From an optimization exercise on the open Yosys and OpenROAD flow, aimed at small area, a short achievable clock period and few clock cycles; shortcuts taken in it are not production practice. Only simulation tests tie the RTL to the original design; equivalence was not proved. Not every run is shown, and edits may drop behaviour that the tests do not exercise.

File: flow/design.v
module CHIP (	clk,
				rst_n,
				mem_read_D,
				mem_write_D,
				mem_addr_D,
				mem_wdata_D,
				mem_rdata_D,
				mem_ready_D,
				mem_read_I,
				mem_write_I,
				mem_addr_I,
				mem_wdata_I,
				mem_rdata_I,
				mem_ready_I,
				DCACHE_addr,
				DCACHE_wdata,
				DCACHE_wen
			);
input			clk, rst_n;
output			mem_read_D;
output			mem_write_D;
output	[31:4]	mem_addr_D;
output	[127:0]	mem_wdata_D;
input	[127:0]	mem_rdata_D;
input			mem_ready_D;
output			mem_read_I;
output			mem_write_I;
output	[31:4]	mem_addr_I;
output	[127:0]	mem_wdata_I;
input	[127:0]	mem_rdata_I;
input			mem_ready_I;
output	[29:0]	DCACHE_addr;
output	[31:0]	DCACHE_wdata;
output			DCACHE_wen;
wire [29:0] if_pc;
wire        if_hit;
wire [31:0] if_word;
wire        d_ren;
wire [31:0] d_rdata;
wire        d_stall;
	RISCV_Pipeline i_RISCV(
		.clk        (clk),
		.rst_n      (rst_n),
		.if_pc      (if_pc),
		.if_hit     (if_hit),
		.if_word    (if_word),
		.d_ren      (d_ren),
		.d_wen      (DCACHE_wen),
		.d_addr     (DCACHE_addr),
		.d_wdata    (DCACHE_wdata),
		.d_rdata    (d_rdata),
		.d_stall    (d_stall)
	);
	cache D_cache(
		.clk        (clk),
		.rst_n      (rst_n),
		.proc_read  (d_ren),
		.proc_write (DCACHE_wen),
		.proc_addr  (DCACHE_addr),
		.proc_wdata (DCACHE_wdata),
		.proc_rdata (d_rdata),
		.proc_stall (d_stall),
		.mem_read   (mem_read_D),
		.mem_write  (mem_write_D),
		.mem_addr   (mem_addr_D),
		.mem_wdata  (mem_wdata_D),
		.mem_rdata  (mem_rdata_D),
		.mem_ready  (mem_ready_D)
	);
	cache_read_only I_cache(
		.clk        (clk),
		.rst_n      (rst_n),
		.pc         (if_pc),
		.hit        (if_hit),
		.word       (if_word),
		.mem_read   (mem_read_I),
		.mem_addr   (mem_addr_I),
		.mem_rdata  (mem_rdata_I),
		.mem_ready  (mem_ready_I)
	);
	assign mem_write_I = 1'b0;
	assign mem_wdata_I = 128'd0;
endmodule
module RISCV_Pipeline(
    input              clk,
    input              rst_n,
    output     [29:0]  if_pc,
    input              if_hit,
    input      [31:0]  if_word,
    output             d_ren,
    output             d_wen,
    output     [29:0]  d_addr,
    output     [31:0]  d_wdata,
    input      [31:0]  d_rdata,
    input              d_stall
);
    localparam OP_LUI = 5'b01101;
    wire freeze = d_stall;
    reg  [29:0] pc;
    assign if_pc = pc;
    wire [31:0] if_inst = {if_word[7:0], if_word[15:8], if_word[23:16], if_word[31:24]};
    reg         d_v;
    reg  [31:0] d_inst;
    reg  [29:0] d_pc;
    reg         e_v;
    reg  [29:0] e_pc;
    reg  [31:0] e_a, e_b, e_imm;
    reg  [4:0]  e_rd;
    reg         e_we, e_ld, e_st, e_br, e_jal, e_jalr, e_alusrc, e_pt;
    reg  [2:0]  e_f3;
    reg         e_f7;        
    reg         e_rtype;
    reg         e_fam, e_faw, e_fbm, e_fbw;
    reg         m_we, m_ld, m_st;
    reg  [4:0]  m_rd;
    reg  [31:0] m_res;
    reg  [31:0] m_sd;
    reg         w_we;
    reg  [4:0]  w_rd;
    reg  [31:0] w_res;
    wire [4:0] op  = d_inst[6:2];
    wire [4:0] rs1 = d_inst[19:15];
    wire [4:0] rs2 = d_inst[24:20];
    wire [4:0] rd  = d_inst[11:7];
    wire is_r    = (op == 5'b01100);
    wire is_i    = (op == 5'b00100);
    wire is_ld   = (op == 5'b00000);
    wire is_st   = (op == 5'b01000);
    wire is_br   = (op == 5'b11000);
    wire is_jal  = (op == 5'b11011);
    wire is_jalr = (op == 5'b11001);
    wire we      = (is_r | is_i | is_ld | is_jal | is_jalr) && (rd != 5'd0);
    wire use1    = is_r | is_i | is_ld | is_st | is_br | is_jalr;
    wire use2    = is_r | is_st | is_br;
    reg [31:0] imm;
    always @(*) begin
        if (is_st)       imm = {{21{d_inst[31]}}, d_inst[30:25], d_inst[11:7]};
        else if (is_br)  imm = {{20{d_inst[31]}}, d_inst[7], d_inst[30:25], d_inst[11:8], 1'b0};
        else if (is_jal) imm = {{12{d_inst[31]}}, d_inst[19:12], d_inst[20], d_inst[30:21], 1'b0};
        else             imm = {{21{d_inst[31]}}, d_inst[30:20]};
    end
    wire [31:0] rf_a, rf_b;
    register_file rf(
        .clk(clk), .rst_n(rst_n),
        .we(w_we), .wa(w_rd), .wd(w_res),
        .ra(rs1), .rb(rs2), .da(rf_a), .db(rf_b)
    );
    wire [31:0] id_a = (w_we && w_rd == rs1) ? w_res : rf_a;
    wire [31:0] id_b = (w_we && w_rd == rs2) ? w_res : rf_b;
    wire ld_stall = d_v && e_v && e_ld && e_we &&
                    ((use1 && e_rd == rs1) || (use2 && e_rd == rs2));
    wire pred_t   = is_jal || (is_br && d_inst[31]);
    wire [29:0] id_tgt = d_pc + imm[31:2];
    wire [31:0] fa = e_fam ? m_res : e_faw ? w_res : e_a;
    wire [31:0] fb = e_fbm ? m_res : e_fbw ? w_res : e_b;
    wire [31:0] x  = fa;
    wire [31:0] y  = e_alusrc ? e_imm : fb;
    wire        sub  = e_rtype && e_f7;
    wire [32:0] sum  = {1'b0, x} + {1'b0, sub ? ~y : y} + {32'd0, sub};
    wire [31:0] diff = x - y;
    wire        lt   = (x[31] ^ y[31]) ? x[31] : diff[31];
    wire        shl  = (e_f3 == 3'b001);
    reg  [31:0] xr;
    integer k;
    always @(*) for (k = 0; k < 32; k = k + 1) xr[k] = x[31-k];
    wire [31:0] sin  = shl ? xr : x;
    wire        sfill = e_f7 & x[31] & !shl;
    wire [31:0] sr   = $signed({sfill, sin}) >>> y[4:0];
    reg  [31:0] srr;
    always @(*) for (k = 0; k < 32; k = k + 1) srr[k] = sr[31-k];
    wire [31:0] shv  = shl ? srr : sr;
    reg [31:0] alu;
    always @(*) begin
        case (e_f3)
            3'b000: alu = sum[31:0];
            3'b001: alu = shv;
            3'b010: alu = {31'd0, lt};
            3'b100: alu = x ^ y;
            3'b101: alu = shv;
            3'b110: alu = x | y;
            3'b111: alu = x & y;
            default: alu = sum[31:0];
        endcase
    end
    wire        use_alu = !(e_ld || e_st || e_jalr || e_jal);
    wire [29:0] e_pc4   = e_pc + 30'd1;
    wire [31:0] e_res   = (e_jal || e_jalr) ? {e_pc4, 2'b00} :
                          use_alu ? alu : sum[31:0];
    wire        eq      = (fa == fb);
    wire        taken   = eq ^ e_f3[0];
    wire [29:0] e_btgt  = e_pc + e_imm[31:2];
    wire        br_mis  = e_v && e_br && (taken != e_pt);
    wire        ex_redir = br_mis || (e_v && e_jalr);
    wire [29:0] ex_tgt  = e_jalr ? sum[31:2] : (taken ? e_btgt : e_pc4);
    assign d_ren   = m_ld;
    assign d_wen   = m_st;
    assign d_addr  = m_res[31:2];
    assign d_wdata = m_sd;
    wire [31:0] m_ldv = {d_rdata[7:0], d_rdata[15:8], d_rdata[23:16], d_rdata[31:24]};
    wire id_adv   = !ld_stall;                       
    wire id_redir = d_v && pred_t && id_adv;         
    always @(posedge clk or negedge rst_n) begin
        if (!rst_n) begin
            pc  <= 30'd0;
            d_v <= 1'b0;
            e_v <= 1'b0;
            e_we <= 1'b0; e_ld <= 1'b0; e_st <= 1'b0; e_br <= 1'b0;
            e_jal <= 1'b0; e_jalr <= 1'b0;
            m_we <= 1'b0; m_ld <= 1'b0; m_st <= 1'b0;
            w_we <= 1'b0;
        end else if (!freeze) begin
            if (ex_redir) begin
                pc  <= ex_tgt;
                d_v <= 1'b0;
            end else if (ld_stall) begin
            end else if (id_redir) begin
                pc  <= id_tgt;
                d_v <= 1'b0;
            end else begin
                d_v <= if_hit;
                if (if_hit) pc <= pc + 30'd1;
            end
            if (ex_redir || ld_stall || !d_v) begin
                e_v <= 1'b0;
                e_we <= 1'b0; e_ld <= 1'b0; e_st <= 1'b0; e_br <= 1'b0;
                e_jal <= 1'b0; e_jalr <= 1'b0;
            end else begin
                e_v <= 1'b1;
                e_we <= we; e_ld <= is_ld; e_st <= is_st; e_br <= is_br;
                e_jal <= is_jal; e_jalr <= is_jalr;
            end
            m_we <= e_we; m_ld <= e_ld; m_st <= e_st;
            w_we <= m_we;
        end
    end
    always @(posedge clk) begin
        if (!freeze) begin
            if (!ex_redir && !ld_stall && !id_redir && if_hit) begin
                d_inst <= if_inst;
                d_pc   <= pc;
            end
            if (!ld_stall) begin
                e_pc  <= d_pc;
                e_a   <= id_a;
                e_b   <= id_b;
                e_imm <= imm;
                e_rd  <= rd;
                e_pt  <= pred_t;
                e_f3  <= d_inst[14:12];
                e_f7  <= d_inst[30];
                e_rtype  <= is_r;
                e_alusrc <= !(is_r || is_br);
                e_fam <= e_we && e_v && e_rd == rs1;
                e_faw <= m_we && m_rd == rs1;
                e_fbm <= e_we && e_v && e_rd == rs2;
                e_fbw <= m_we && m_rd == rs2;
            end
            m_rd  <= e_rd;
            m_res <= e_res;
            m_sd  <= {fb[7:0], fb[15:8], fb[23:16], fb[31:24]};
            w_rd  <= m_rd;
            w_res <= m_ld ? m_ldv : m_res;
        end
    end
endmodule
module register_file(
    input         clk,
    input         rst_n,
    input         we,
    input  [4:0]  wa,
    input  [31:0] wd,
    input  [4:0]  ra,
    input  [4:0]  rb,
    output [31:0] da,
    output [31:0] db
);
    reg [31:0] r [1:31];
    reg [31:1] ok;
    wire [31:0] okx = {ok, 1'b0};
    assign da = okx[ra] ? r[ra] : 32'd0;
    assign db = okx[rb] ? r[rb] : 32'd0;
    always @(posedge clk or negedge rst_n) begin
        if (!rst_n) ok <= 31'd0;
        else if (we && wa != 5'd0) ok[wa] <= 1'b1;
    end
    always @(posedge clk) begin
        if (we && wa != 5'd0) r[wa] <= wd;
    end
endmodule
module cache #(
    parameter IW = 3             
)(
    input              clk,
    input              rst_n,
    input              proc_read,
    input              proc_write,
    input      [29:0]  proc_addr,
    input      [31:0]  proc_wdata,
    output     [31:0]  proc_rdata,
    output             proc_stall,
    output             mem_read,
    output             mem_write,
    output     [27:0]  mem_addr,
    output     [127:0] mem_wdata,
    input      [127:0] mem_rdata,
    input              mem_ready
);
    localparam N  = 1 << IW;
    localparam TW = 28 - IW;
    reg [127:0]  data  [0:N-1];
    reg [TW-1:0] tag   [0:N-1];
    reg [N-1:0]  valid, dirty;
    wire [27:0]   line = proc_addr[29:2];
    wire [1:0]    wsel = proc_addr[1:0];
    wire [IW-1:0] idx  = line[IW-1:0];
    wire          hit  = valid[idx] && (tag[idx] == line[27:IW]);
    wire [127:0]  ld   = data[idx];
    assign proc_rdata = ld[wsel*32 +: 32];
    wire          miss = (proc_read || proc_write) && !hit;
    assign proc_stall = miss;
    reg          rd_act, wr_act;
    reg  [27:0]  raddr;
    reg  [127:0] wbuf;
    reg  [27:0]  waddr;
    reg          wbuf_v;
    wire         idle   = !rd_act && !wr_act;
    wire         do_wr  = idle && wbuf_v;
    wire         do_rd  = idle && !wbuf_v && miss;
    assign mem_read  = rd_act || do_rd;
    assign mem_write = wr_act || do_wr;
    assign mem_addr  = wr_act ? waddr : raddr;
    assign mem_wdata = wbuf;
    wire [IW-1:0] fidx = raddr[IW-1:0];
    wire          fill = rd_act && mem_ready;
    always @(posedge clk or negedge rst_n) begin
        if (!rst_n) begin
            rd_act <= 1'b0;
            wr_act <= 1'b0;
            wbuf_v <= 1'b0;
            valid  <= {N{1'b0}};
            dirty  <= {N{1'b0}};
        end else begin
            if (do_rd) rd_act <= 1'b1;
            if (do_wr) wr_act <= 1'b1;
            if (wr_act && mem_ready) begin
                wr_act <= 1'b0;
                wbuf_v <= 1'b0;
            end
            if (fill) begin
                rd_act      <= 1'b0;
                valid[fidx] <= 1'b1;
                dirty[fidx] <= 1'b0;
                if (valid[fidx] && dirty[fidx]) wbuf_v <= 1'b1;
            end
            if (proc_write && hit) dirty[idx] <= 1'b1;
        end
    end
    always @(posedge clk) begin
        if (do_rd) raddr <= line;
        if (fill) begin
            data[fidx] <= mem_rdata;
            tag[fidx]  <= raddr[27:IW];
            wbuf       <= data[fidx];
            waddr      <= {tag[fidx], fidx};
        end
        if (proc_write && hit) data[idx][wsel*32 +: 32] <= proc_wdata;
    end
endmodule
module cache_read_only #(
    parameter IW = 3,            
    parameter PD = 2,            
    parameter PTB = 4            
)(
    input              clk,
    input              rst_n,
    input      [29:0]  pc,
    output             hit,
    output     [31:0]  word,
    output             mem_read,
    output     [27:0]  mem_addr,
    input      [127:0] mem_rdata,
    input              mem_ready
);
    localparam N  = 1 << IW;
    localparam TW = 28 - IW;
    integer i;
    reg [127:0]  data  [0:N-1];
    reg [TW-1:0] tag   [0:N-1];
    reg [N-1:0]  valid;
    wire [27:0]   line = pc[29:2];
    wire [IW-1:0] idx  = line[IW-1:0];
    assign hit  = valid[idx] && (tag[idx] == line[27:IW]);
    wire [127:0] ld = data[idx];
    assign word = ld[pc[1:0]*32 +: 32];
    wire [27:0] l1 = line + 28'd1;
    wire [27:0] l2 = line + 28'd2;
    wire [IW-1:0] i1 = l1[IW-1:0];
    wire [IW-1:0] i2 = l2[IW-1:0];
    wire p1 = valid[i1] && (tag[i1][PTB-1:0] == l1[IW+PTB-1:IW]);
    wire p2 = valid[i2] && (tag[i2][PTB-1:0] == l2[IW+PTB-1:IW]);
    reg          act;
    reg  [27:0]  maddr;
    wire         want = !act && (!hit || !p1 || (PD > 1 && !p2));
    wire [27:0]  nxt  = !hit ? line : !p1 ? l1 : l2;
    assign mem_read = act || want;
    assign mem_addr = maddr;
    always @(posedge clk or negedge rst_n) begin
        if (!rst_n) begin
            act   <= 1'b0;
            valid <= {N{1'b0}};
        end else begin
            if (act) begin
                if (mem_ready) begin
                    act <= 1'b0;
                    valid[maddr[IW-1:0]] <= 1'b1;
                end
            end else if (want) begin
                act <= 1'b1;
            end
        end
    end
    always @(posedge clk) begin
        if (!act && want)
            maddr <= nxt;
        if (act && mem_ready) begin
            data[maddr[IW-1:0]] <= mem_rdata;
            tag[maddr[IW-1:0]]  <= maddr[27:IW];
        end
    end
endmodule
File: flow/run.sh
#!/bin/bash
# synth_recipe.tcl (not shown) runs the flow's synth.tcl, then flattens the netlist and writes it again
# the make line also repeats each setting of config.mk as NAME=value (left out here)
make -C /OpenROAD-flow-scripts/flow DESIGN_CONFIG=/design/flow/config.mk WORK_HOME=/design/flow/orfs CLKGATE_MAP_FILE= SYNTH_SCRIPT=/design/flow/synth_recipe.tcl finish
File: flow/config.mk
export PLATFORM = sky130hd
export DESIGN_NAME = CHIP
export DESIGN_NICKNAME = CHIP
export VERILOG_FILES = /design/flow/design.v
export SDC_FILE = /design/flow/constraint.sdc
export NUM_CORES = 4
export LEC_CHECK = 0
export CAP_MARGIN = 20
export CORE_MARGIN = 2
export CORE_UTILIZATION = 40
export PLACE_DENSITY = 0.6
export SLEW_MARGIN = 20
File: flow/constraint.sdc
create_clock -name core_clock -period 10.0 [get_ports {clk}]
set_input_delay 2.0000 -clock core_clock [delete_from_list [all_inputs] [get_ports {clk}]]
set_output_delay 2.0000 -clock core_clock [all_outputs]
set_load 0.01 [all_outputs]
run_1/by_instance.png
Bar = 200 um. Other sequential cells in the stronger grey, the rest of the logic in the fainter grey.
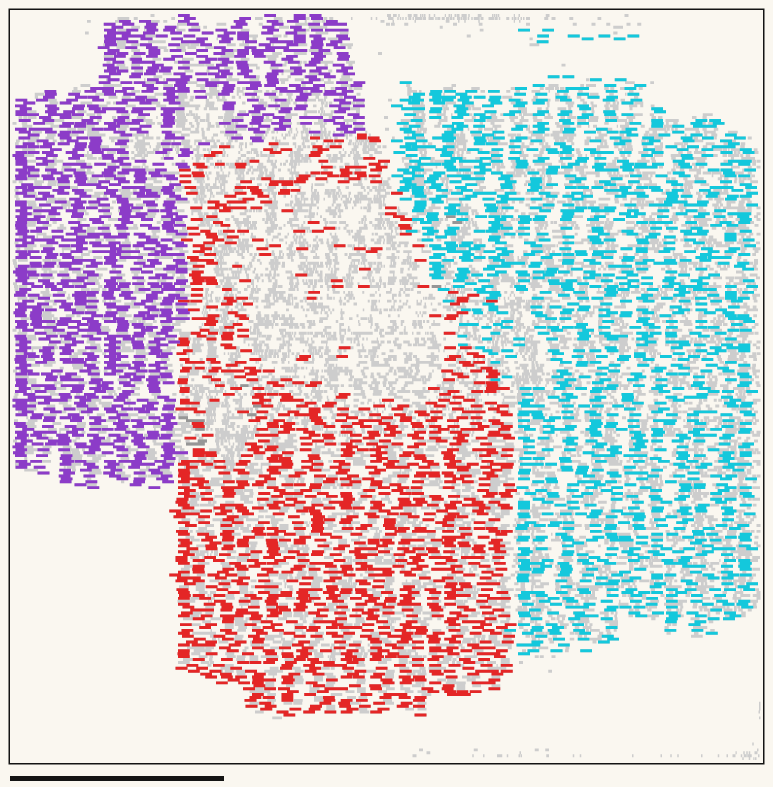
Purple is I_cache, placed flops 1197. Cyan is D_cache, placed flops 1427. Red is i_RISCV, placed flops 1361.
Another 13 sequential cells are not coloured.

run_1/detail.png
Bar = 10 um. Window x 336 to 366, y 477 to 507 um. Cells in grey, sequential cells in the stronger grey; small squares are vias.
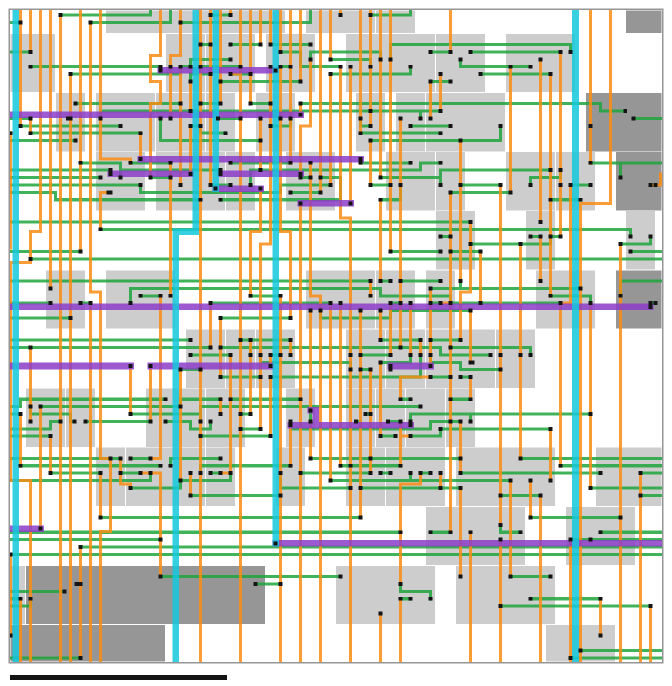
Purple is metal 3. Green is metal 1. Orange is metal 2. Cyan is metal 4.
Netlist names of flops here include i_RISCV.m_res (2). 63 logic cells have their middle in the window. Most frequent: nor2_1 (9), a21oi_1 (7). Sequential cells in the window: 2.

run_1/congestion.png
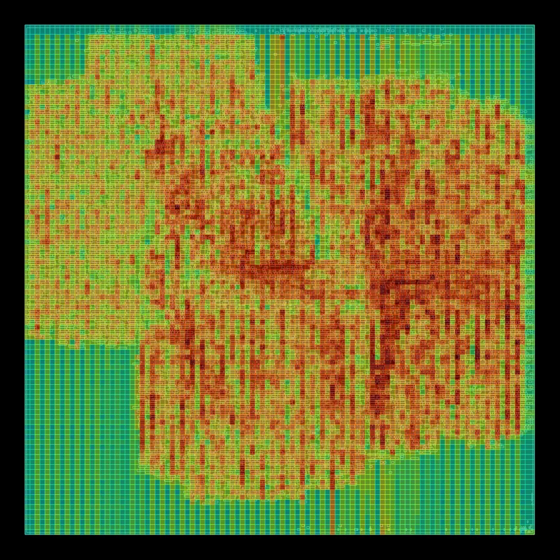
GRT Util Overall: 0.2587
fin util: 0.4565
Most Crowded Layer GR: met2
GR Util met3: 0.07754

run_1/wires.png
Bar = 200 um.
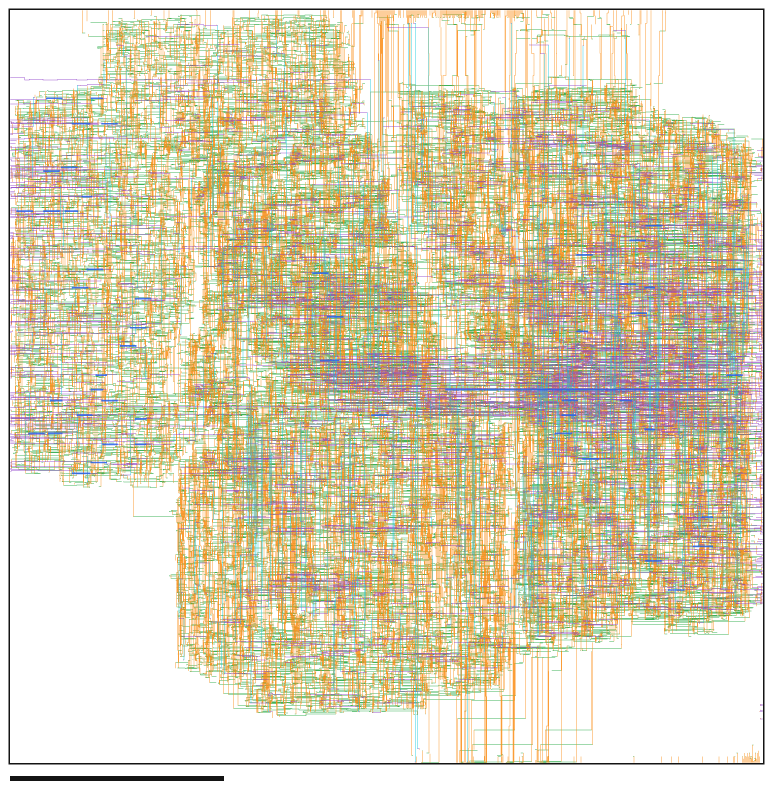
Blue is metal 5, wire length 903 um. Green is metal 1, wire length 244 mm. Orange is metal 2, wire length 305 mm. Cyan is metal 4, wire length 34.5 mm. Purple is metal 3, wire length 71.7 mm.

==> flow_metrics.py, run 1 <==
metrics = {
    "status": {
        "status": "complete, no violations",
    },
    "timing": {
        "setup_slack_ns": 1.407,
        "slew_violations": 0,
        "post-route-period-util": 0.8593,
        "setup_viol": 0,
        "rsz0062_at_grt": "false",
        "setup_tns_ns": 0,
    },
    "hold_path": {
        "worstHoldEndpoint": "i_RISCV.e_pc[17]$_DFFE_PP_",
        "min-delay-start": "i_RISCV.d_pc[17]$_DFFE_PP_",
    },
    "layout": {
        "reg_top3": "D_cache.data x1024, i_RISCV.rf.r x992, I_cache.data x960",
        "largest_reg_flops": 1024,
        "clk_share": 0.06327,
        "multi_input_cells": 6442,
        "top_register": "D_cache.data",
        "drive_above_1_share": 0.2997,
        "bufAreaShareNonClock": 0.03562,
        "multi_input_area_share": 0.3228,
        "n_antenna_cell": 41,
    },
    "placement": {
        "place_congestion": 0.9391,
        "place_hpwl_um": 388600,
        "numPortBuffers": 501,
        "placed_area_sq_um": 207400,
    },
    "global_routing": {
        "grt_antenna_before_repair": 124,
        "grt_pass1_wl_um": 915200,
        "grt_max_degree": 126,
    },
    "routing": {
        "dr.first_iter.drc_count": 15376,
        "wl_met1_um": 243800,
        "ant_nets": 0,
        "num_vias": 119094,
        "drc": 0,
    },
    "clock_tree": {
        "cts_max_path_buffers": 4,
        "cts_root_buf": "clkbuf_16",
        "cts_setup_buffers": 0,
        "hold_buffers": 0,
        "cts.sinks": 3998,
        "path_clk_slew_ns": 0.06,
    },
    "synthesis": {
        "synthArstFlopShare": 0.02526,
        "synth_mux_area_frac": 0.2456,
        "synth_top_family_by_area": "multiplexers",
        "yosysUniqueCellTypes": 95,
    },
    "die": {
        "core_region_area_sq_um": 486200,
        "die_w_um": 702.9,
        "tap_cells": 6450,
        "initial_utilization": 0.4018,
        "die_area_sq_um": 494100,
        "rows": 256,
    },
    "setup_path": {
        "reg2regPathDepth": 11,
        "regToRegEndpoint": "D_cache.data[1][95]$_DFFE_PP_",
        "critPathSlowestCell": "clkdlybuf4s50_1",
        "rrSetupSlack_ns": 3.17,
        "endpoint": "mem_read_D",
    },
    "run": {
        "max_cap_viol_count": 0,
    },
}
Testbench counts for the RTL of run 1, summed over its fixed seeds: cycles 17,494.
==> run 2: a larger rewrite; changed files in full <==
==> flow/design.v <==
module CHIP (	clk,
				rst_n,
				mem_read_D,
				mem_write_D,
				mem_addr_D,
				mem_wdata_D,
				mem_rdata_D,
				mem_ready_D,
				mem_read_I,
				mem_write_I,
				mem_addr_I,
				mem_wdata_I,
				mem_rdata_I,
				mem_ready_I,
				DCACHE_addr,
				DCACHE_wdata,
				DCACHE_wen
			);
input			clk, rst_n;
output			mem_read_D;
output			mem_write_D;
output	[31:4]	mem_addr_D;
output	[127:0]	mem_wdata_D;
input	[127:0]	mem_rdata_D;
input			mem_ready_D;
output			mem_read_I;
output			mem_write_I;
output	[31:4]	mem_addr_I;
output	[127:0]	mem_wdata_I;
input	[127:0]	mem_rdata_I;
input			mem_ready_I;
output	[29:0]	DCACHE_addr;
output	[31:0]	DCACHE_wdata;
output			DCACHE_wen;
wire [29:0] if_pc;
wire        if_hit;
wire [31:0] if_word;
wire        d_ren;
wire [31:0] d_rdata;
wire        d_stall;
wire [3:0]  d_nset;
wire        ld_kill, ld_pend, ld_done, ld_busy;
wire [31:0] ld_ddata;
	RISCV_Pipeline i_RISCV(
		.clk        (clk),
		.rst_n      (rst_n),
		.if_pc      (if_pc),
		.if_hit     (if_hit),
		.if_word    (if_word),
		.d_ren      (d_ren),
		.d_wen      (DCACHE_wen),
		.d_addr     (DCACHE_addr),
		.d_nset     (d_nset),
		.d_wdata    (DCACHE_wdata),
		.d_rdata    (d_rdata),
		.d_stall    (d_stall),
		.ld_kill    (ld_kill),
		.ld_pend    (ld_pend),
		.ld_done    (ld_done),
		.ld_ddata   (ld_ddata),
		.ld_busy    (ld_busy)
	);
	cache D_cache(
		.clk        (clk),
		.rst_n      (rst_n),
		.proc_read  (d_ren),
		.proc_write (DCACHE_wen),
		.proc_addr  (DCACHE_addr),
		.proc_nset  (d_nset),
		.proc_wdata (DCACHE_wdata),
		.proc_rdata (d_rdata),
		.proc_stall (d_stall),
		.ld_kill    (ld_kill),
		.ld_pend    (ld_pend),
		.ld_done    (ld_done),
		.ld_ddata   (ld_ddata),
		.ld_busy    (ld_busy),
		.mem_read   (mem_read_D),
		.mem_write  (mem_write_D),
		.mem_addr   (mem_addr_D),
		.mem_wdata  (mem_wdata_D),
		.mem_rdata  (mem_rdata_D),
		.mem_ready  (mem_ready_D)
	);
	cache_read_only I_cache(
		.clk        (clk),
		.rst_n      (rst_n),
		.pc         (if_pc),
		.hit        (if_hit),
		.word       (if_word),
		.mem_read   (mem_read_I),
		.mem_addr   (mem_addr_I),
		.mem_rdata  (mem_rdata_I),
		.mem_ready  (mem_ready_I)
	);
	assign mem_write_I = 1'b0;
	assign mem_wdata_I = 128'd0;
endmodule
module RISCV_Pipeline(
    input              clk,
    input              rst_n,
    output     [29:0]  if_pc,
    input              if_hit,
    input      [31:0]  if_word,
    output             d_ren,
    output             d_wen,
    output     [29:0]  d_addr,
    output     [3:0]   d_nset,      
    output     [31:0]  d_wdata,
    input      [31:0]  d_rdata,
    input              d_stall,
    input              ld_kill,     
    input              ld_pend,     
    input              ld_done,     
    input      [31:0]  ld_ddata,
    output             ld_busy      
);
    localparam OP_LUI = 5'b01101;
    wire freeze = d_stall;
    integer k;
    reg  [29:0] pc;
    assign if_pc = pc;
    wire [31:0] if_inst = {if_word[7:0], if_word[15:8], if_word[23:16], if_word[31:24]};
    reg         d_v;
    reg  [31:0] d_inst;
    reg  [29:0] d_pc;
    reg         e_v;
    reg  [29:0] e_pc;
    reg  [31:0] e_a, e_b, e_imm;
    reg  [4:0]  e_rd;
    reg         e_we, e_ld, e_st, e_br, e_jal, e_jalr, e_pt;
    reg  [2:0]  e_f3;
    reg         e_f7;        
    reg  [3:0]  e_fam, e_fbm;    
    reg  [3:0]  e_fym;           
    reg  [31:0] e_y;
    reg         e_sub;
    reg         m_we, m_ld, m_st;
    reg  [4:0]  m_rd;
    reg  [31:0] m_res;
    reg  [31:0] m_sd;
    reg         w_we;
    reg  [4:0]  w_rd;
    reg  [31:0] w_res;
    wire [4:0] op  = d_inst[6:2];
    wire [4:0] rs1 = d_inst[19:15];
    wire [4:0] rs2 = d_inst[24:20];
    wire [4:0] rd  = d_inst[11:7];
    wire is_r    = (op == 5'b01100);
    wire is_i    = (op == 5'b00100);
    wire is_ld   = (op == 5'b00000);
    wire is_st   = (op == 5'b01000);
    wire is_br   = (op == 5'b11000);
    wire is_jal  = (op == 5'b11011);
    wire is_jalr = (op == 5'b11001);
    wire we      = (is_r | is_i | is_ld | is_jal | is_jalr) && (rd != 5'd0);
    wire use1    = is_r | is_i | is_ld | is_st | is_br | is_jalr;
    wire use2    = is_r | is_st | is_br;
    reg [31:0] imm;
    always @(*) begin
        if (is_st)       imm = {{21{d_inst[31]}}, d_inst[30:25], d_inst[11:7]};
        else if (is_br)  imm = {{20{d_inst[31]}}, d_inst[7], d_inst[30:25], d_inst[11:8], 1'b0};
        else if (is_jal) imm = {{12{d_inst[31]}}, d_inst[19:12], d_inst[20], d_inst[30:21], 1'b0};
        else             imm = {{21{d_inst[31]}}, d_inst[30:20]};
    end
    wire [31:0] rf_a, rf_b;
    wire        rf_we = w_we || pw_v;
    wire [4:0]  rf_wa = w_we ? w_rd : pw_rd;
    wire [31:0] rf_wd = w_we ? w_res : pw_d;
    register_file rf(
        .clk(clk), .rst_n(rst_n),
        .we(rf_we), .wa(rf_wa), .wd(rf_wd),
        .ra(rs1), .rb(rs2), .da(rf_a), .db(rf_b)
    );
    wire [31:0] m_ldv = {d_rdata[7:0], d_rdata[15:8], d_rdata[23:16], d_rdata[31:24]};
    wire [31:0] w_nxt = m_ld ? m_ldv : m_res;
    wire        fm1  = m_we && !m_ld && m_rd == rs1;
    wire        fm2  = m_we && !m_ld && m_rd == rs2;
    wire [31:0] id_a = fm1 ? m_res : (w_we && w_rd == rs1) ? w_res : rf_a;
    wire [31:0] id_b = fm2 ? m_res : (w_we && w_rd == rs2) ? w_res : rf_b;
    wire sub_d = (is_r && d_inst[30] && d_inst[14:12] == 3'b000) ||
                 ((is_r || is_i) && d_inst[14:12] == 3'b010);
    reg         pw_v;
    reg  [4:0]  pl_rd, pw_rd;
    reg  [31:0] pw_d;
    assign ld_busy = pw_v;
    wire [4:0] sb_rd  = ld_kill ? m_rd : pl_rd;
    wire       sb_act = (ld_pend || pw_v) && sb_rd != 5'd0;
    wire sb_stall = sb_act && ((use1 && rs1 == sb_rd) || (use2 && rs2 == sb_rd) ||
                               (we && rd == sb_rd));
    wire ld_stall = d_v && ((e_v && e_ld && e_we &&
                    ((use1 && e_rd == rs1) || (use2 && e_rd == rs2))) ||
                    (m_ld && m_we && ((use1 && m_rd == rs1) || (use2 && m_rd == rs2))) ||
                    sb_stall);
    wire same     = (rs1 == rs2);
    wire pred_t   = is_jal || (is_br && (same ? !d_inst[12] : (d_inst[31] || d_inst[12])));
    wire [29:0] id_tgt = d_pc + imm[31:2];
    reg  [31:0] fa, fb;
    always @(*) begin
        for (k = 0; k < 4; k = k + 1) begin
            fa[8*k +: 8] = e_fam[k] ? m_res[8*k +: 8] : e_a[8*k +: 8];
            fb[8*k +: 8] = e_fbm[k] ? m_res[8*k +: 8] : e_b[8*k +: 8];
        end
    end
    wire [31:0] x  = fa;
    reg  [31:0] yy;
    always @(*) begin
        for (k = 0; k < 4; k = k + 1)
            yy[8*k +: 8] = e_fym[k] ? (m_res[8*k +: 8] ^ {8{e_sub}}) : e_y[8*k +: 8];
    end
    wire [31:0] y  = yy;     
    reg  [31:0] pg, pp, sum;
    integer dd;
    always @(*) begin
        pg = x & yy;
        pp = x ^ yy;
        pg[0] = pg[0] | (pp[0] & e_sub);
        for (dd = 1; dd < 32; dd = dd * 2)
            for (k = 31; k >= dd; k = k - 1) begin
                pg[k] = pg[k] | (pp[k] & pg[k-dd]);
                pp[k] = pp[k] & pp[k-dd];
            end
        sum = (x ^ yy) ^ {pg[30:0], e_sub};
    end
    wire [7:0]  lsum = x[7:0] + e_imm[7:0];          
    assign d_nset = lsum[7:4];
    wire        lt   = (x[31] ^ yy[31] ^ e_sub) ? x[31] : sum[31];
    wire        shl  = (e_f3 == 3'b001);
    reg  [31:0] xr;
    always @(*) for (k = 0; k < 32; k = k + 1) xr[k] = x[31-k];
    wire [31:0] sin  = shl ? xr : x;
    wire        sfill = e_f7 & x[31] & !shl;
    wire [31:0] sr   = $signed({sfill, sin}) >>> y[4:0];
    reg  [31:0] srr;
    always @(*) for (k = 0; k < 32; k = k + 1) srr[k] = sr[31-k];
    wire [31:0] shv  = shl ? srr : sr;
    reg [31:0] alu;
    always @(*) begin
        case (e_f3)
            3'b000: alu = sum;
            3'b001: alu = shv;
            3'b010: alu = {31'd0, lt};
            3'b100: alu = x ^ y;
            3'b101: alu = shv;
            3'b110: alu = x | y;
            3'b111: alu = x & y;
            default: alu = sum;
        endcase
    end
    wire        use_alu = !(e_ld || e_st || e_jalr || e_jal);
    wire [29:0] e_pc4   = e_pc + 30'd1;
    wire [31:0] e_res   = (e_jal || e_jalr) ? {e_pc4, 2'b00} :
                          use_alu ? alu : sum;
    wire        eq      = (fa == fb);
    wire        taken   = eq ^ e_f3[0];
    wire [29:0] e_btgt  = e_pc + e_imm[31:2];
    wire        br_mis  = e_v && e_br && (taken != e_pt);
    wire        ex_redir = br_mis || (e_v && e_jalr);
    wire [29:0] ex_tgt  = e_jalr ? sum[31:2] : (taken ? e_btgt : e_pc4);
    assign d_ren   = m_ld;
    assign d_wen   = m_st;
    assign d_addr  = m_res[31:2];
    assign d_wdata = m_sd;
    wire id_adv   = !ld_stall;                       
    wire id_redir = d_v && pred_t && id_adv;         
    always @(posedge clk or negedge rst_n) begin
        if (!rst_n) begin
            pc  <= 30'd0;
            d_v <= 1'b0;
            e_v <= 1'b0;
            e_we <= 1'b0; e_ld <= 1'b0; e_st <= 1'b0; e_br <= 1'b0;
            e_jal <= 1'b0; e_jalr <= 1'b0;
            m_we <= 1'b0; m_ld <= 1'b0; m_st <= 1'b0;
            w_we <= 1'b0;
        end else if (!freeze) begin
            if (ex_redir) begin
                pc  <= ex_tgt;
                d_v <= 1'b0;
            end else if (ld_stall) begin
            end else if (id_redir) begin
                pc  <= id_tgt;
                d_v <= 1'b0;
            end else begin
                d_v <= if_hit;
                if (if_hit) pc <= pc + 30'd1;
            end
            if (ex_redir || ld_stall || !d_v) begin
                e_v <= 1'b0;
                e_we <= 1'b0; e_ld <= 1'b0; e_st <= 1'b0; e_br <= 1'b0;
                e_jal <= 1'b0; e_jalr <= 1'b0;
            end else begin
                e_v <= 1'b1;
                e_we <= we; e_ld <= is_ld; e_st <= is_st; e_br <= is_br;
                e_jal <= is_jal; e_jalr <= is_jalr;
            end
            m_we <= e_we; m_ld <= e_ld; m_st <= e_st;
            w_we <= m_we && !ld_kill;
        end
    end
    reg  pl_dead;
    wire w_pl = w_we && w_rd == pl_rd;
    always @(posedge clk or negedge rst_n) begin
        if (!rst_n) begin
            pw_v    <= 1'b0;
            pl_dead <= 1'b0;
        end else begin
            if (ld_kill) pl_dead <= 1'b0;
            else if (ld_pend && w_pl) pl_dead <= 1'b1;
            if (ld_done) pw_v <= ld_kill || !(pl_dead || w_pl);
            else if (!w_we || w_rd == pw_rd) pw_v <= 1'b0;
        end
    end
    always @(posedge clk) begin
        if (ld_kill && !freeze) pl_rd <= m_rd;
        if (ld_done) begin
            pw_rd <= sb_rd;
            pw_d  <= {ld_ddata[7:0], ld_ddata[15:8], ld_ddata[23:16], ld_ddata[31:24]};
        end
    end
    always @(posedge clk) begin
        if (!freeze) begin
            if (!ld_stall) begin
                d_inst <= if_inst;
                d_pc   <= pc;
            end
            e_pc  <= d_pc;
            e_a   <= id_a;
            e_b   <= id_b;
            e_imm <= imm;
            e_rd  <= rd;
            e_pt  <= pred_t;
            e_f3  <= d_inst[14:12];
            e_f7  <= d_inst[30];
            e_fam <= {4{e_we && e_rd == rs1}};
            e_fbm <= {4{e_we && e_rd == rs2}};
            e_fym <= {4{e_we && e_rd == rs2 && (is_r || is_br)}};
            e_y   <= (is_r || is_br ? id_b : imm) ^ {32{sub_d}};
            e_sub <= sub_d;
            m_rd  <= e_rd;
            m_res <= e_res;
            m_sd  <= {fb[7:0], fb[15:8], fb[23:16], fb[31:24]};
            w_rd  <= m_rd;
            w_res <= w_nxt;
        end
    end
endmodule
module register_file(
    input         clk,
    input         rst_n,
    input         we,
    input  [4:0]  wa,
    input  [31:0] wd,
    input  [4:0]  ra,
    input  [4:0]  rb,
    output [31:0] da,
    output [31:0] db
);
    reg [31:0] r [1:31];
    reg [31:1] ok;
    wire [31:0] okx = {ok, 1'b0};
    assign da = okx[ra] ? r[ra] : 32'd0;
    assign db = okx[rb] ? r[rb] : 32'd0;
    always @(posedge clk or negedge rst_n) begin
        if (!rst_n) ok <= 31'd0;
        else if (we && wa != 5'd0) ok[wa] <= 1'b1;
    end
    always @(posedge clk) begin
        if (we && wa != 5'd0) r[wa] <= wd;
    end
endmodule
module cache #(
    parameter IW = 2             
)(
    input              clk,
    input              rst_n,
    input              proc_read,
    input              proc_write,
    input      [29:0]  proc_addr,
    input      [3:0]   proc_nset,    
    input      [31:0]  proc_wdata,
    output     [31:0]  proc_rdata,
    output             proc_stall,
    output             ld_kill,
    output             ld_pend,
    output             ld_done,
    output     [31:0]  ld_ddata,
    input              ld_busy,
    output             mem_read,
    output             mem_write,
    output     [27:0]  mem_addr,
    output     [127:0] mem_wdata,
    input      [127:0] mem_rdata,
    input              mem_ready
);
    localparam S  = 1 << IW;
    localparam N  = 2 * S;           
    localparam TW = 28 - IW;
    integer i, j;
    reg [31:0]   data  [0:N-1][0:3];
    reg [TW-1:0] tag   [0:N-1];
    reg [N-1:0]  valid, dirty;
    reg [3:0]    wv    [0:N-1];
    reg [S-1:0]  lru;                
    wire [27:0]   line = proc_addr[29:2];
    wire [1:0]    wsel = proc_addr[1:0];
    wire [IW-1:0] set  = line[IW-1:0];
    wire [IW:0]   l0   = {1'b0, set};
    wire [IW:0]   l1   = {1'b1, set};
    reg  [TW-1:0] mt0, mt1;
    reg           mv0, mv1;
    wire          h0   = mv0 && (mt0 == line[27:IW]);
    wire          h1   = mv1 && (mt1 == line[27:IW]);
    wire          tmatch = h0 || h1;
    wire [IW:0]   hl   = {h1, set};                  
    wire          vw   = lru[set];
    wire [IW:0]   vl   = {vw, set};                  
    wire [3:0]    wvi  = h1 ? wv[l1] : wv[l0];
    wire          acc  = proc_read || proc_write;
    wire [IW:0]   al   = tmatch ? hl : vl;           
    reg          rd_act, wr_act;
    reg          pf_v, pf_iss;       
    reg  [27:0]  pf_addr;
    reg  [IW:0]  pf_l;
    reg  [127:0] wbuf;
    reg  [27:0]  waddr;
    reg          wbuf_v;
    reg          vc_v;               
    reg  [IW:0]  vc_l;
    reg           sp_v;
    reg  [IW:0]   sp_l;
    reg  [1:0]    sp_w;
    reg  [31:0]   sp_d;
    wire          sp_hit = sp_v && sp_l == hl && sp_w == wsel;
    wire [31:0]   rd0 = data[l0][wsel];
    wire [31:0]   rd1 = data[l1][wsel];
    wire          fwd_fill = rd_act && mem_ready;
    wire [31:0]   rdm = mem_rdata[32*wsel +: 32];
    assign proc_rdata = !wvi[wsel] ? rdm : sp_hit ? sp_d : (h1 ? rd1 : rd0);
    wire vict_dirty = valid[vl] && dirty[vl];
    wire alloc      = acc && !tmatch && !pf_v && !(vict_dirty && wbuf_v) &&
                      !(sp_v && sp_l == vl);
    wire ld_ok      = tmatch && wvi[wsel];
    wire alloc_ok   = !pf_v && !(vict_dirty && wbuf_v) && !(sp_v && sp_l == vl);
    reg          dl_v, dl_cur;
    reg  [1:0]   dl_w;
    wire         defer = proc_read && !dl_v && !ld_busy &&
                         (tmatch ? (!wvi[wsel] && !fwd_fill) : alloc);
    assign ld_kill  = dl_cur;
    assign ld_pend  = dl_v;
    assign ld_done  = dl_v && rd_act && mem_ready;
    assign ld_ddata = mem_rdata[32*dl_w +: 32];
    wire          wv0s = wv[l0][wsel];
    wire          wv1s = wv[l1][wsel];
    wire          st_h0 = proc_read && !wv0s && !fwd_fill;
    wire          st_h1 = proc_read && !wv1s && !fwd_fill;
    wire          st_m  = proc_read || (proc_write && !alloc_ok);
    assign proc_stall = !dl_cur && ((h0 && st_h0) || (h1 && st_h1) || (!h0 && !h1 && st_m));
    wire [IW-1:0] sset = proc_stall ? set : proc_nset[IW-1:0];
    wire [IW:0]   s0 = {1'b0, sset};
    wire [IW:0]   s1 = {1'b1, sset};
    wire st_do      = proc_write && (tmatch || alloc);
    wire rdone   = rd_act && mem_ready;
    wire wdone   = wr_act && mem_ready;
    wire free    = !(rd_act || wr_act) || mem_ready;
    wire [27:0] rd_line = pf_v ? pf_addr : line;
    wire rd_want = (pf_v && !pf_iss) || alloc;
    wire rd_ok   = !wbuf_v || wdone || (waddr != rd_line);
    wire go_rd   = free && rd_want && rd_ok;
    wire go_wr   = free && !go_rd && wbuf_v && !wdone;
    assign mem_read  = rd_act;
    assign mem_write = wr_act;
    reg  [27:0] maddr;
    assign mem_addr  = maddr;
    assign mem_wdata = wbuf;
    always @(posedge clk or negedge rst_n) begin
        if (!rst_n) begin
            rd_act <= 1'b0;
            wr_act <= 1'b0;
            wbuf_v <= 1'b0;
            pf_v   <= 1'b0;
            pf_iss <= 1'b0;
            sp_v   <= 1'b0;
            vc_v   <= 1'b0;
            valid  <= {N{1'b0}};
            dirty  <= {N{1'b0}};
            lru    <= {S{1'b0}};
            mv0    <= 1'b0;
            mv1    <= 1'b0;
            dl_v   <= 1'b0;
            dl_cur <= 1'b0;
        end else begin
            dl_cur <= defer;
            if (defer) dl_v <= 1'b1;
            else if (ld_done) dl_v <= 1'b0;
            mv0 <= (alloc && vl == s0) || valid[s0];
            mv1 <= (alloc && vl == s1) || valid[s1];
            if (free) begin
                rd_act <= go_rd;
                wr_act <= go_wr;
            end
            if (go_rd) pf_iss <= 1'b1;
            if (wdone) wbuf_v <= 1'b0;
            if (rdone) begin
                pf_v   <= 1'b0;
                pf_iss <= 1'b0;
            end
            sp_v <= st_do;
            vc_v <= alloc && vict_dirty;
            if (acc && (tmatch || alloc)) lru[set] <= !al[IW];
            if (alloc) begin
                pf_v <= 1'b1;
                valid[vl] <= 1'b1;
                dirty[vl] <= proc_write;
                if (vict_dirty) wbuf_v <= 1'b1;
            end else if (st_do) begin
                dirty[hl] <= 1'b1;
            end
        end
    end
    always @(posedge clk) begin
        mt0 <= (alloc && vl == s0) ? line[27:IW] : tag[s0];
        mt1 <= (alloc && vl == s1) ? line[27:IW] : tag[s1];
        if (defer) dl_w <= wsel;
        if (go_rd) maddr <= rd_line;
        else if (go_wr) maddr <= waddr;
        if (alloc) begin
            pf_addr  <= line;
            pf_l     <= vl;
            tag[vl]  <= line[27:IW];
            waddr    <= {tag[vl], set};
            vc_l     <= vl;
        end
        if (vc_v)
            wbuf <= {data[vc_l][3], data[vc_l][2], data[vc_l][1], data[vc_l][0]};
        if (st_do) begin
            sp_l <= al;
            sp_w <= wsel;
            sp_d <= proc_wdata;
        end
        for (i = 0; i < N; i = i + 1) begin
            for (j = 0; j < 4; j = j + 1) begin
                if (st_do && al == i && wsel == j)
                    wv[i][j] <= 1'b1;
                else if (alloc && vl == i)
                    wv[i][j] <= 1'b0;
                else if (rdone && pf_l == i)
                    wv[i][j] <= 1'b1;
                if (sp_v && sp_l == i && sp_w == j)
                    data[i][j] <= sp_d;
                else if (rdone && pf_l == i && !wv[i][j])
                    data[i][j] <= mem_rdata[32*j +: 32];
            end
        end
    end
endmodule
module cache_read_only #(
    parameter IW = 3,            
    parameter PD = 3,            
    parameter PTB = 4            
)(
    input              clk,
    input              rst_n,
    input      [29:0]  pc,
    output             hit,
    output     [31:0]  word,
    output             mem_read,
    output     [27:0]  mem_addr,
    input      [127:0] mem_rdata,
    input              mem_ready
);
    localparam N  = 1 << IW;
    localparam TW = 28 - IW;
    reg [127:0]  data  [0:N-1];
    reg [TW-1:0] tag   [0:N-1];
    reg [N-1:0]  valid;
    wire [27:0]   line = pc[29:2];
    wire [IW-1:0] idx  = line[IW-1:0];
    reg          act;
    reg  [27:0]  maddr;
    wire         done = act && mem_ready;
    wire chit = valid[idx] && (tag[idx] == line[27:IW]);
    wire byp  = done && maddr == line;
    assign hit  = chit || byp;
    wire [127:0] ld = byp ? mem_rdata : data[idx];
    assign word = ld[pc[1:0]*32 +: 32];
    wire         free = !act || mem_ready;
    reg  [27:0] pline;
    reg         phit;
    always @(posedge clk) begin
        pline <= line;
        phit  <= hit;
    end
    wire [27:0] l1 = pline + 28'd1;
    wire [27:0] l2 = pline + 28'd2;
    wire [27:0] l3 = pline + 28'd3;
    wire [IW-1:0] i1 = l1[IW-1:0];
    wire [IW-1:0] i2 = l2[IW-1:0];
    wire [IW-1:0] i3 = l3[IW-1:0];
    wire [IW+PTB-1:0] mlow = maddr[IW+PTB-1:0];
    wire p0 = phit || (done && maddr == pline);
    wire p1 = (valid[i1] && tag[i1][PTB-1:0] == l1[IW+PTB-1:IW]) || (done && mlow == l1[IW+PTB-1:0]);
    wire p2 = (PD < 2) || (valid[i2] && tag[i2][PTB-1:0] == l2[IW+PTB-1:IW]) || (done && mlow == l2[IW+PTB-1:0]);
    wire p3 = (PD < 3) || (valid[i3] && tag[i3][PTB-1:0] == l3[IW+PTB-1:IW]) || (done && mlow == l3[IW+PTB-1:0]);
    wire         want = !p0 || !p1 || !p2 || !p3;
    wire [27:0]  nxt  = !p0 ? pline : !p1 ? l1 : !p2 ? l2 : l3;
    assign mem_read = act;
    assign mem_addr = maddr;
    always @(posedge clk or negedge rst_n) begin
        if (!rst_n) begin
            act   <= 1'b0;
            valid <= {N{1'b0}};
        end else begin
            if (free) act <= want;
            if (done) valid[maddr[IW-1:0]] <= 1'b1;
        end
    end
    always @(posedge clk) begin
        if (free && want)
            maddr <= nxt;
        if (done) begin
            data[maddr[IW-1:0]] <= mem_rdata;
            tag[maddr[IW-1:0]]  <= maddr[27:IW];
        end
    end
endmodule
==> flow/config.mk <==
export PLATFORM = sky130hd
export DESIGN_NAME = CHIP
export DESIGN_NICKNAME = CHIP
export VERILOG_FILES = /design/flow/design.v
export SDC_FILE = /design/flow/constraint.sdc
export NUM_CORES = 4
export LEC_CHECK = 0
export CAP_MARGIN = 20
export CORE_MARGIN = 2
export CORE_UTILIZATION = 40
export PLACE_DENSITY = 0.6
export SETUP_SLACK_MARGIN = 4
export SLEW_MARGIN = 20
run_2/congestion.png
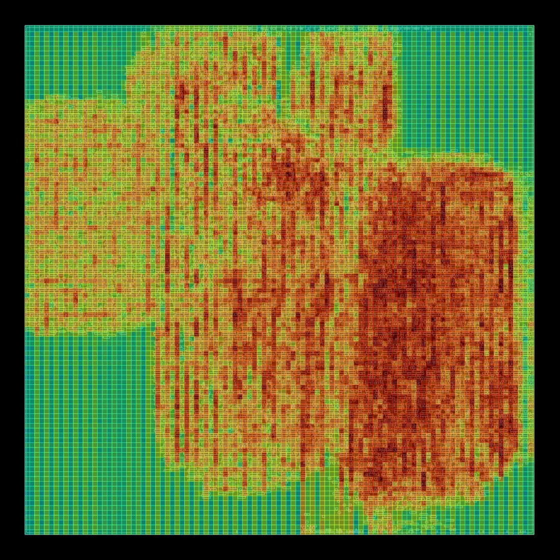
GR Util met3: 0.09286
met1 usage: 0.3687
grt met2 use: 0.4255
fin util: 0.4556

run_2/by_instance.png
Bar = 200 um. Other sequential cells in the stronger grey, the rest of the logic in the fainter grey.
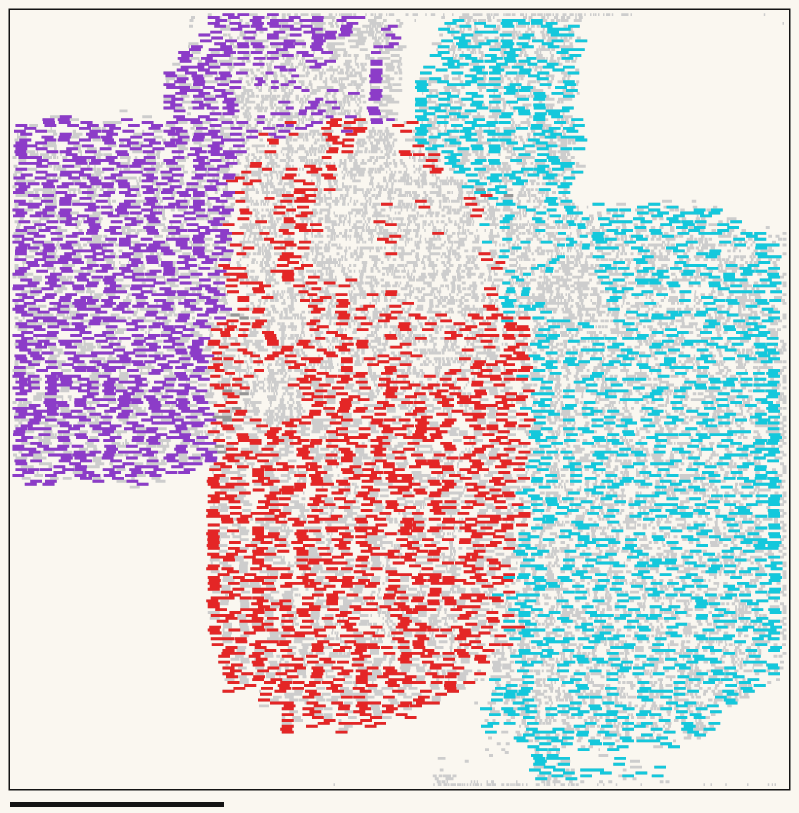
die area: 527700 sq um
Final Non-Filler Cells: 21306

run_2/detail.png
Bar = 10 um. Window x 348 to 378, y 494 to 524 um. Cells in grey, sequential cells in the stronger grey; small squares are vias.
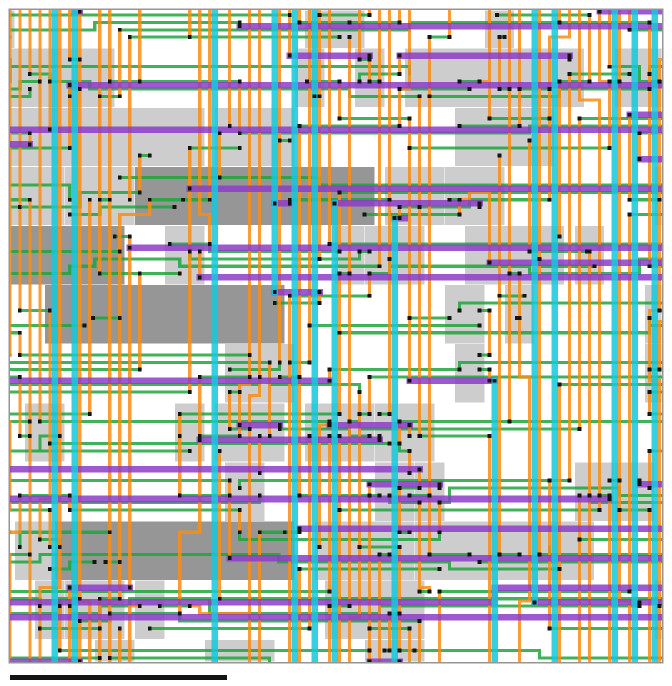

==> run 2 against run 1 <==
  * Non-clock buffer count up 81
  * Sequential share of layout area down 0.91 points
  * Critical endpoint is now i_RISCV.w_res[14]$_DFFE_PN_
  * First-iteration DRC count up 31%
  * Via count up 17%
  * Register-to-register slack better by 0.70 ns
  * Wire length up 19%
  * Global-route usage up 2.9 points
  * Synthesized cell count up 19%
  * Still clean
  * Cell area up 6.8%
  * Highest routed layer unchanged
==> flow_metrics.py, run 2 <==
metrics = {
    "layout": {
        "syn_to_final_growth_pct": 13.52,
        "fillCellCount": 45287,
        "largest_reg_flops": 1024,
        "n_antenna_cell": 71,
        "reg_top3": "D_cache.data x1024, i_RISCV.rf.r x992, I_cache.data x960",
        "multi_input_cells": 8160,
        "drive_above_1_share": 0.2527,
        "clk_share": 0.06147,
        "bufAreaShareNonClock": 0.03603,
        "top_register": "D_cache.data",
        "multi_input_area_share": 0.3331,
    },
    "global_routing": {
        "grtUsageTotal": 0.2873,
        "grt_pass1_wl_um": 1075000,
        "grt_antenna_before_repair": 134,
        "grt_busiest_layer": "met2",
    },
    "placement": {
        "placed_area_sq_um": 222100,
        "numPortBuffers": 501,
        "place_congestion": 0.9588,
        "place_ws_ns": 3.522,
    },
    "setup_path": {
        "endpoint": "i_RISCV.w_res[14]$_DFFE_PN_",
        "regToRegEndpoint": "i_RISCV.w_res[14]$_DFFE_PN_",
        "start_kind": "register",
        "critPathSlowestCell": "a21oi_1",
    },
    "timing": {
        "post-route-period-util": 0.6127,
        "setup_tns_ns": 0,
        "setup_slack_ns": 3.873,
        "setup_viol": 0,
        "rsz0062_at_grt": "false",
        "slew_violations": 0,
    },
    "hold_path": {
        "worstHoldEndpoint": "i_RISCV.e_pc[13]$_DFFE_PN_",
        "min-delay-start": "i_RISCV.d_pc[13]$_DFFE_PP_",
    },
    "synthesis": {
        "ys_seq_elements": 4218,
        "synth_top_family_by_area": "multiplexers",
        "synth_mux_area_frac": 0.2089,
        "synthArstFlopShare": 0.02726,
        "yosysUniqueCellTypes": 95,
        "yosys.area.top_type": "edfxtp_1",
        "yosysSeqAreaShare": 0.6005,
    },
    "die": {
        "initial_utilization": 0.4013,
        "core_region_area_sq_um": 520200,
        "rows": 265,
        "die_w_um": 726.4,
        "tap_cells": 6942,
    },
    "clock_tree": {
        "cts_max_path_buffers": 4,
        "cts.sinks": 4218,
        "cts_setup_buffers": 1,
        "path_clk_slew_ns": 0.06,
        "cts_resized": 7,
        "cts_tree": "yes",
        "cts_max_level": 5,
        "cts_root_buf": "clkbuf_16",
        "hold_buffers": 0,
    },
    "run": {
        "max_cap_viol_count": 0,
    },
    "routing": {
        "num_vias": 138763,
        "dr.first_iter.drc_count": 20137,
        "drc": 0,
        "wl_met1_um": 287500,
        "ant_nets": 0,
    },
    "status": {
        "status": "complete, no violations",
    },
}
Testbench counts for the RTL of run 2, summed over its fixed seeds: cycles 14,694.
run_2/wires.png
Bar = 200 um.
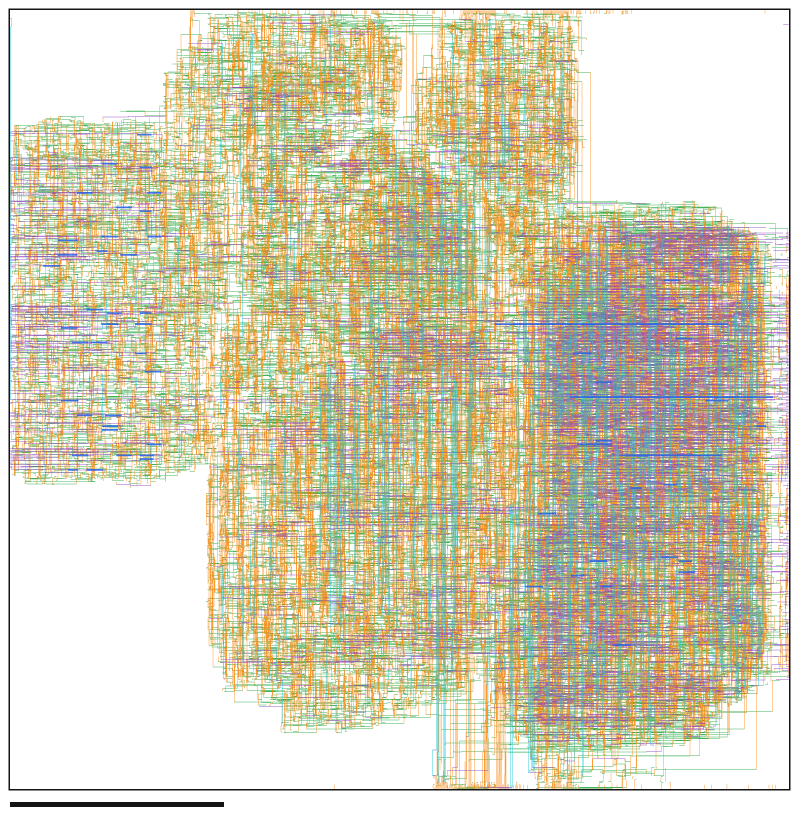

==> run 3: a larger rewrite; changed files in full <==
==> flow/design.v <==
module CHIP (	clk,
				rst_n,
				mem_read_D,
				mem_write_D,
				mem_addr_D,
				mem_wdata_D,
				mem_rdata_D,
				mem_ready_D,
				mem_read_I,
				mem_write_I,
				mem_addr_I,
				mem_wdata_I,
				mem_rdata_I,
				mem_ready_I,
				DCACHE_addr,
				DCACHE_wdata,
				DCACHE_wen
			);
input			clk, rst_n;
output			mem_read_D;
output			mem_write_D;
output	[31:4]	mem_addr_D;
output	[127:0]	mem_wdata_D;
input	[127:0]	mem_rdata_D;
input			mem_ready_D;
output			mem_read_I;
output			mem_write_I;
output	[31:4]	mem_addr_I;
output	[127:0]	mem_wdata_I;
input	[127:0]	mem_rdata_I;
input			mem_ready_I;
output	[29:0]	DCACHE_addr;
output	[31:0]	DCACHE_wdata;
output			DCACHE_wen;
wire [29:0] if_pc;
wire        if_hit;
wire [31:0] if_word;
wire        if_ptk;
wire        d_ren;
wire [31:0] d_rdata;
wire        d_stall;
wire [3:0]  d_nset;
wire        ld_kill, ld_pend, ld_done, ld_busy;
wire [31:0] ld_ddata;
	RISCV_Pipeline i_RISCV(
		.clk        (clk),
		.rst_n      (rst_n),
		.if_pc      (if_pc),
		.if_hit     (if_hit),
		.if_word    (if_word),
		.if_ptk     (if_ptk),
		.d_ren      (d_ren),
		.d_wen      (DCACHE_wen),
		.d_addr     (DCACHE_addr),
		.d_nset     (d_nset),
		.d_wdata    (DCACHE_wdata),
		.d_rdata    (d_rdata),
		.d_stall    (d_stall),
		.ld_kill    (ld_kill),
		.ld_pend    (ld_pend),
		.ld_done    (ld_done),
		.ld_ddata   (ld_ddata),
		.ld_busy    (ld_busy)
	);
	cache D_cache(
		.clk        (clk),
		.rst_n      (rst_n),
		.proc_read  (d_ren),
		.proc_write (DCACHE_wen),
		.proc_addr  (DCACHE_addr),
		.proc_nset  (d_nset),
		.proc_wdata (DCACHE_wdata),
		.proc_rdata (d_rdata),
		.proc_stall (d_stall),
		.ld_kill    (ld_kill),
		.ld_pend    (ld_pend),
		.ld_done    (ld_done),
		.ld_ddata   (ld_ddata),
		.ld_busy    (ld_busy),
		.mem_read   (mem_read_D),
		.mem_write  (mem_write_D),
		.mem_addr   (mem_addr_D),
		.mem_wdata  (mem_wdata_D),
		.mem_rdata  (mem_rdata_D),
		.mem_ready  (mem_ready_D)
	);
	cache_read_only I_cache(
		.clk        (clk),
		.rst_n      (rst_n),
		.pc         (if_pc),
		.hit        (if_hit),
		.word       (if_word),
		.ptk        (if_ptk),
		.mem_read   (mem_read_I),
		.mem_addr   (mem_addr_I),
		.mem_rdata  (mem_rdata_I),
		.mem_ready  (mem_ready_I)
	);
	assign mem_write_I = 1'b0;
	assign mem_wdata_I = 128'd0;
endmodule
module RISCV_Pipeline(
    input              clk,
    input              rst_n,
    output     [29:0]  if_pc,
    input              if_hit,
    input      [31:0]  if_word,
    input              if_ptk,
    output             d_ren,
    output             d_wen,
    output     [29:0]  d_addr,
    output     [3:0]   d_nset,      
    output     [31:0]  d_wdata,
    input      [31:0]  d_rdata,
    input              d_stall,
    input              ld_kill,     
    input              ld_pend,     
    input              ld_done,     
    input      [31:0]  ld_ddata,
    output             ld_busy      
);
    localparam OP_LUI = 5'b01101;
    wire freeze = d_stall;
    integer k;
    reg  [29:0] pc;
    assign if_pc = pc;
    wire [31:0] if_inst = {if_word[7:0], if_word[15:8], if_word[23:16], if_word[31:24]};
    wire        fj    = if_inst[3];                  
    wire [8:0]  foff  = fj ? if_inst[30:22] : {if_inst[30:25], if_inst[11:9]};
    wire        ffits = fj ? (&{if_inst[31], if_inst[19:12], if_inst[20], if_inst[30]} ||
                              !(|{if_inst[31], if_inst[19:12], if_inst[20], if_inst[30]}))
                           : (&{if_inst[31], if_inst[7], if_inst[30]} ||
                              !(|{if_inst[31], if_inst[7], if_inst[30]}));
    wire [9:0]  fsum  = {1'b0, pc[8:0]} + {1'b0, foff};
    wire        f_pred = if_ptk && ffits && (fsum[9] == if_inst[31]);
    wire [29:0] f_tgt = {pc[29:9], fsum[8:0]};
    reg         d_v;
    reg         d_fp;        
    reg  [31:0] d_inst;
    reg  [29:0] d_pc;
    reg         e_v;
    reg  [29:0] e_pc;
    reg  [31:0] e_a, e_b;
    reg  [12:0] e_imm;           
    reg  [4:0]  e_rd;
    reg         e_we, e_ld, e_st, e_br, e_jal, e_jalr, e_pt;
    reg  [2:0]  e_f3;
    reg         e_f7;        
    reg  [3:0]  e_fam, e_fbm;    
    reg  [3:0]  e_fym;           
    reg  [31:0] e_y;
    reg         e_sub;
    reg         m_we, m_ld, m_st;
    reg  [4:0]  m_rd;
    reg  [31:0] m_res;
    reg  [31:0] m_sd;
    reg         w_we;
    reg  [4:0]  w_rd;
    reg  [31:0] w_res;
    wire [4:0] op  = d_inst[6:2];
    wire [4:0] rs1 = d_inst[19:15];
    wire [4:0] rs2 = d_inst[24:20];
    wire [4:0] rd  = d_inst[11:7];
    wire is_r    = (op == 5'b01100);
    wire is_i    = (op == 5'b00100);
    wire is_ld   = (op == 5'b00000);
    wire is_st   = (op == 5'b01000);
    wire is_br   = (op == 5'b11000);
    wire is_jal  = (op == 5'b11011);
    wire is_jalr = (op == 5'b11001);
    wire we      = (is_r | is_i | is_ld | is_jal | is_jalr) && (rd != 5'd0);
    wire use1    = is_r | is_i | is_ld | is_st | is_br | is_jalr;
    wire use2    = is_r | is_st | is_br;
    reg [31:0] imm;
    always @(*) begin
        if (is_st)       imm = {{21{d_inst[31]}}, d_inst[30:25], d_inst[11:7]};
        else if (is_br)  imm = {{20{d_inst[31]}}, d_inst[7], d_inst[30:25], d_inst[11:8], 1'b0};
        else if (is_jal) imm = {{12{d_inst[31]}}, d_inst[19:12], d_inst[20], d_inst[30:21], 1'b0};
        else             imm = {{21{d_inst[31]}}, d_inst[30:20]};
    end
    wire [31:0] rf_a, rf_b;
    wire        rf_we = w_we || pw_v;
    wire [4:0]  rf_wa = w_we ? w_rd : pw_rd;
    wire [31:0] rf_wd = w_we ? w_res : pw_d;
    register_file rf(
        .clk(clk), .rst_n(rst_n),
        .we(rf_we), .wa(rf_wa), .wd(rf_wd),
        .ra(rs1), .rb(rs2), .da(rf_a), .db(rf_b)
    );
    wire [31:0] m_ldv = {d_rdata[7:0], d_rdata[15:8], d_rdata[23:16], d_rdata[31:24]};
    wire [31:0] w_nxt = m_ld ? m_ldv : m_res;
    wire        fm1  = m_we && !m_ld && m_rd == rs1;
    wire        fm2  = m_we && !m_ld && m_rd == rs2;
    wire [31:0] id_a = fm1 ? m_res : (w_we && w_rd == rs1) ? w_res : rf_a;
    wire [31:0] id_b = fm2 ? m_res : (w_we && w_rd == rs2) ? w_res : rf_b;
    wire sub_d = (is_r && d_inst[30] && d_inst[14:12] == 3'b000) ||
                 ((is_r || is_i) && d_inst[14:12] == 3'b010);
    reg         pw_v;
    reg  [4:0]  pl_rd, pw_rd;
    reg  [31:0] pw_d;
    assign ld_busy = pw_v;
    wire [4:0] sb_rd  = ld_kill ? m_rd : pl_rd;
    wire       sb_act = (ld_pend || pw_v) && sb_rd != 5'd0;
    wire sb_stall = sb_act && ((use1 && rs1 == sb_rd) || (use2 && rs2 == sb_rd) ||
                               (we && rd == sb_rd));
    wire ld_stall = d_v && ((e_v && e_ld && e_we &&
                    ((use1 && e_rd == rs1) || (use2 && e_rd == rs2))) ||
                    (m_ld && m_we && ((use1 && m_rd == rs1) || (use2 && m_rd == rs2))) ||
                    sb_stall);
    wire same     = (rs1 == rs2);
    wire pred_t   = is_jal || (is_br && (same ? !d_inst[12] : (d_inst[31] || d_inst[12])));
    wire [29:0] id_tgt = d_pc + imm[31:2];
    reg  [31:0] fa, fb;
    always @(*) begin
        for (k = 0; k < 4; k = k + 1) begin
            fa[8*k +: 8] = e_fam[k] ? m_res[8*k +: 8] : e_a[8*k +: 8];
            fb[8*k +: 8] = e_fbm[k] ? m_res[8*k +: 8] : e_b[8*k +: 8];
        end
    end
    wire [31:0] x  = fa;
    reg  [31:0] yy;
    always @(*) begin
        for (k = 0; k < 4; k = k + 1)
            yy[8*k +: 8] = e_fym[k] ? (m_res[8*k +: 8] ^ {8{e_sub}}) : e_y[8*k +: 8];
    end
    wire [31:0] y  = yy;     
    reg  [31:0] pg, pp, sum;
    integer dd;
    always @(*) begin
        pg = x & yy;
        pp = x ^ yy;
        pg[0] = pg[0] | (pp[0] & e_sub);
        for (dd = 1; dd < 32; dd = dd * 2)
            for (k = 31; k >= dd; k = k - 1) begin
                pg[k] = pg[k] | (pp[k] & pg[k-dd]);
                pp[k] = pp[k] & pp[k-dd];
            end
        sum = (x ^ yy) ^ {pg[30:0], e_sub};
    end
    wire [7:0]  lsum = x[7:0] + e_imm[7:0];          
    assign d_nset = lsum[7:4];
    wire        lt   = (x[31] ^ yy[31] ^ e_sub) ? x[31] : sum[31];
    wire        shl  = (e_f3 == 3'b001);
    reg  [31:0] xr;
    always @(*) for (k = 0; k < 32; k = k + 1) xr[k] = x[31-k];
    wire [31:0] sin  = shl ? xr : x;
    wire        sfill = e_f7 & x[31] & !shl;
    wire [31:0] sr   = $signed({sfill, sin}) >>> y[4:0];
    reg  [31:0] srr;
    always @(*) for (k = 0; k < 32; k = k + 1) srr[k] = sr[31-k];
    wire [31:0] shv  = shl ? srr : sr;
    reg [31:0] alu;
    always @(*) begin
        case (e_f3)
            3'b000: alu = sum;
            3'b001: alu = shv;
            3'b010: alu = {31'd0, lt};
            3'b100: alu = x ^ y;
            3'b101: alu = shv;
            3'b110: alu = x | y;
            3'b111: alu = x & y;
            default: alu = sum;
        endcase
    end
    wire        use_alu = !(e_ld || e_st || e_jalr || e_jal);
    wire [29:0] e_pc4   = e_pc + 30'd1;
    wire [31:0] e_res   = (e_jal || e_jalr) ? {e_pc4, 2'b00} :
                          use_alu ? alu : sum;
    wire        eq      = (fa == fb);
    wire        taken   = eq ^ e_f3[0];
    wire [29:0] e_btgt  = e_pc + {{19{e_imm[12]}}, e_imm[12:2]};
    wire        br_mis  = e_v && e_br && (taken != e_pt);
    wire        ex_redir = br_mis || (e_v && e_jalr);
    wire [29:0] ex_tgt  = e_jalr ? sum[31:2] : (taken ? e_btgt : e_pc4);
    assign d_ren   = m_ld;
    assign d_wen   = m_st;
    assign d_addr  = m_res[31:2];
    assign d_wdata = m_sd;
    wire id_adv   = !ld_stall;                       
    wire id_redir = d_v && pred_t && !d_fp && id_adv;    
    always @(posedge clk or negedge rst_n) begin
        if (!rst_n) begin
            pc  <= 30'd0;
            d_v <= 1'b0;
            e_v <= 1'b0;
            e_we <= 1'b0; e_ld <= 1'b0; e_st <= 1'b0; e_br <= 1'b0;
            e_jal <= 1'b0; e_jalr <= 1'b0;
            m_we <= 1'b0; m_ld <= 1'b0; m_st <= 1'b0;
        end else if (!freeze) begin
            if (ex_redir) begin
                pc  <= ex_tgt;
                d_v <= 1'b0;
            end else if (ld_stall) begin
            end else if (id_redir) begin
                pc  <= id_tgt;
                d_v <= 1'b0;
            end else begin
                d_v <= if_hit;
                if (if_hit) pc <= f_pred ? f_tgt : pc + 30'd1;
            end
            if (ex_redir || ld_stall || !d_v) begin
                e_v <= 1'b0;
                e_we <= 1'b0; e_ld <= 1'b0; e_st <= 1'b0; e_br <= 1'b0;
                e_jal <= 1'b0; e_jalr <= 1'b0;
            end else begin
                e_v <= 1'b1;
                e_we <= we; e_ld <= is_ld; e_st <= is_st; e_br <= is_br;
                e_jal <= is_jal; e_jalr <= is_jalr;
            end
            m_we <= e_we; m_ld <= e_ld; m_st <= e_st;
        end
    end
    always @(posedge clk or negedge rst_n) begin
        if (!rst_n) w_we <= 1'b0;
        else        w_we <= m_we && !ld_kill && !freeze;
    end
    always @(posedge clk) begin
        w_rd  <= m_rd;
        w_res <= w_nxt;
    end
    reg  pl_dead;
    wire w_pl = w_we && w_rd == pl_rd;
    always @(posedge clk or negedge rst_n) begin
        if (!rst_n) begin
            pw_v    <= 1'b0;
            pl_dead <= 1'b0;
        end else begin
            if (ld_kill) pl_dead <= 1'b0;
            else if (ld_pend && w_pl) pl_dead <= 1'b1;
            if (ld_done) pw_v <= ld_kill || !(pl_dead || w_pl);
            else if (!w_we || w_rd == pw_rd) pw_v <= 1'b0;
        end
    end
    always @(posedge clk) begin
        if (ld_kill && !freeze) pl_rd <= m_rd;
        if (ld_done) begin
            pw_rd <= sb_rd;
            pw_d  <= {ld_ddata[7:0], ld_ddata[15:8], ld_ddata[23:16], ld_ddata[31:24]};
        end
    end
    always @(posedge clk) begin
        if (!freeze) begin
            if (!ld_stall) begin
                d_inst <= if_inst;
                d_pc   <= pc;
                d_fp   <= f_pred;
            end
            e_pc  <= d_pc;
            e_a   <= id_a;
            e_b   <= id_b;
            e_imm <= imm[12:0];
            e_rd  <= rd;
            e_pt  <= pred_t;
            e_f3  <= d_inst[14:12];
            e_f7  <= d_inst[30];
            e_fam <= {4{e_we && e_rd == rs1}};
            e_fbm <= {4{e_we && e_rd == rs2}};
            e_fym <= {4{e_we && e_rd == rs2 && (is_r || is_br)}};
            e_y   <= (is_r || is_br ? id_b : imm) ^ {32{sub_d}};
            e_sub <= sub_d;
            m_rd  <= e_rd;
            m_res <= e_res;
            m_sd  <= {fb[7:0], fb[15:8], fb[23:16], fb[31:24]};
        end
    end
endmodule
module register_file(
    input         clk,
    input         rst_n,
    input         we,
    input  [4:0]  wa,
    input  [31:0] wd,
    input  [4:0]  ra,
    input  [4:0]  rb,
    output [31:0] da,
    output [31:0] db
);
    reg [31:0] r [1:31];
    reg [31:1] ok;
    wire [31:0] okx = {ok, 1'b0};
    assign da = okx[ra] ? r[ra] : 32'd0;
    assign db = okx[rb] ? r[rb] : 32'd0;
    always @(posedge clk or negedge rst_n) begin
        if (!rst_n) ok <= 31'd0;
        else if (we && wa != 5'd0) ok[wa] <= 1'b1;
    end
    always @(posedge clk) begin
        if (we && wa != 5'd0) r[wa] <= wd;
    end
endmodule
module cache #(
    parameter IW = 2             
)(
    input              clk,
    input              rst_n,
    input              proc_read,
    input              proc_write,
    input      [29:0]  proc_addr,
    input      [3:0]   proc_nset,    
    input      [31:0]  proc_wdata,
    output     [31:0]  proc_rdata,
    output             proc_stall,
    output             ld_kill,
    output             ld_pend,
    output             ld_done,
    output     [31:0]  ld_ddata,
    input              ld_busy,
    output             mem_read,
    output             mem_write,
    output     [27:0]  mem_addr,
    output     [127:0] mem_wdata,
    input      [127:0] mem_rdata,
    input              mem_ready
);
    localparam S  = 1 << IW;
    localparam N  = 2 * S;           
    localparam TW = 28 - IW;
    integer i, j;
    reg [31:0]   data  [0:4*N-1];    
    reg [TW-1:0] tag   [0:N-1];
    reg [N-1:0]  valid, dirty;
    reg [3:0]    wv    [0:N-1];
    reg [S-1:0]  lru;                
    wire [27:0]   line = proc_addr[29:2];
    wire [1:0]    wsel = proc_addr[1:0];
    wire [IW-1:0] set  = line[IW-1:0];
    wire [IW:0]   l0   = {1'b0, set};
    wire [IW:0]   l1   = {1'b1, set};
    reg  [TW-1:0] mt0, mt1;
    reg           mv0, mv1;
    wire          h0   = mv0 && (mt0 == line[27:IW]);
    wire          h1   = mv1 && (mt1 == line[27:IW]);
    wire          tmatch = h0 || h1;
    wire [IW:0]   hl   = {h1, set};                  
    wire          vw   = lru[set];
    wire [IW:0]   vl   = {vw, set};                  
    wire          acc  = proc_read || proc_write;
    wire [IW:0]   al   = tmatch ? hl : vl;           
    reg          rd_act, wr_act;
    reg          pf_v, pf_iss;       
    reg  [27:0]  pf_addr;
    reg  [IW:0]  pf_l;
    reg  [127:0] wbuf;
    reg  [27:0]  waddr;
    reg          wbuf_v;
    reg          vc_v;               
    reg  [IW:0]  vc_l;
    reg  [3:0]    mwv0, mwv1;        
    wire          wv0s = mwv0[wsel];
    wire          wv1s = mwv1[wsel];
    reg           sp_v;
    reg  [IW:0]   sp_l;
    reg  [1:0]    sp_w;
    reg  [31:0]   sp_d;
    wire          sp0 = sp_v && sp_l == l0 && sp_w == wsel;
    wire          sp1 = sp_v && sp_l == l1 && sp_w == wsel;
    wire [31:0]   rd0 = data[{l0, wsel}];
    wire [31:0]   rd1 = data[{l1, wsel}];
    wire          fwd_fill = rd_act && mem_ready;
    wire [31:0]   rdm = mem_rdata[32*wsel +: 32];
    wire [31:0]   rw0 = !wv0s ? rdm : sp0 ? sp_d : rd0;
    wire [31:0]   rw1 = !wv1s ? rdm : sp1 ? sp_d : rd1;
    assign proc_rdata = h1 ? rw1 : rw0;
    wire vict_dirty = valid[vl] && dirty[vl];
    wire alloc      = acc && !tmatch && !pf_v && !(vict_dirty && wbuf_v) &&
                      !(sp_v && sp_l == vl);
    wire alloc_ok   = !pf_v && !(vict_dirty && wbuf_v) && !(sp_v && sp_l == vl);
    reg          dl_v, dl_cur;
    reg  [1:0]   dl_w;
    wire         defer = proc_read && !dl_v && !ld_busy &&
                         (tmatch ? (!(h1 ? wv1s : wv0s) && !fwd_fill) : alloc);
    assign ld_kill  = dl_cur;
    assign ld_pend  = dl_v;
    assign ld_done  = dl_v && rd_act && mem_ready;
    assign ld_ddata = mem_rdata[32*dl_w +: 32];
    wire          st_h0 = proc_read && !wv0s && !fwd_fill;
    wire          st_h1 = proc_read && !wv1s && !fwd_fill;
    wire          st_m  = proc_read || (proc_write && !alloc_ok);
    assign proc_stall = !dl_cur && ((h0 && st_h0) || (h1 && st_h1) || (!h0 && !h1 && st_m));
    wire st_do      = proc_write && (tmatch || alloc);
    wire rdone   = rd_act && mem_ready;
    wire wdone   = wr_act && mem_ready;
    wire free    = !(rd_act || wr_act) || mem_ready;
    wire [27:0] rd_line = pf_v ? pf_addr : line;
    wire rd_want = (pf_v && !pf_iss) || alloc;
    wire rd_ok   = !wbuf_v || wdone || (waddr != rd_line);
    wire go_rd   = free && rd_want && rd_ok;
    wire go_wr   = free && !go_rd && wbuf_v && !wdone;
    assign mem_read  = rd_act;
    assign mem_write = wr_act;
    reg  [27:0] maddr;
    assign mem_addr  = maddr;
    assign mem_wdata = wbuf;
    always @(posedge clk or negedge rst_n) begin
        if (!rst_n) begin
            rd_act <= 1'b0;
            wr_act <= 1'b0;
            wbuf_v <= 1'b0;
            pf_v   <= 1'b0;
            pf_iss <= 1'b0;
            sp_v   <= 1'b0;
            vc_v   <= 1'b0;
            valid  <= {N{1'b0}};
            dirty  <= {N{1'b0}};
            lru    <= {S{1'b0}};
            mv0    <= 1'b0;
            mv1    <= 1'b0;
            dl_v   <= 1'b0;
            dl_cur <= 1'b0;
            ta_v   <= 1'b0;
        end else begin
            ta_v   <= alloc;
            dl_cur <= defer;
            if (defer) dl_v <= 1'b1;
            else if (ld_done) dl_v <= 1'b0;
            mv0 <= proc_stall ? ((alloc && vl == l0) || valid[l0]) : ((alloc && vl == n0) || valid[n0]);
            mv1 <= proc_stall ? ((alloc && vl == l1) || valid[l1]) : ((alloc && vl == n1) || valid[n1]);
            if (free) begin
                rd_act <= go_rd;
                wr_act <= go_wr;
            end
            if (go_rd) pf_iss <= 1'b1;
            if (wdone) wbuf_v <= 1'b0;
            if (rdone) begin
                pf_v   <= 1'b0;
                pf_iss <= 1'b0;
            end
            sp_v <= st_do;
            vc_v <= alloc && vict_dirty;
            if (acc && (tmatch || alloc)) lru[set] <= !al[IW];
            if (alloc) begin
                pf_v <= 1'b1;
                valid[vl] <= 1'b1;
                dirty[vl] <= proc_write;
                if (vict_dirty) wbuf_v <= 1'b1;
            end else if (st_do) begin
                dirty[hl] <= 1'b1;
            end
        end
    end
    reg [3:0] wv_n [0:N-1];
    always @(*) begin
        for (i = 0; i < N; i = i + 1)
            for (j = 0; j < 4; j = j + 1) begin
                if (st_do && al == i && wsel == j)
                    wv_n[i][j] = 1'b1;
                else if (alloc && vl == i)
                    wv_n[i][j] = 1'b0;
                else if (rdone && pf_l == i)
                    wv_n[i][j] = 1'b1;
                else
                    wv_n[i][j] = wv[i][j];
            end
    end
    reg           ta_v;
    reg  [IW:0]   ta_l;
    reg  [TW-1:0] ta_t;
    wire [IW-1:0] nset = proc_nset[IW-1:0];
    wire [IW:0]   n0 = {1'b0, nset};
    wire [IW:0]   n1 = {1'b1, nset};
    wire [TW-1:0] tvS0 = (ta_v && ta_l == l0) ? ta_t : tag[l0];
    wire [TW-1:0] tvS1 = (ta_v && ta_l == l1) ? ta_t : tag[l1];
    wire [TW-1:0] tvN0 = (ta_v && ta_l == n0) ? ta_t : tag[n0];
    wire [TW-1:0] tvN1 = (ta_v && ta_l == n1) ? ta_t : tag[n1];
    wire [TW-1:0] mtS0 = (alloc && vl == l0) ? line[27:IW] : tvS0;
    wire [TW-1:0] mtS1 = (alloc && vl == l1) ? line[27:IW] : tvS1;
    wire [TW-1:0] mtN0 = (alloc && vl == n0) ? line[27:IW] : tvN0;
    wire [TW-1:0] mtN1 = (alloc && vl == n1) ? line[27:IW] : tvN1;
    always @(posedge clk) begin
        mt0  <= proc_stall ? mtS0 : mtN0;
        mt1  <= proc_stall ? mtS1 : mtN1;
        mwv0 <= proc_stall ? wv_n[{1'b0, set}] : wv_n[{1'b0, nset}];
        mwv1 <= proc_stall ? wv_n[{1'b1, set}] : wv_n[{1'b1, nset}];
        ta_l <= vl;
        ta_t <= line[27:IW];
        if (ta_v) tag[ta_l] <= ta_t;
        if (defer) dl_w <= wsel;
        if (go_rd) maddr <= rd_line;
        else if (go_wr) maddr <= waddr;
        if (alloc) begin
            pf_addr  <= line;
            pf_l     <= vl;
            waddr    <= {tag[vl], set};
            vc_l     <= vl;
        end
        if (vc_v)
            wbuf <= {data[{vc_l, 2'd3}], data[{vc_l, 2'd2}], data[{vc_l, 2'd1}], data[{vc_l, 2'd0}]};
        if (st_do) begin
            sp_l <= al;
            sp_w <= wsel;
            sp_d <= proc_wdata;
        end
        for (i = 0; i < N; i = i + 1) begin
            for (j = 0; j < 4; j = j + 1) begin
                wv[i][j] <= wv_n[i][j];
                if (sp_v && sp_l == i && sp_w == j)
                    data[4*i+j] <= sp_d;
                else if (rdone && pf_l == i && !wv[i][j])
                    data[4*i+j] <= mem_rdata[32*j +: 32];
            end
        end
    end
endmodule
module cache_read_only #(
    parameter IW = 3,            
    parameter PD = 3,            
    parameter LT = 4             
)(
    input              clk,
    input              rst_n,
    input      [29:0]  pc,
    output             hit,
    output     [31:0]  word,
    output             ptk,         
    output             mem_read,
    output     [27:0]  mem_addr,
    input      [127:0] mem_rdata,
    input              mem_ready
);
    localparam N  = 1 << IW;
    localparam RB = 28 - IW - LT;
    reg [127:0]  data  [0:N-1];
    reg [LT-1:0] tag   [0:N-1];
    reg [RB-1:0] region;
    reg [N-1:0]  valid;
    reg [3:0]    pt    [0:N-1];   
    wire [27:0]   line = pc[29:2];
    wire [IW-1:0] idx  = line[IW-1:0];
    reg          act;
    reg  [27:0]  maddr;
    wire         done = act && mem_ready;
    wire chit = valid[idx] && (tag[idx] == line[IW+LT-1:IW]) && (region == line[27:IW+LT]);
    wire byp  = done && maddr == line;
    assign hit  = chit || byp;
    wire [127:0] ld = byp ? mem_rdata : data[idx];
    assign word = ld[pc[1:0]*32 +: 32];
    wire [3:0] ptl = pt[idx];
    assign ptk  = chit && ptl[pc[1:0]];
    function pred;
        input [31:0] w;      
        reg   [31:0] ins;
        begin
            ins  = {w[7:0], w[15:8], w[23:16], w[31:24]};
            pred = (ins[6:2] == 5'b11011) ||
                   ((ins[6:2] == 5'b11000) &&
                    ((ins[19:15] == ins[24:20]) ? !ins[12] : (ins[31] || ins[12])));
        end
    endfunction
    wire         free = !act || mem_ready;
    reg  [27:0] pline;
    reg         phit;
    always @(posedge clk) begin
        pline <= line;
        phit  <= hit;
    end
    wire [27:0] l1 = pline + 28'd1;
    wire [27:0] l2 = pline + 28'd2;
    wire [27:0] l3 = pline + 28'd3;
    wire [IW-1:0] i1 = l1[IW-1:0];
    wire [IW-1:0] i2 = l2[IW-1:0];
    wire [IW-1:0] i3 = l3[IW-1:0];
    wire [IW+LT-1:0] mlow = maddr[IW+LT-1:0];
    wire p0 = phit || (done && maddr == pline);
    wire p1 = (l1[27:IW+LT] != region) || (valid[i1] && tag[i1] == l1[IW+LT-1:IW]) || (done && mlow == l1[IW+LT-1:0]);
    wire p2 = (PD < 2) || (l2[27:IW+LT] != region) || (valid[i2] && tag[i2] == l2[IW+LT-1:IW]) || (done && mlow == l2[IW+LT-1:0]);
    wire p3 = (PD < 3) || (l3[27:IW+LT] != region) || (valid[i3] && tag[i3] == l3[IW+LT-1:IW]) || (done && mlow == l3[IW+LT-1:0]);
    wire         want = !p0 || !p1 || !p2 || !p3;
    wire [27:0]  nxt  = !p0 ? pline : !p1 ? l1 : !p2 ? l2 : l3;
    assign mem_read = act;
    assign mem_addr = maddr;
    always @(posedge clk or negedge rst_n) begin
        if (!rst_n) begin
            act   <= 1'b0;
            valid <= {N{1'b0}};
        end else begin
            if (free) act <= want;
            if (done) begin
                if (maddr[27:IW+LT] == region) begin
                    valid[maddr[IW-1:0]] <= 1'b1;
                end else begin
                    valid <= {N{1'b0}};
                    valid[maddr[IW-1:0]] <= 1'b1;
                end
            end
        end
    end
    always @(posedge clk) begin
        if (free && want)
            maddr <= nxt;
        if (done) begin
            data[maddr[IW-1:0]] <= mem_rdata;
            tag[maddr[IW-1:0]]  <= maddr[IW+LT-1:IW];
            pt[maddr[IW-1:0]]   <= {pred(mem_rdata[127:96]), pred(mem_rdata[95:64]),
                                    pred(mem_rdata[63:32]), pred(mem_rdata[31:0])};
            region <= maddr[27:IW+LT];
        end
    end
endmodule
run_3/wires.png
Bar = 200 um.
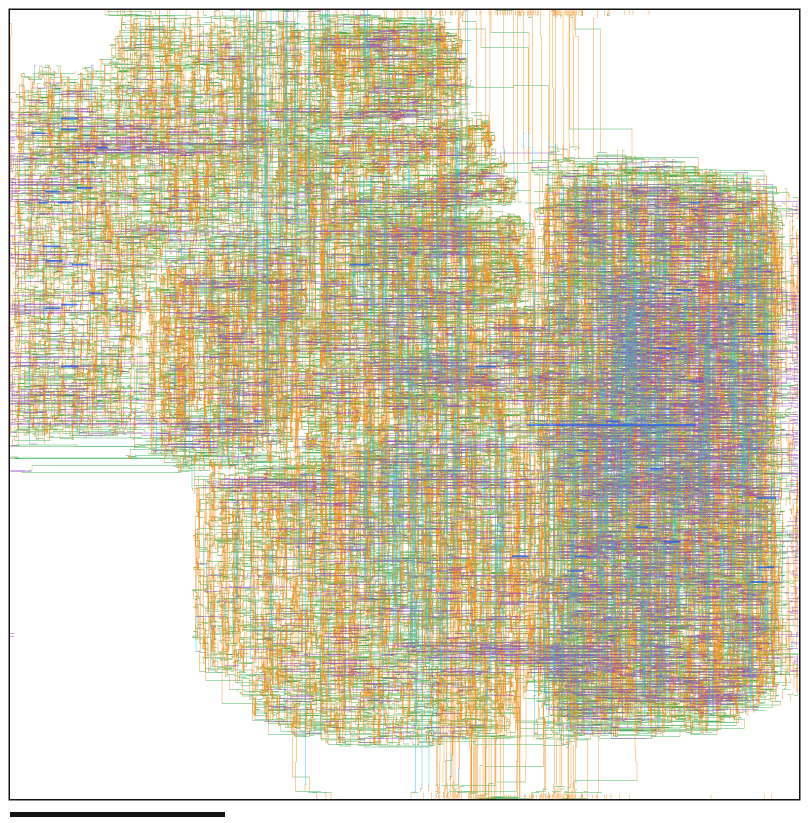
Purple is metal 3, wire length 111 mm. Orange is metal 2, wire length 367 mm. Green is metal 1, wire length 310 mm. Blue is metal 5, wire length 625 um. Cyan is metal 4, wire length 64.1 mm.

run_3/by_instance.png
Bar = 200 um. Other sequential cells in the stronger grey, the rest of the logic in the fainter grey.
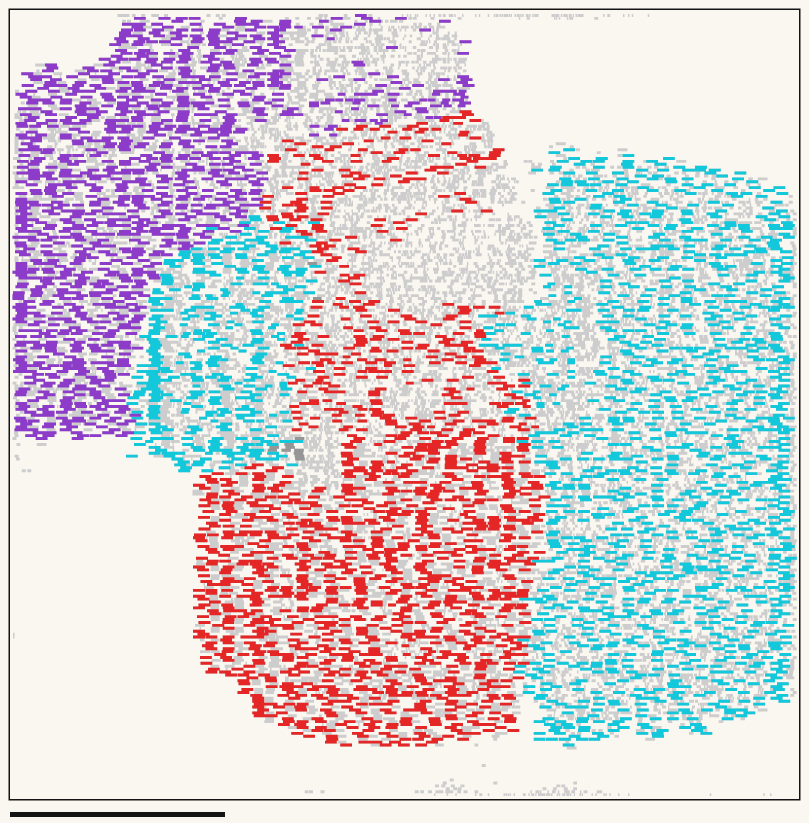
Cyan is D_cache, placed flops 1635. Purple is I_cache, placed flops 1111. Red is i_RISCV, placed flops 1428.
Another 12 sequential cells are not coloured.

run_3/congestion.png
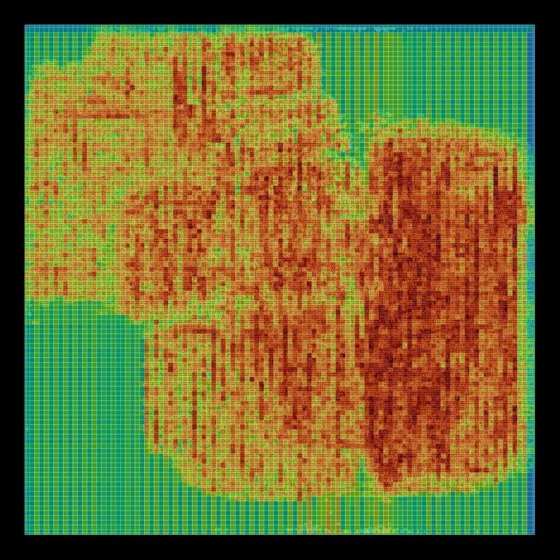
fin util: 0.4556
DR WL/cell: 37.86 um
met1 usage: 0.3921
grt met2 use: 0.4463
GRT Util Overall: 0.3043

==> run 3 against run 2 <==
  * Wire length grew 8.9%
  * Fmax grew 2.5%
  * Register-to-register slack gained 0.15 ns
  * Highest routed layer unchanged
  * Clock skew grew 0.030 ns
  * Utilization is essentially flat
  * Still clean
==> flow_metrics.py, run 3 <==
metrics = {
    "synthesis": {
        "yosysSeqAreaShare": 0.5755,
        "synth_top_family_by_area": "multiplexers",
        "synth_mux_area_frac": 0.2150,
        "yosys.area.top_type": "edfxtp_1",
        "yosysUniqueCellTypes": 112,
        "synthArstFlopShare": 0.02771,
    },
    "layout": {
        "reg_top3": "D_cache.data x1024, i_RISCV.rf.r x992, I_cache.data x960",
        "multi_input_area_share": 0.3533,
        "clk_share": 0.05853,
        "bufAreaShareNonClock": 0.03892,
        "fin_cells": 22539,
        "syn_to_final_growth_pct": 13.47,
        "largest_reg_flops": 1024,
        "fillCellCount": 46757,
        "multi_input_cells": 9152,
        "top_register": "D_cache.data",
    },
    "hold_path": {
        "worstHoldEndpoint": "i_RISCV.e_pc[3]$_DFFE_PN_",
        "min-delay-start": "i_RISCV.d_pc[3]$_DFFE_PP_",
    },
    "timing": {
        "setup_viol": 0,
        "setup_tns_ns": 0,
        "setup_slack_ns": 4.022,
    },
    "die": {
        "rows": 268,
        "initial_utilization": 0.4016,
        "core_region_area_sq_um": 532800,
        "tap_cells": 7020,
    },
    "clock_tree": {
        "cts_root_buf": "clkbuf_16",
        "cts_max_level": 5,
        "hold_buffers": 0,
        "cts.sinks": 4186,
        "cts_setup_buffers": 22,
    },
    "placement": {
        "placed_area_sq_um": 227300,
        "place_congestion": 0.9519,
    },
    "status": {
        "status": "complete, no violations",
    },
    "global_routing": {
        "grt_pass1_wl_um": 1160000,
        "grt_use_met3": 0.09527,
        "grt_busiest_layer": "met2",
    },
    "routing": {
        "wl_met1_um": 310000,
    },
}
Testbench counts for the RTL of run 3, summed over its fixed seeds: cycles 13,844.
run_3/detail.png
Bar = 10 um. Window x 353 to 383, y 500 to 530 um. Cells in grey, sequential cells in the stronger grey; small squares are vias.
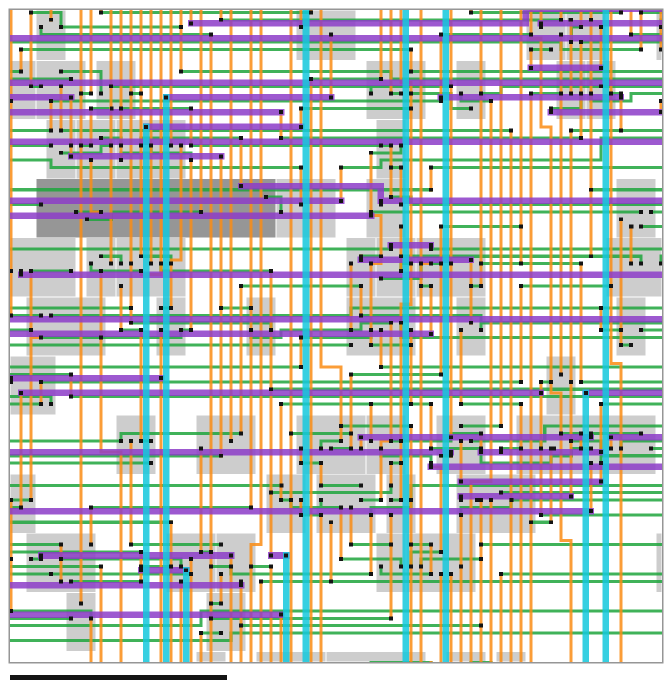

==> run 3 -> run 4 <==
--- a/flow/design.v
+++ b/flow/design.v
@@ -34,7 +34,7 @@
 output			DCACHE_wen;
 wire [29:0] if_pc;
 wire        if_hit;
-wire [31:0] if_word;
+wire [31:0] if_word, if_cword;
 wire        if_ptk;
 wire        d_ren;
 wire [31:0] d_rdata;
@@ -48,6 +48,7 @@
 		.if_pc      (if_pc),
 		.if_hit     (if_hit),
 		.if_word    (if_word),
+		.if_cword   (if_cword),
 		.if_ptk     (if_ptk),
 		.d_ren      (d_ren),
 		.d_wen      (DCACHE_wen),
@@ -90,6 +91,7 @@
 		.pc         (if_pc),
 		.hit        (if_hit),
 		.word       (if_word),
+		.cword      (if_cword),
 		.ptk        (if_ptk),
 		.mem_read   (mem_read_I),
 		.mem_addr   (mem_addr_I),
@@ -105,6 +107,7 @@
     output     [29:0]  if_pc,
     input              if_hit,
     input      [31:0]  if_word,
+    input      [31:0]  if_cword,
     input              if_ptk,
     output             d_ren,
     output             d_wen,
@@ -125,14 +128,10 @@
     reg  [29:0] pc;
     assign if_pc = pc;
     wire [31:0] if_inst = {if_word[7:0], if_word[15:8], if_word[23:16], if_word[31:24]};
-    wire        fj    = if_inst[3];                  
-    wire [8:0]  foff  = fj ? if_inst[30:22] : {if_inst[30:25], if_inst[11:9]};
-    wire        ffits = fj ? (&{if_inst[31], if_inst[19:12], if_inst[20], if_inst[30]} ||
-                              !(|{if_inst[31], if_inst[19:12], if_inst[20], if_inst[30]}))
-                           : (&{if_inst[31], if_inst[7], if_inst[30]} ||
-                              !(|{if_inst[31], if_inst[7], if_inst[30]}));
-    wire [9:0]  fsum  = {1'b0, pc[8:0]} + {1'b0, foff};
-    wire        f_pred = if_ptk && ffits && (fsum[9] == if_inst[31]);
+    wire [31:0] fi    = {if_cword[7:0], if_cword[15:8], if_cword[23:16], if_cword[31:24]};
+    wire [8:0]  foff  = fi[3] ? fi[30:22] : {fi[30:25], fi[11:9]};
+    wire [8:0]  fsum  = pc[8:0] + foff;
+    wire        f_pred = if_ptk;
     wire [29:0] f_tgt = {pc[29:9], fsum[8:0]};
     reg         d_v;
     reg         d_fp;        
@@ -150,6 +149,8 @@
     reg  [3:0]  e_fym;           
     reg  [31:0] e_y;
     reg         e_sub;
+    reg         e_selsum;        
+    reg  [31:0] m_resx;          
     reg         m_we, m_ld, m_st;
     reg  [4:0]  m_rd;
     reg  [31:0] m_res;
@@ -189,20 +190,21 @@
     );
     wire [31:0] m_ldv = {d_rdata[7:0], d_rdata[15:8], d_rdata[23:16], d_rdata[31:24]};
     wire [31:0] w_nxt = m_ld ? m_ldv : m_res;
+    reg         pw_v;        
+    reg  [4:0]  pl_rd, pw_rd;
+    reg  [31:0] pw_d;
     wire        fm1  = m_we && !m_ld && m_rd == rs1;
     wire        fm2  = m_we && !m_ld && m_rd == rs2;
-    wire [31:0] id_a = fm1 ? m_res : (w_we && w_rd == rs1) ? w_res : rf_a;
-    wire [31:0] id_b = fm2 ? m_res : (w_we && w_rd == rs2) ? w_res : rf_b;
+    wire [31:0] id_a = fm1 ? m_res : (w_we && w_rd == rs1) ? w_res :
+                       (pw_v && pw_rd == rs1) ? pw_d : rf_a;
+    wire [31:0] id_b = fm2 ? m_res : (w_we && w_rd == rs2) ? w_res :
+                       (pw_v && pw_rd == rs2) ? pw_d : rf_b;
     wire sub_d = (is_r && d_inst[30] && d_inst[14:12] == 3'b000) ||
                  ((is_r || is_i) && d_inst[14:12] == 3'b010);
-    reg         pw_v;
-    reg  [4:0]  pl_rd, pw_rd;
-    reg  [31:0] pw_d;
     assign ld_busy = pw_v;
     wire [4:0] sb_rd  = ld_kill ? m_rd : pl_rd;
-    wire       sb_act = (ld_pend || pw_v) && sb_rd != 5'd0;
-    wire sb_stall = sb_act && ((use1 && rs1 == sb_rd) || (use2 && rs2 == sb_rd) ||
-                               (we && rd == sb_rd));
+    wire       sb_act = ld_pend && sb_rd != 5'd0;
+    wire sb_stall = sb_act && ((use1 && rs1 == sb_rd) || (use2 && rs2 == sb_rd));
     wire ld_stall = d_v && ((e_v && e_ld && e_we &&
                     ((use1 && e_rd == rs1) || (use2 && e_rd == rs2))) ||
                     (m_ld && m_we && ((use1 && m_rd == rs1) || (use2 && m_rd == rs2))) ||
@@ -221,7 +223,7 @@
     reg  [31:0] yy;
     always @(*) begin
         for (k = 0; k < 4; k = k + 1)
-            yy[8*k +: 8] = e_fym[k] ? (m_res[8*k +: 8] ^ {8{e_sub}}) : e_y[8*k +: 8];
+            yy[8*k +: 8] = e_fym[k] ? m_resx[8*k +: 8] : e_y[8*k +: 8];
     end
     wire [31:0] y  = yy;     
     reg  [31:0] pg, pp, sum;
@@ -249,23 +251,20 @@
     reg  [31:0] srr;
     always @(*) for (k = 0; k < 32; k = k + 1) srr[k] = sr[31-k];
     wire [31:0] shv  = shl ? srr : sr;
-    reg [31:0] alu;
+    reg [31:0] alu;      
     always @(*) begin
         case (e_f3)
-            3'b000: alu = sum;
             3'b001: alu = shv;
             3'b010: alu = {31'd0, lt};
             3'b100: alu = x ^ y;
             3'b101: alu = shv;
             3'b110: alu = x | y;
-            3'b111: alu = x & y;
-            default: alu = sum;
+            default: alu = x & y;
         endcase
     end
-    wire        use_alu = !(e_ld || e_st || e_jalr || e_jal);
     wire [29:0] e_pc4   = e_pc + 30'd1;
-    wire [31:0] e_res   = (e_jal || e_jalr) ? {e_pc4, 2'b00} :
-                          use_alu ? alu : sum;
+    wire [31:0] e_oth   = (e_jal || e_jalr) ? {e_pc4, 2'b00} : alu;
+    wire [31:0] e_res   = e_selsum ? sum : e_oth;
     wire        eq      = (fa == fb);
     wire        taken   = eq ^ e_f3[0];
     wire [29:0] e_btgt  = e_pc + {{19{e_imm[12]}}, e_imm[12:2]};
@@ -327,7 +326,7 @@
         end else begin
             if (ld_kill) pl_dead <= 1'b0;
             else if (ld_pend && w_pl) pl_dead <= 1'b1;
-            if (ld_done) pw_v <= ld_kill || !(pl_dead || w_pl);
+            if (ld_done) pw_v <= (ld_kill || !(pl_dead || w_pl)) && sb_rd != 5'd0;
             else if (!w_we || w_rd == pw_rd) pw_v <= 1'b0;
         end
     end
@@ -358,8 +357,10 @@
             e_fym <= {4{e_we && e_rd == rs2 && (is_r || is_br)}};
             e_y   <= (is_r || is_br ? id_b : imm) ^ {32{sub_d}};
             e_sub <= sub_d;
+            e_selsum <= is_ld || is_st || ((is_r || is_i) && d_inst[14:12] == 3'b000);
             m_rd  <= e_rd;
             m_res <= e_res;
+            m_resx <= e_res ^ {32{sub_d}};
             m_sd  <= {fb[7:0], fb[15:8], fb[23:16], fb[31:24]};
         end
     end
@@ -424,6 +425,7 @@
     wire [27:0]   line = proc_addr[29:2];
     wire [1:0]    wsel = proc_addr[1:0];
     wire [IW-1:0] set  = line[IW-1:0];
+    wire [IW-1:0] nset = proc_nset[IW-1:0];
     wire [IW:0]   l0   = {1'b0, set};
     wire [IW:0]   l1   = {1'b1, set};
     reg  [TW-1:0] mt0, mt1;
@@ -432,7 +434,8 @@
     wire          h1   = mv1 && (mt1 == line[27:IW]);
     wire          tmatch = h0 || h1;
     wire [IW:0]   hl   = {h1, set};                  
-    wire          vw   = lru[set];
+    reg           m_vw, m_vd;        
+    wire          vw   = m_vw;
     wire [IW:0]   vl   = {vw, set};                  
     wire          acc  = proc_read || proc_write;
     wire [IW:0]   al   = tmatch ? hl : vl;           
@@ -461,9 +464,10 @@
     wire [31:0]   rw0 = !wv0s ? rdm : sp0 ? sp_d : rd0;
     wire [31:0]   rw1 = !wv1s ? rdm : sp1 ? sp_d : rd1;
     assign proc_rdata = h1 ? rw1 : rw0;
-    wire vict_dirty = valid[vl] && dirty[vl];
+    wire sp_hold    = sp_v && rd_act && mem_ready && (sp_l != pf_l);
+    wire vict_dirty = m_vd;
     wire alloc      = acc && !tmatch && !pf_v && !(vict_dirty && wbuf_v) &&
-                      !(sp_v && sp_l == vl);
+                      !(sp_v && sp_l == vl) && !(proc_write && sp_hold);
     wire alloc_ok   = !pf_v && !(vict_dirty && wbuf_v) && !(sp_v && sp_l == vl);
     reg          dl_v, dl_cur;
     reg  [1:0]   dl_w;
@@ -476,8 +480,9 @@
     wire          st_h0 = proc_read && !wv0s && !fwd_fill;
     wire          st_h1 = proc_read && !wv1s && !fwd_fill;
     wire          st_m  = proc_read || (proc_write && !alloc_ok);
-    assign proc_stall = !dl_cur && ((h0 && st_h0) || (h1 && st_h1) || (!h0 && !h1 && st_m));
-    wire st_do      = proc_write && (tmatch || alloc);
+    assign proc_stall = (proc_write && sp_hold) ||
+                        (!dl_cur && ((h0 && st_h0) || (h1 && st_h1) || (!h0 && !h1 && st_m)));
+    wire st_do      = proc_write && (tmatch || alloc) && !sp_hold;
     wire rdone   = rd_act && mem_ready;
     wire wdone   = wr_act && mem_ready;
     wire free    = !(rd_act || wr_act) || mem_ready;
@@ -505,6 +510,8 @@
             lru    <= {S{1'b0}};
             mv0    <= 1'b0;
             mv1    <= 1'b0;
+            m_vw   <= 1'b0;
+            m_vd   <= 1'b0;
             dl_v   <= 1'b0;
             dl_cur <= 1'b0;
             ta_v   <= 1'b0;
@@ -513,6 +520,8 @@
             dl_cur <= defer;
             if (defer) dl_v <= 1'b1;
             else if (ld_done) dl_v <= 1'b0;
+            m_vw <= proc_stall ? vwS : vwN;
+            m_vd <= proc_stall ? vdS : vdN;
             mv0 <= proc_stall ? ((alloc && vl == l0) || valid[l0]) : ((alloc && vl == n0) || valid[n0]);
             mv1 <= proc_stall ? ((alloc && vl == l1) || valid[l1]) : ((alloc && vl == n1) || valid[n1]);
             if (free) begin
@@ -525,7 +534,7 @@
                 pf_v   <= 1'b0;
                 pf_iss <= 1'b0;
             end
-            sp_v <= st_do;
+            sp_v <= st_do || sp_hold;
             vc_v <= alloc && vict_dirty;
             if (acc && (tmatch || alloc)) lru[set] <= !al[IW];
             if (alloc) begin
@@ -538,6 +547,26 @@
             end
         end
     end
+    reg [S-1:0] lru_n;
+    reg [N-1:0] vd_n;
+    always @(*) begin
+        lru_n = lru;
+        if (acc && (tmatch || alloc)) lru_n[set] = !al[IW];
+        for (i = 0; i < N; i = i + 1) begin
+            if (alloc && vl == i)          vd_n[i] = proc_write;
+            else if (st_do && hl == i)     vd_n[i] = 1'b1;
+            else                           vd_n[i] = valid[i] && dirty[i];
+        end
+    end
+    wire vwS = lru_n[set];
+    wire vwN = lru_n[nset];
+    wire vdS = vd_n[{vwS, set}];
+    wire vdN = vd_n[{vwN, nset}];
+    reg [31:0] wbus [0:3];
+    always @(*) begin
+        for (j = 0; j < 4; j = j + 1)
+            wbus[j] = (sp_v && !sp_hold && sp_w == j) ? sp_d : mem_rdata[32*j +: 32];
+    end
     reg [3:0] wv_n [0:N-1];
     always @(*) begin
         for (i = 0; i < N; i = i + 1)
@@ -555,7 +584,6 @@
     reg           ta_v;
     reg  [IW:0]   ta_l;
     reg  [TW-1:0] ta_t;
-    wire [IW-1:0] nset = proc_nset[IW-1:0];
     wire [IW:0]   n0 = {1'b0, nset};
     wire [IW:0]   n1 = {1'b1, nset};
     wire [TW-1:0] tvS0 = (ta_v && ta_l == l0) ? ta_t : tag[l0];
@@ -585,7 +613,7 @@
         end
         if (vc_v)
             wbuf <= {data[{vc_l, 2'd3}], data[{vc_l, 2'd2}], data[{vc_l, 2'd1}], data[{vc_l, 2'd0}]};
-        if (st_do) begin
+        if (st_do && !sp_hold) begin
             sp_l <= al;
             sp_w <= wsel;
             sp_d <= proc_wdata;
@@ -593,10 +621,9 @@
         for (i = 0; i < N; i = i + 1) begin
             for (j = 0; j < 4; j = j + 1) begin
                 wv[i][j] <= wv_n[i][j];
-                if (sp_v && sp_l == i && sp_w == j)
-                    data[4*i+j] <= sp_d;
-                else if (rdone && pf_l == i && !wv[i][j])
-                    data[4*i+j] <= mem_rdata[32*j +: 32];
+                if ((sp_v && !sp_hold && sp_l == i && sp_w == j) ||
+                    (rdone && pf_l == i && !wv[i][j]))
+                    data[4*i+j] <= wbus[j];
             end
         end
     end
@@ -611,6 +638,7 @@
     input      [29:0]  pc,
     output             hit,
     output     [31:0]  word,
+    output     [31:0]  cword,       
     output             ptk,         
     output             mem_read,
     output     [27:0]  mem_addr,
@@ -632,18 +660,34 @@
     wire chit = valid[idx] && (tag[idx] == line[IW+LT-1:IW]) && (region == line[27:IW+LT]);
     wire byp  = done && maddr == line;
     assign hit  = chit || byp;
-    wire [127:0] ld = byp ? mem_rdata : data[idx];
-    assign word = ld[pc[1:0]*32 +: 32];
+    wire [127:0] ld = data[idx];
+    assign cword = ld[pc[1:0]*32 +: 32];
+    assign word  = byp ? mem_rdata[pc[1:0]*32 +: 32] : cword;
     wire [3:0] ptl = pt[idx];
     assign ptk  = chit && ptl[pc[1:0]];
     function pred;
         input [31:0] w;      
+        input [6:0]  la;     
+        input [1:0]  k;      
         reg   [31:0] ins;
+        reg   [8:0]  off;
+        reg          fits;
+        reg   [9:0]  s;
         begin
             ins  = {w[7:0], w[15:8], w[23:16], w[31:24]};
-            pred = (ins[6:2] == 5'b11011) ||
-                   ((ins[6:2] == 5'b11000) &&
-                    ((ins[19:15] == ins[24:20]) ? !ins[12] : (ins[31] || ins[12])));
+            if (ins[3]) begin
+                off  = ins[30:22];
+                fits = &{ins[31], ins[19:12], ins[20], ins[30]} ||
+                       !(|{ins[31], ins[19:12], ins[20], ins[30]});
+            end else begin
+                off  = {ins[30:25], ins[11:9]};
+                fits = &{ins[31], ins[7], ins[30]} || !(|{ins[31], ins[7], ins[30]});
+            end
+            s    = {1'b0, la, k} + {1'b0, off};
+            pred = ((ins[6:2] == 5'b11011) ||
+                    ((ins[6:2] == 5'b11000) &&
+                     ((ins[19:15] == ins[24:20]) ? !ins[12] : (ins[31] || ins[12])))) &&
+                   fits && (s[9] == ins[31]);
         end
     endfunction
     wire         free = !act || mem_ready;
@@ -690,8 +734,10 @@
         if (done) begin
             data[maddr[IW-1:0]] <= mem_rdata;
             tag[maddr[IW-1:0]]  <= maddr[IW+LT-1:IW];
-            pt[maddr[IW-1:0]]   <= {pred(mem_rdata[127:96]), pred(mem_rdata[95:64]),
-                                    pred(mem_rdata[63:32]), pred(mem_rdata[31:0])};
+            pt[maddr[IW-1:0]]   <= {pred(mem_rdata[127:96], maddr[6:0], 2'd3),
+                                    pred(mem_rdata[95:64],  maddr[6:0], 2'd2),
+                                    pred(mem_rdata[63:32],  maddr[6:0], 2'd1),
+                                    pred(mem_rdata[31:0],   maddr[6:0], 2'd0)};
             region <= maddr[27:IW+LT];
         end
     end
--- a/flow/config.mk
+++ b/flow/config.mk
@@ -9,5 +9,5 @@
 export CORE_MARGIN = 2
 export CORE_UTILIZATION = 40
 export PLACE_DENSITY = 0.6
-export SETUP_SLACK_MARGIN = 4
+export SETUP_SLACK_MARGIN = 5
 export SLEW_MARGIN = 20
run_4/detail.png
Bar = 10 um. Window x 345 to 375, y 489 to 519 um. Cells in grey, sequential cells in the stronger grey; small squares are vias.
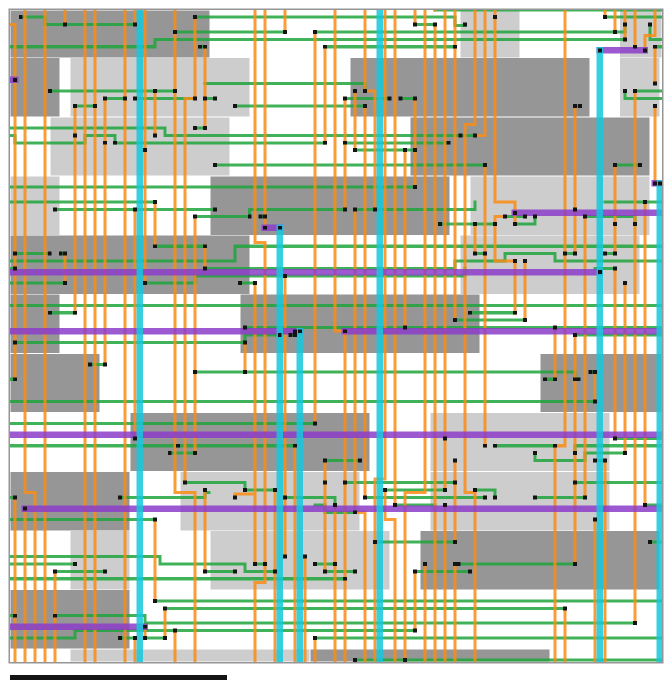
Orange is metal 2. Purple is metal 3. Green is metal 1. Cyan is metal 4.
Sequential cells in the window: 11. Most frequent: edfxtp_1 (11), mux4_2 (8), buf_4 (2). 23 logic cells have their middle in the window. Netlist names of flops here include i_RISCV.rf.r (11).

run_4/wires.png
Bar = 200 um.
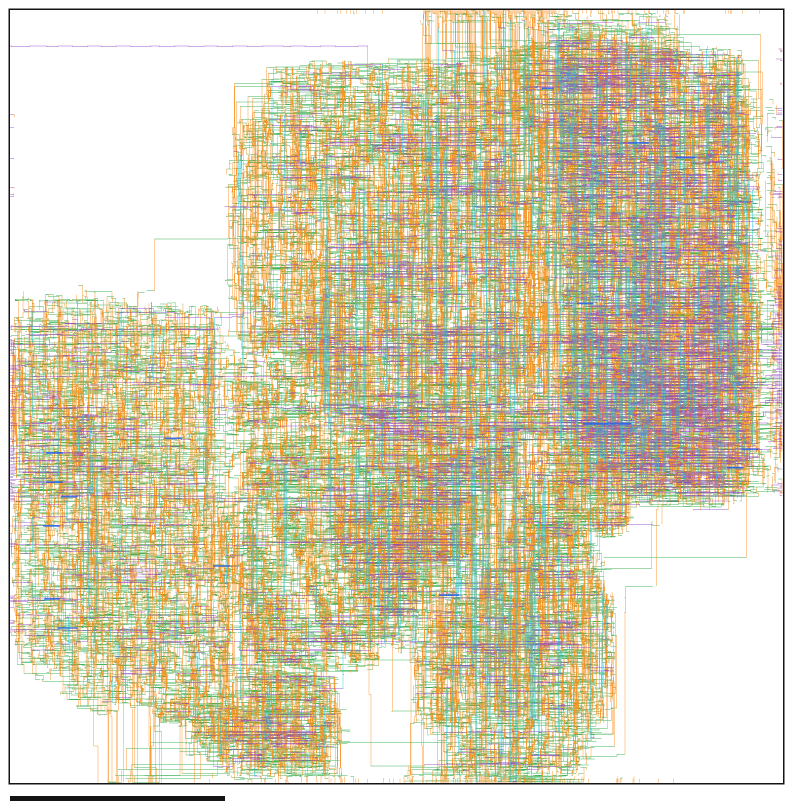
GRT Util Overall: 0.2816
DR WL/cell: 35.69 um
total detailed-routing wirelength: 757600 um
DR vias: 138314

run_4/congestion.png
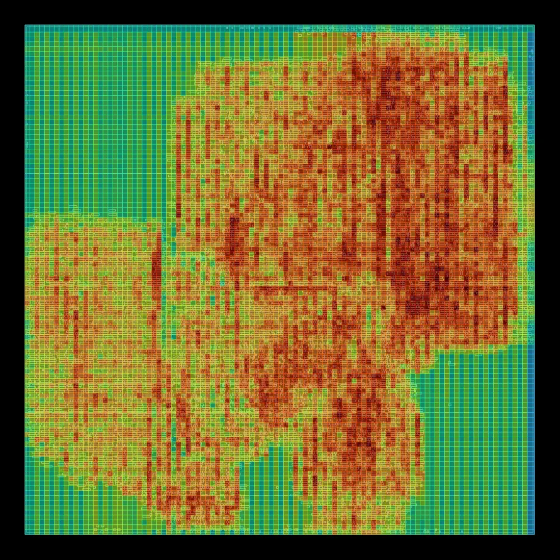
grt met2 use: 0.4353
GR Util met3: 0.06654
met1 usage: 0.3643

==> run 4 against run 3 <==
  * Highest routed layer unchanged
  * Fmax rose by 15%
  * Cell area fell by 3.3%
  * Critical path type unchanged
  * Worst setup slack gained 0.79 ns
  * Sequential share of layout area rose by 2.2 points
  * Wire length down 11%
  * Final cell count down 5.8%
  * Synthesized area decreased by 4.0%
==> flow_metrics.py, run 4 <==
metrics = {
    "placement": {
        "place_congestion": 0.9421,
        "placed_area_sq_um": 218800,
    },
    "clock_tree": {
        "cts.sinks": 4221,
        "cts_setup_buffers": 26,
        "hold_buffers": 0,
        "cts_max_level": 5,
        "cts_tree": "yes",
        "cts_root_buf": "clkbuf_16",
    },
    "synthesis": {
        "synth_mux_area_frac": 0.1815,
        "synth_top_family_by_area": "multiplexers",
        "yosysSeqAreaShare": 0.6044,
        "yosys.area.top_type": "edfxtp_1",
        "ys.flop_type": "edfxtp_1",
    },
    "layout": {
        "multi_input_cells": 8216,
        "largest_reg_flops": 1024,
        "syn_to_final_growth_pct": 14.30,
        "top_register": "D_cache.data",
        "design_area_sq_um": 234800,
        "reg_top3": "D_cache.data x1024, i_RISCV.rf.r x992, I_cache.data x960",
        "fillCellCount": 44365,
        "multi_input_area_share": 0.3288,
        "fin_cells": 21227,
        "nNonClkBuffers": 932,
        "bufAreaShareNonClock": 0.03862,
        "clk_share": 0.06305,
        "final_util": 0.4583,
        "finalNetCount": 14499,
    },
    "routing": {
        "drc": 0,
        "dr.max_layer_used": "met5",
        "wl_met1_um": 278000,
    },
    "die": {
        "core_region_area_sq_um": 512400,
        "rows": 263,
        "initial_utilization": 0.4010,
        "tap_cells": 6757,
    },
    "setup_path": {
        "crit_fanout": 37,
        "path_buf_inv": 4,
    },
    "global_routing": {
        "grt_pass1_wl_um": 1043000,
        "grt_busiest_layer": "met2",
    },
    "timing": {
        "setup_slack_ns": 4.811,
        "fin_skew_ns": 0.1438,
        "setup_viol": 0,
    },
    "hold_path": {
        "worstHoldEndpoint": "i_RISCV.e_pc[0]$_DFFE_PP_",
        "min-delay-start": "i_RISCV.d_pc[0]$_DFFE_PP_",
    },
    "status": {
        "status": "complete, no violations",
    },
}
Testbench counts for the RTL of run 4, summed over its fixed seeds: cycles 13,634.
run_4/by_instance.png
Bar = 200 um. Other sequential cells in the stronger grey, the rest of the logic in the fainter grey.
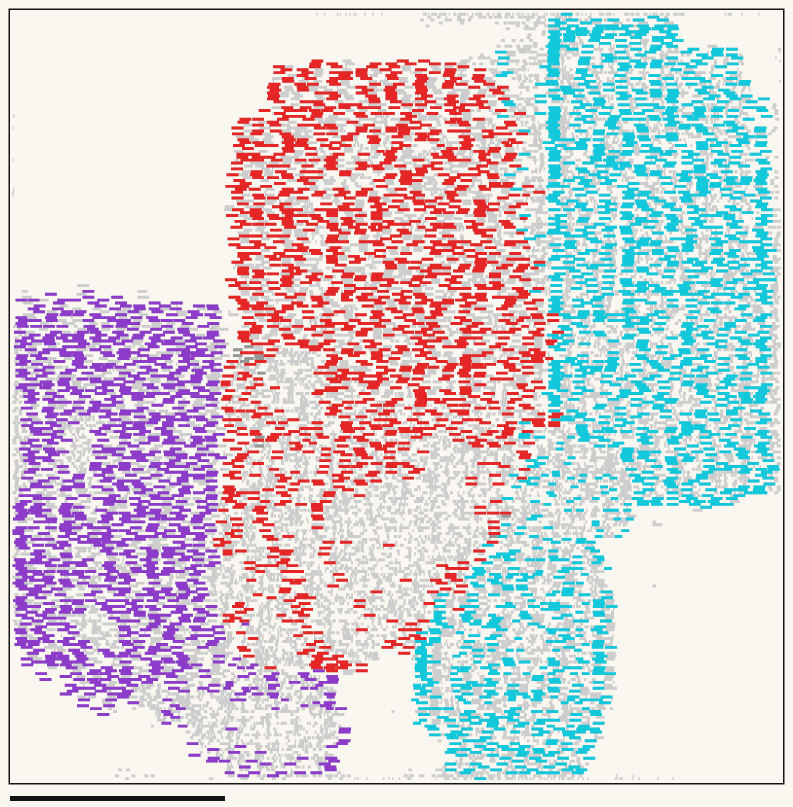

==> run 5: too many edits to list; what changed since run 4 <==
flow/design.v: 744 -> 790 lines; modules unchanged: 4
  cache: edited, 239 -> 285 lines
--- a/flow/config.mk
+++ b/flow/config.mk
@@ -8,6 +8,6 @@
 export CAP_MARGIN = 20
 export CORE_MARGIN = 2
-export CORE_UTILIZATION = 40
-export PLACE_DENSITY = 0.6
+export CORE_UTILIZATION = 60
+export PLACE_DENSITY = 0.75
 export SETUP_SLACK_MARGIN = 5
 export SLEW_MARGIN = 20
run_5/by_instance.png
Bar = 200 um. Other sequential cells in the stronger grey, the rest of the logic in the fainter grey.
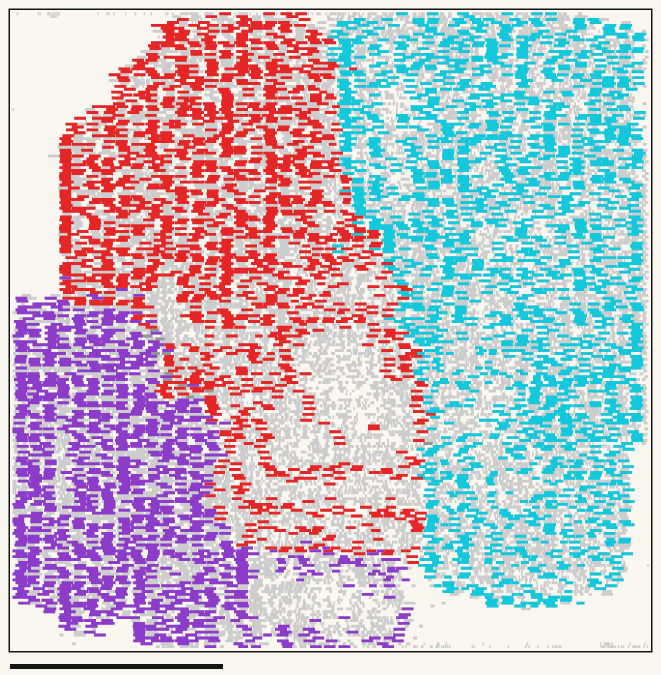
Cyan is D_cache, placed flops 1754. Red is i_RISCV, placed flops 1461. Purple is I_cache, placed flops 1111.
Another 11 sequential cells are not coloured.

run_5/detail.png
Bar = 10 um. Window x 285 to 315, y 405 to 435 um. Cells in grey, sequential cells in the stronger grey; small squares are vias.
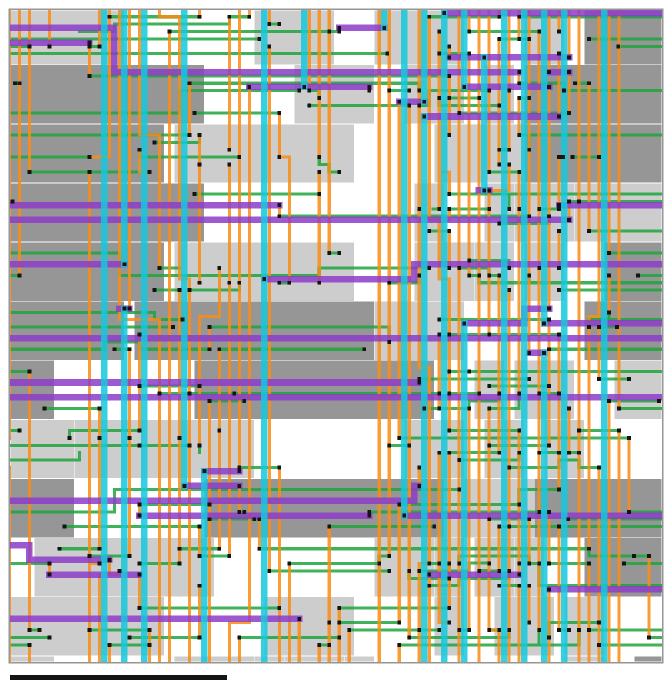
Orange is metal 2. Cyan is metal 4. Purple is metal 3. Green is metal 1.
45 logic cells have their middle in the window. Sequential cells in the window: 10. Most frequent: edfxtp_1 (9). Netlist names of flops here include i_RISCV.rf.r (5), i_RISCV.pw_d (3).

==> run 5 against run 4 <==
  * Still clean
  * Worst hold slack got worse by 0.016 ns
  * Global-route usage up 13 points
  * Fmax is 2.3% lower
==> flow_metrics.py, run 5 <==
metrics = {
    "status": {
        "status": "complete, no violations",
    },
    "setup_path": {
        "crit_fanout": 40,
        "endpoint": "D_cache.wbuf[60]$_DFFE_PP_",
        "r2r_start": "D_cache.vc_l[0]$_DFFE_PP_",
        "critical_path.max_stage_delay_ns": 1.09,
        "crit_family": "buffers and inverters",
        "worstPathRequired_ns": 10.69,
        "rrSetupSlack_ns": 4.69,
        "path_buf_inv": 4,
        "worstSetupPathType": "register to register",
    },
    "hold_path": {
        "min-delay-start": "i_RISCV.d_pc[9]$_DFFE_PP_",
        "worstHoldEndpoint": "i_RISCV.e_pc[9]$_DFFE_PP_",
        "holdPathStages": 0,
    },
    "clock_tree": {
        "cts.sinks": 4337,
        "hold_buffers": 0,
        "cts_tree": "yes",
        "cts_root_buf": "clkbuf_16",
        "cts_setup_buffers": 34,
        "cts-buffers-inserted": 438,
        "cts_max_level": 5,
        "clock_latency_ns": 1.10,
    },
    "synthesis": {
        "synth_cells": 14891,
        "yosysUniqueCellTypes": 109,
        "yosysMostFrequentCell": "edfxtp_1",
        "yosys.area.top_type": "edfxtp_1",
        "synthSimpleGateAreaFrac": 0.06158,
        "ys_warn_count": 14,
        "ys.flop_type": "edfxtp_1",
        "syn_area_sq_um": 213500,
        "synth_mux_area_frac": 0.1849,
        "synth_top_family_by_area": "multiplexers",
        "synth_fa_ha_area_frac": 0.01184,
        "yosysSeqAreaShare": 0.5947,
    },
    "routing": {
        "wl_per_cell_um": 37.57,
        "wl_met1_um": 247500,
        "wl_met3_um": 123400,
        "dr.max_layer_used": "met5",
        "num_vias": 150357,
        "drc": 0,
        "totalWireLength_um": 764800,
        "wl_met2_um": 325900,
    },
    "layout": {
        "fin_cells": 20356,
        "multi_input_cells": 9239,
        "bufAreaShareNonClock": 0.03899,
        "nNonClkBuffers": 951,
        "multi_input_area_share": 0.3432,
        "fillCellCount": 23748,
        "finalNetCount": 15623,
        "register_area_sq_um": 127100,
        "largest_cell_class": "sequential cells",
        "largest_reg_flops": 1024,
        "mostFrequentLayoutCell": "edfxtp_1",
        "top_register": "D_cache.data",
        "clk_share": 0.06106,
        "reg_top3": "D_cache.data x1024, i_RISCV.rf.r x992, I_cache.data x960",
        "syn_to_final_growth_pct": 12.66,
        "design_area_sq_um": 240600,
    },
    "die": {
        "initial_utilization": 0.6013,
        "core_region_area_sq_um": 355100,
        "rows": 219,
        "die_area_sq_um": 360700,
        "tap_cells": 4751,
    },
    "timing": {
        "setup_viol": 0,
        "setup_slack_ns": 4.689,
        "fin_skew_ns": 0.1257,
        "slew_violations": 0,
    },
    "placement": {
        "place_congestion": 1.024,
        "placed_area_sq_um": 223900,
    },
    "global_routing": {
        "grt_busiest_layer": "met2",
        "grtUsageTotal": 0.4144,
        "grt_use_met3": 0.1617,
        "grt_pass1_wl_um": 1065000,
        "gr-total-overflow": 0,
    },
}
Testbench counts for the RTL of run 5, summed over its fixed seeds: cycles 12,789.
run_5/congestion.png
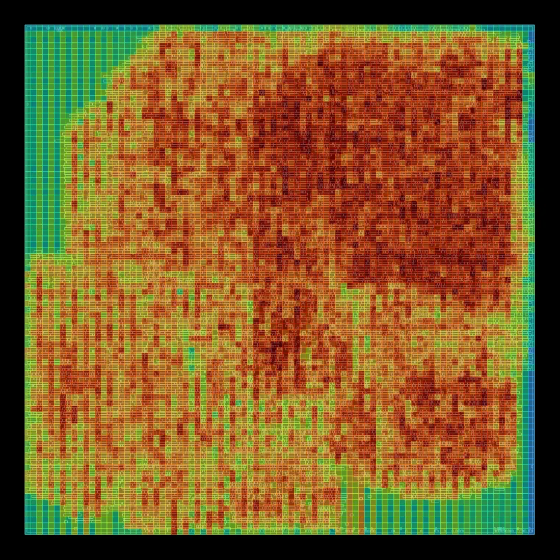
fin util: 0.6774
met1 usage: 0.5210
grt met2 use: 0.5946

run_5/wires.png
Bar = 200 um.
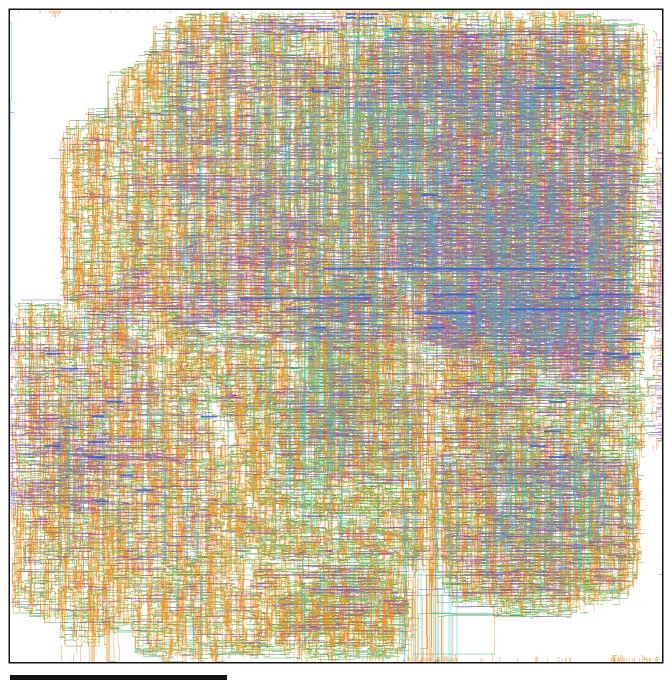

--- run 6: outline of the changes from run 5 ---
flow/design.v: 790 -> 872 lines; modules unchanged: 1
  CHIP: edited, 103 -> 104 lines
  RISCV_Pipeline: edited, 264 -> 266 lines
  cache: edited, 285 -> 316 lines
  cache_read_only: edited, 114 -> 162 lines
run_6/wires.png
Bar = 200 um.
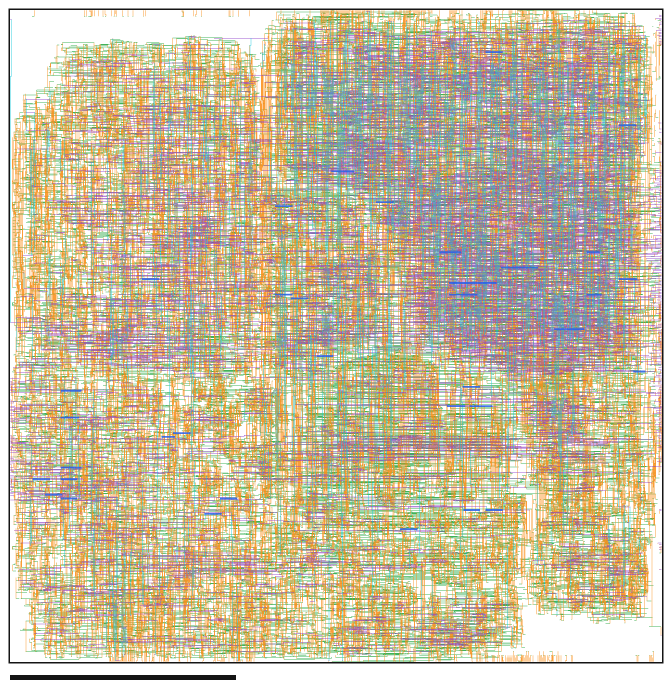
Green is metal 1, wire length 242 mm. Purple is metal 3, wire length 114 mm. Orange is metal 2, wire length 308 mm. Cyan is metal 4, wire length 50.8 mm. Blue is metal 5, wire length 552 um.

run_6/congestion.png
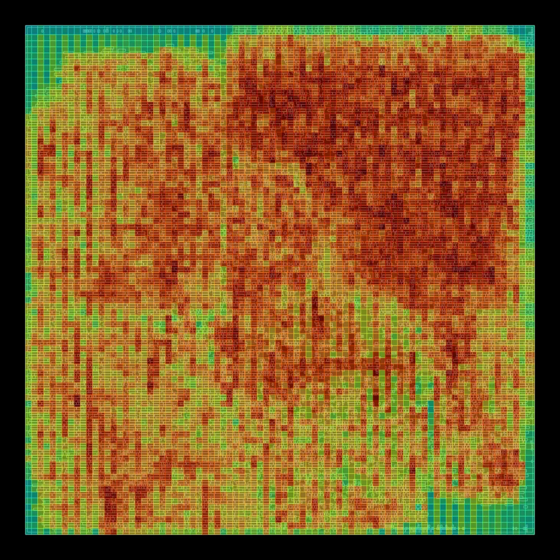
GR Util met3: 0.1600
fin util: 0.6784
DR WL/cell: 38.65 um
met1 usage: 0.5525
grt met2 use: 0.6167

run_6/by_instance.png
Bar = 200 um. Other sequential cells in the stronger grey, the rest of the logic in the fainter grey.
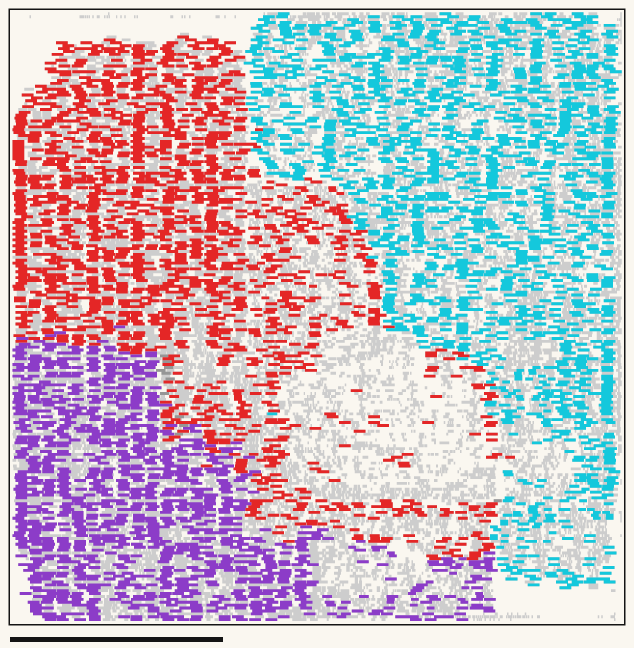
die area: 331900 sq um
Final Non-Filler Cells: 18482

==> run 6 against run 5 <==
  * Synthesized cell count is 10% lower
  * Count of clock-buffer cells in the layout down 30
  * Sequential share of layout area grew 0.13 points
  * Global-route usage increased by 0.93 points
  * Die area decreased by 8.0%
  * Worst setup slack worse by 0.091 ns
  * Critical path depth up 5
  * Worst hold slack worse by 0.0063 ns
  * Critical endpoint is now i_RISCV.w_res[2]$_DFF_P_
  * Largest cell class unchanged
==> flow_metrics.py, run 6 <==
metrics = {
    "clock_tree": {
        "cts_max_level": 5,
        "cts_tree": "yes",
        "hold_buffers": 0,
        "cts.sinks": 3978,
        "cts-buffers-inserted": 408,
    },
    "die": {
        "tap_cells": 4346,
        "rows": 210,
        "initial_utilization": 0.6014,
    },
    "global_routing": {
        "gr-total-overflow": 0,
        "grt_pass1_wl_um": 994700,
    },
    "setup_path": {
        "r2r_start": "i_RISCV.m_res[2]$_DFFE_PP_",
        "worstPathRequired_ns": 10.80,
        "endpoint": "i_RISCV.w_res[2]$_DFF_P_",
        "crit_fanout": 29,
        "rrSetupSlack_ns": 4.60,
    },
    "layout": {
        "register_area_sq_um": 117300,
        "top_register": "D_cache.data",
        "multi_input_area_share": 0.3419,
        "finalNetCount": 14211,
        "multi_input_cells": 8269,
        "bufAreaShareNonClock": 0.03949,
        "fillCellCount": 21798,
        "design_area_sq_um": 221600,
        "reg_top3": "D_cache.data x1024, i_RISCV.rf.r x992, I_cache.data x896",
    },
    "timing": {
        "fin_skew_ns": 0.1055,
        "setup_viol": 0,
        "slew_violations": 0,
        "setup_slack_ns": 4.598,
    },
    "synthesis": {
        "synth_fa_ha_area_frac": 0.01325,
        "synth_cells": 13392,
        "ys_warn_count": 14,
        "synth_mux_area_frac": 0.1919,
        "yosysUniqueCellTypes": 97,
        "yosysSeqAreaShare": 0.5970,
        "synthSimpleGateAreaFrac": 0.05663,
        "yosysMostFrequentCell": "edfxtp_1",
        "synth_top_family_by_area": "multiplexers",
    },
    "routing": {
        "wl_met2_um": 307700,
        "wl_met1_um": 241700,
        "num_vias": 137688,
        "drc": 0,
    },
    "status": {
        "status": "complete, no violations",
    },
    "hold_path": {
        "holdPathStages": 0,
    },
    "placement": {
        "place_congestion": 1.023,
    },
}
Testbench counts for the RTL of run 6, summed over its fixed seeds: cycles 12,711.

[afterwards: timing with drivers on the ports]
The flow's constraints put no driver on any port. The routed layouts listed below were extracted and timed again, unchanged, in two steps.
Step 1, drivers: a clkbuf_16 drives clk and a buf_2 each remaining input, both assumed.
Step 2 adds t to the input delays and takes it off the output delays; t is the mean of the earliest and latest rising clock arrival at the registers after step 1. Input paths then give back, and output paths get back, about the clock's delay inside the block.
a / b / c = no drivers / after step 1 / after step 2; a / b = the first two.
run	shift t [ns]	setup WS [ns]	worst slew at a driven data input, ns
run 1	1.135	1.407 / 1.285 / 2.420	0.31
run 2	1.131	3.873 / 3.873 / 3.873	0.27
run 3	1.151	4.022 / 4.022 / 3.147	0.29
run 4	1.159	4.811 / 4.811 / 3.816	0.33
run 5	1.134	4.689 / 4.689 / 4.028	0.30
run 6	1.092	4.598 / 4.598 / 4.017	0.23
After both steps every run listed still meets setup and hold. The setup slack of run 4, which loses most, moves by 0.000 ns with the drivers and by -0.995 ns with both steps.
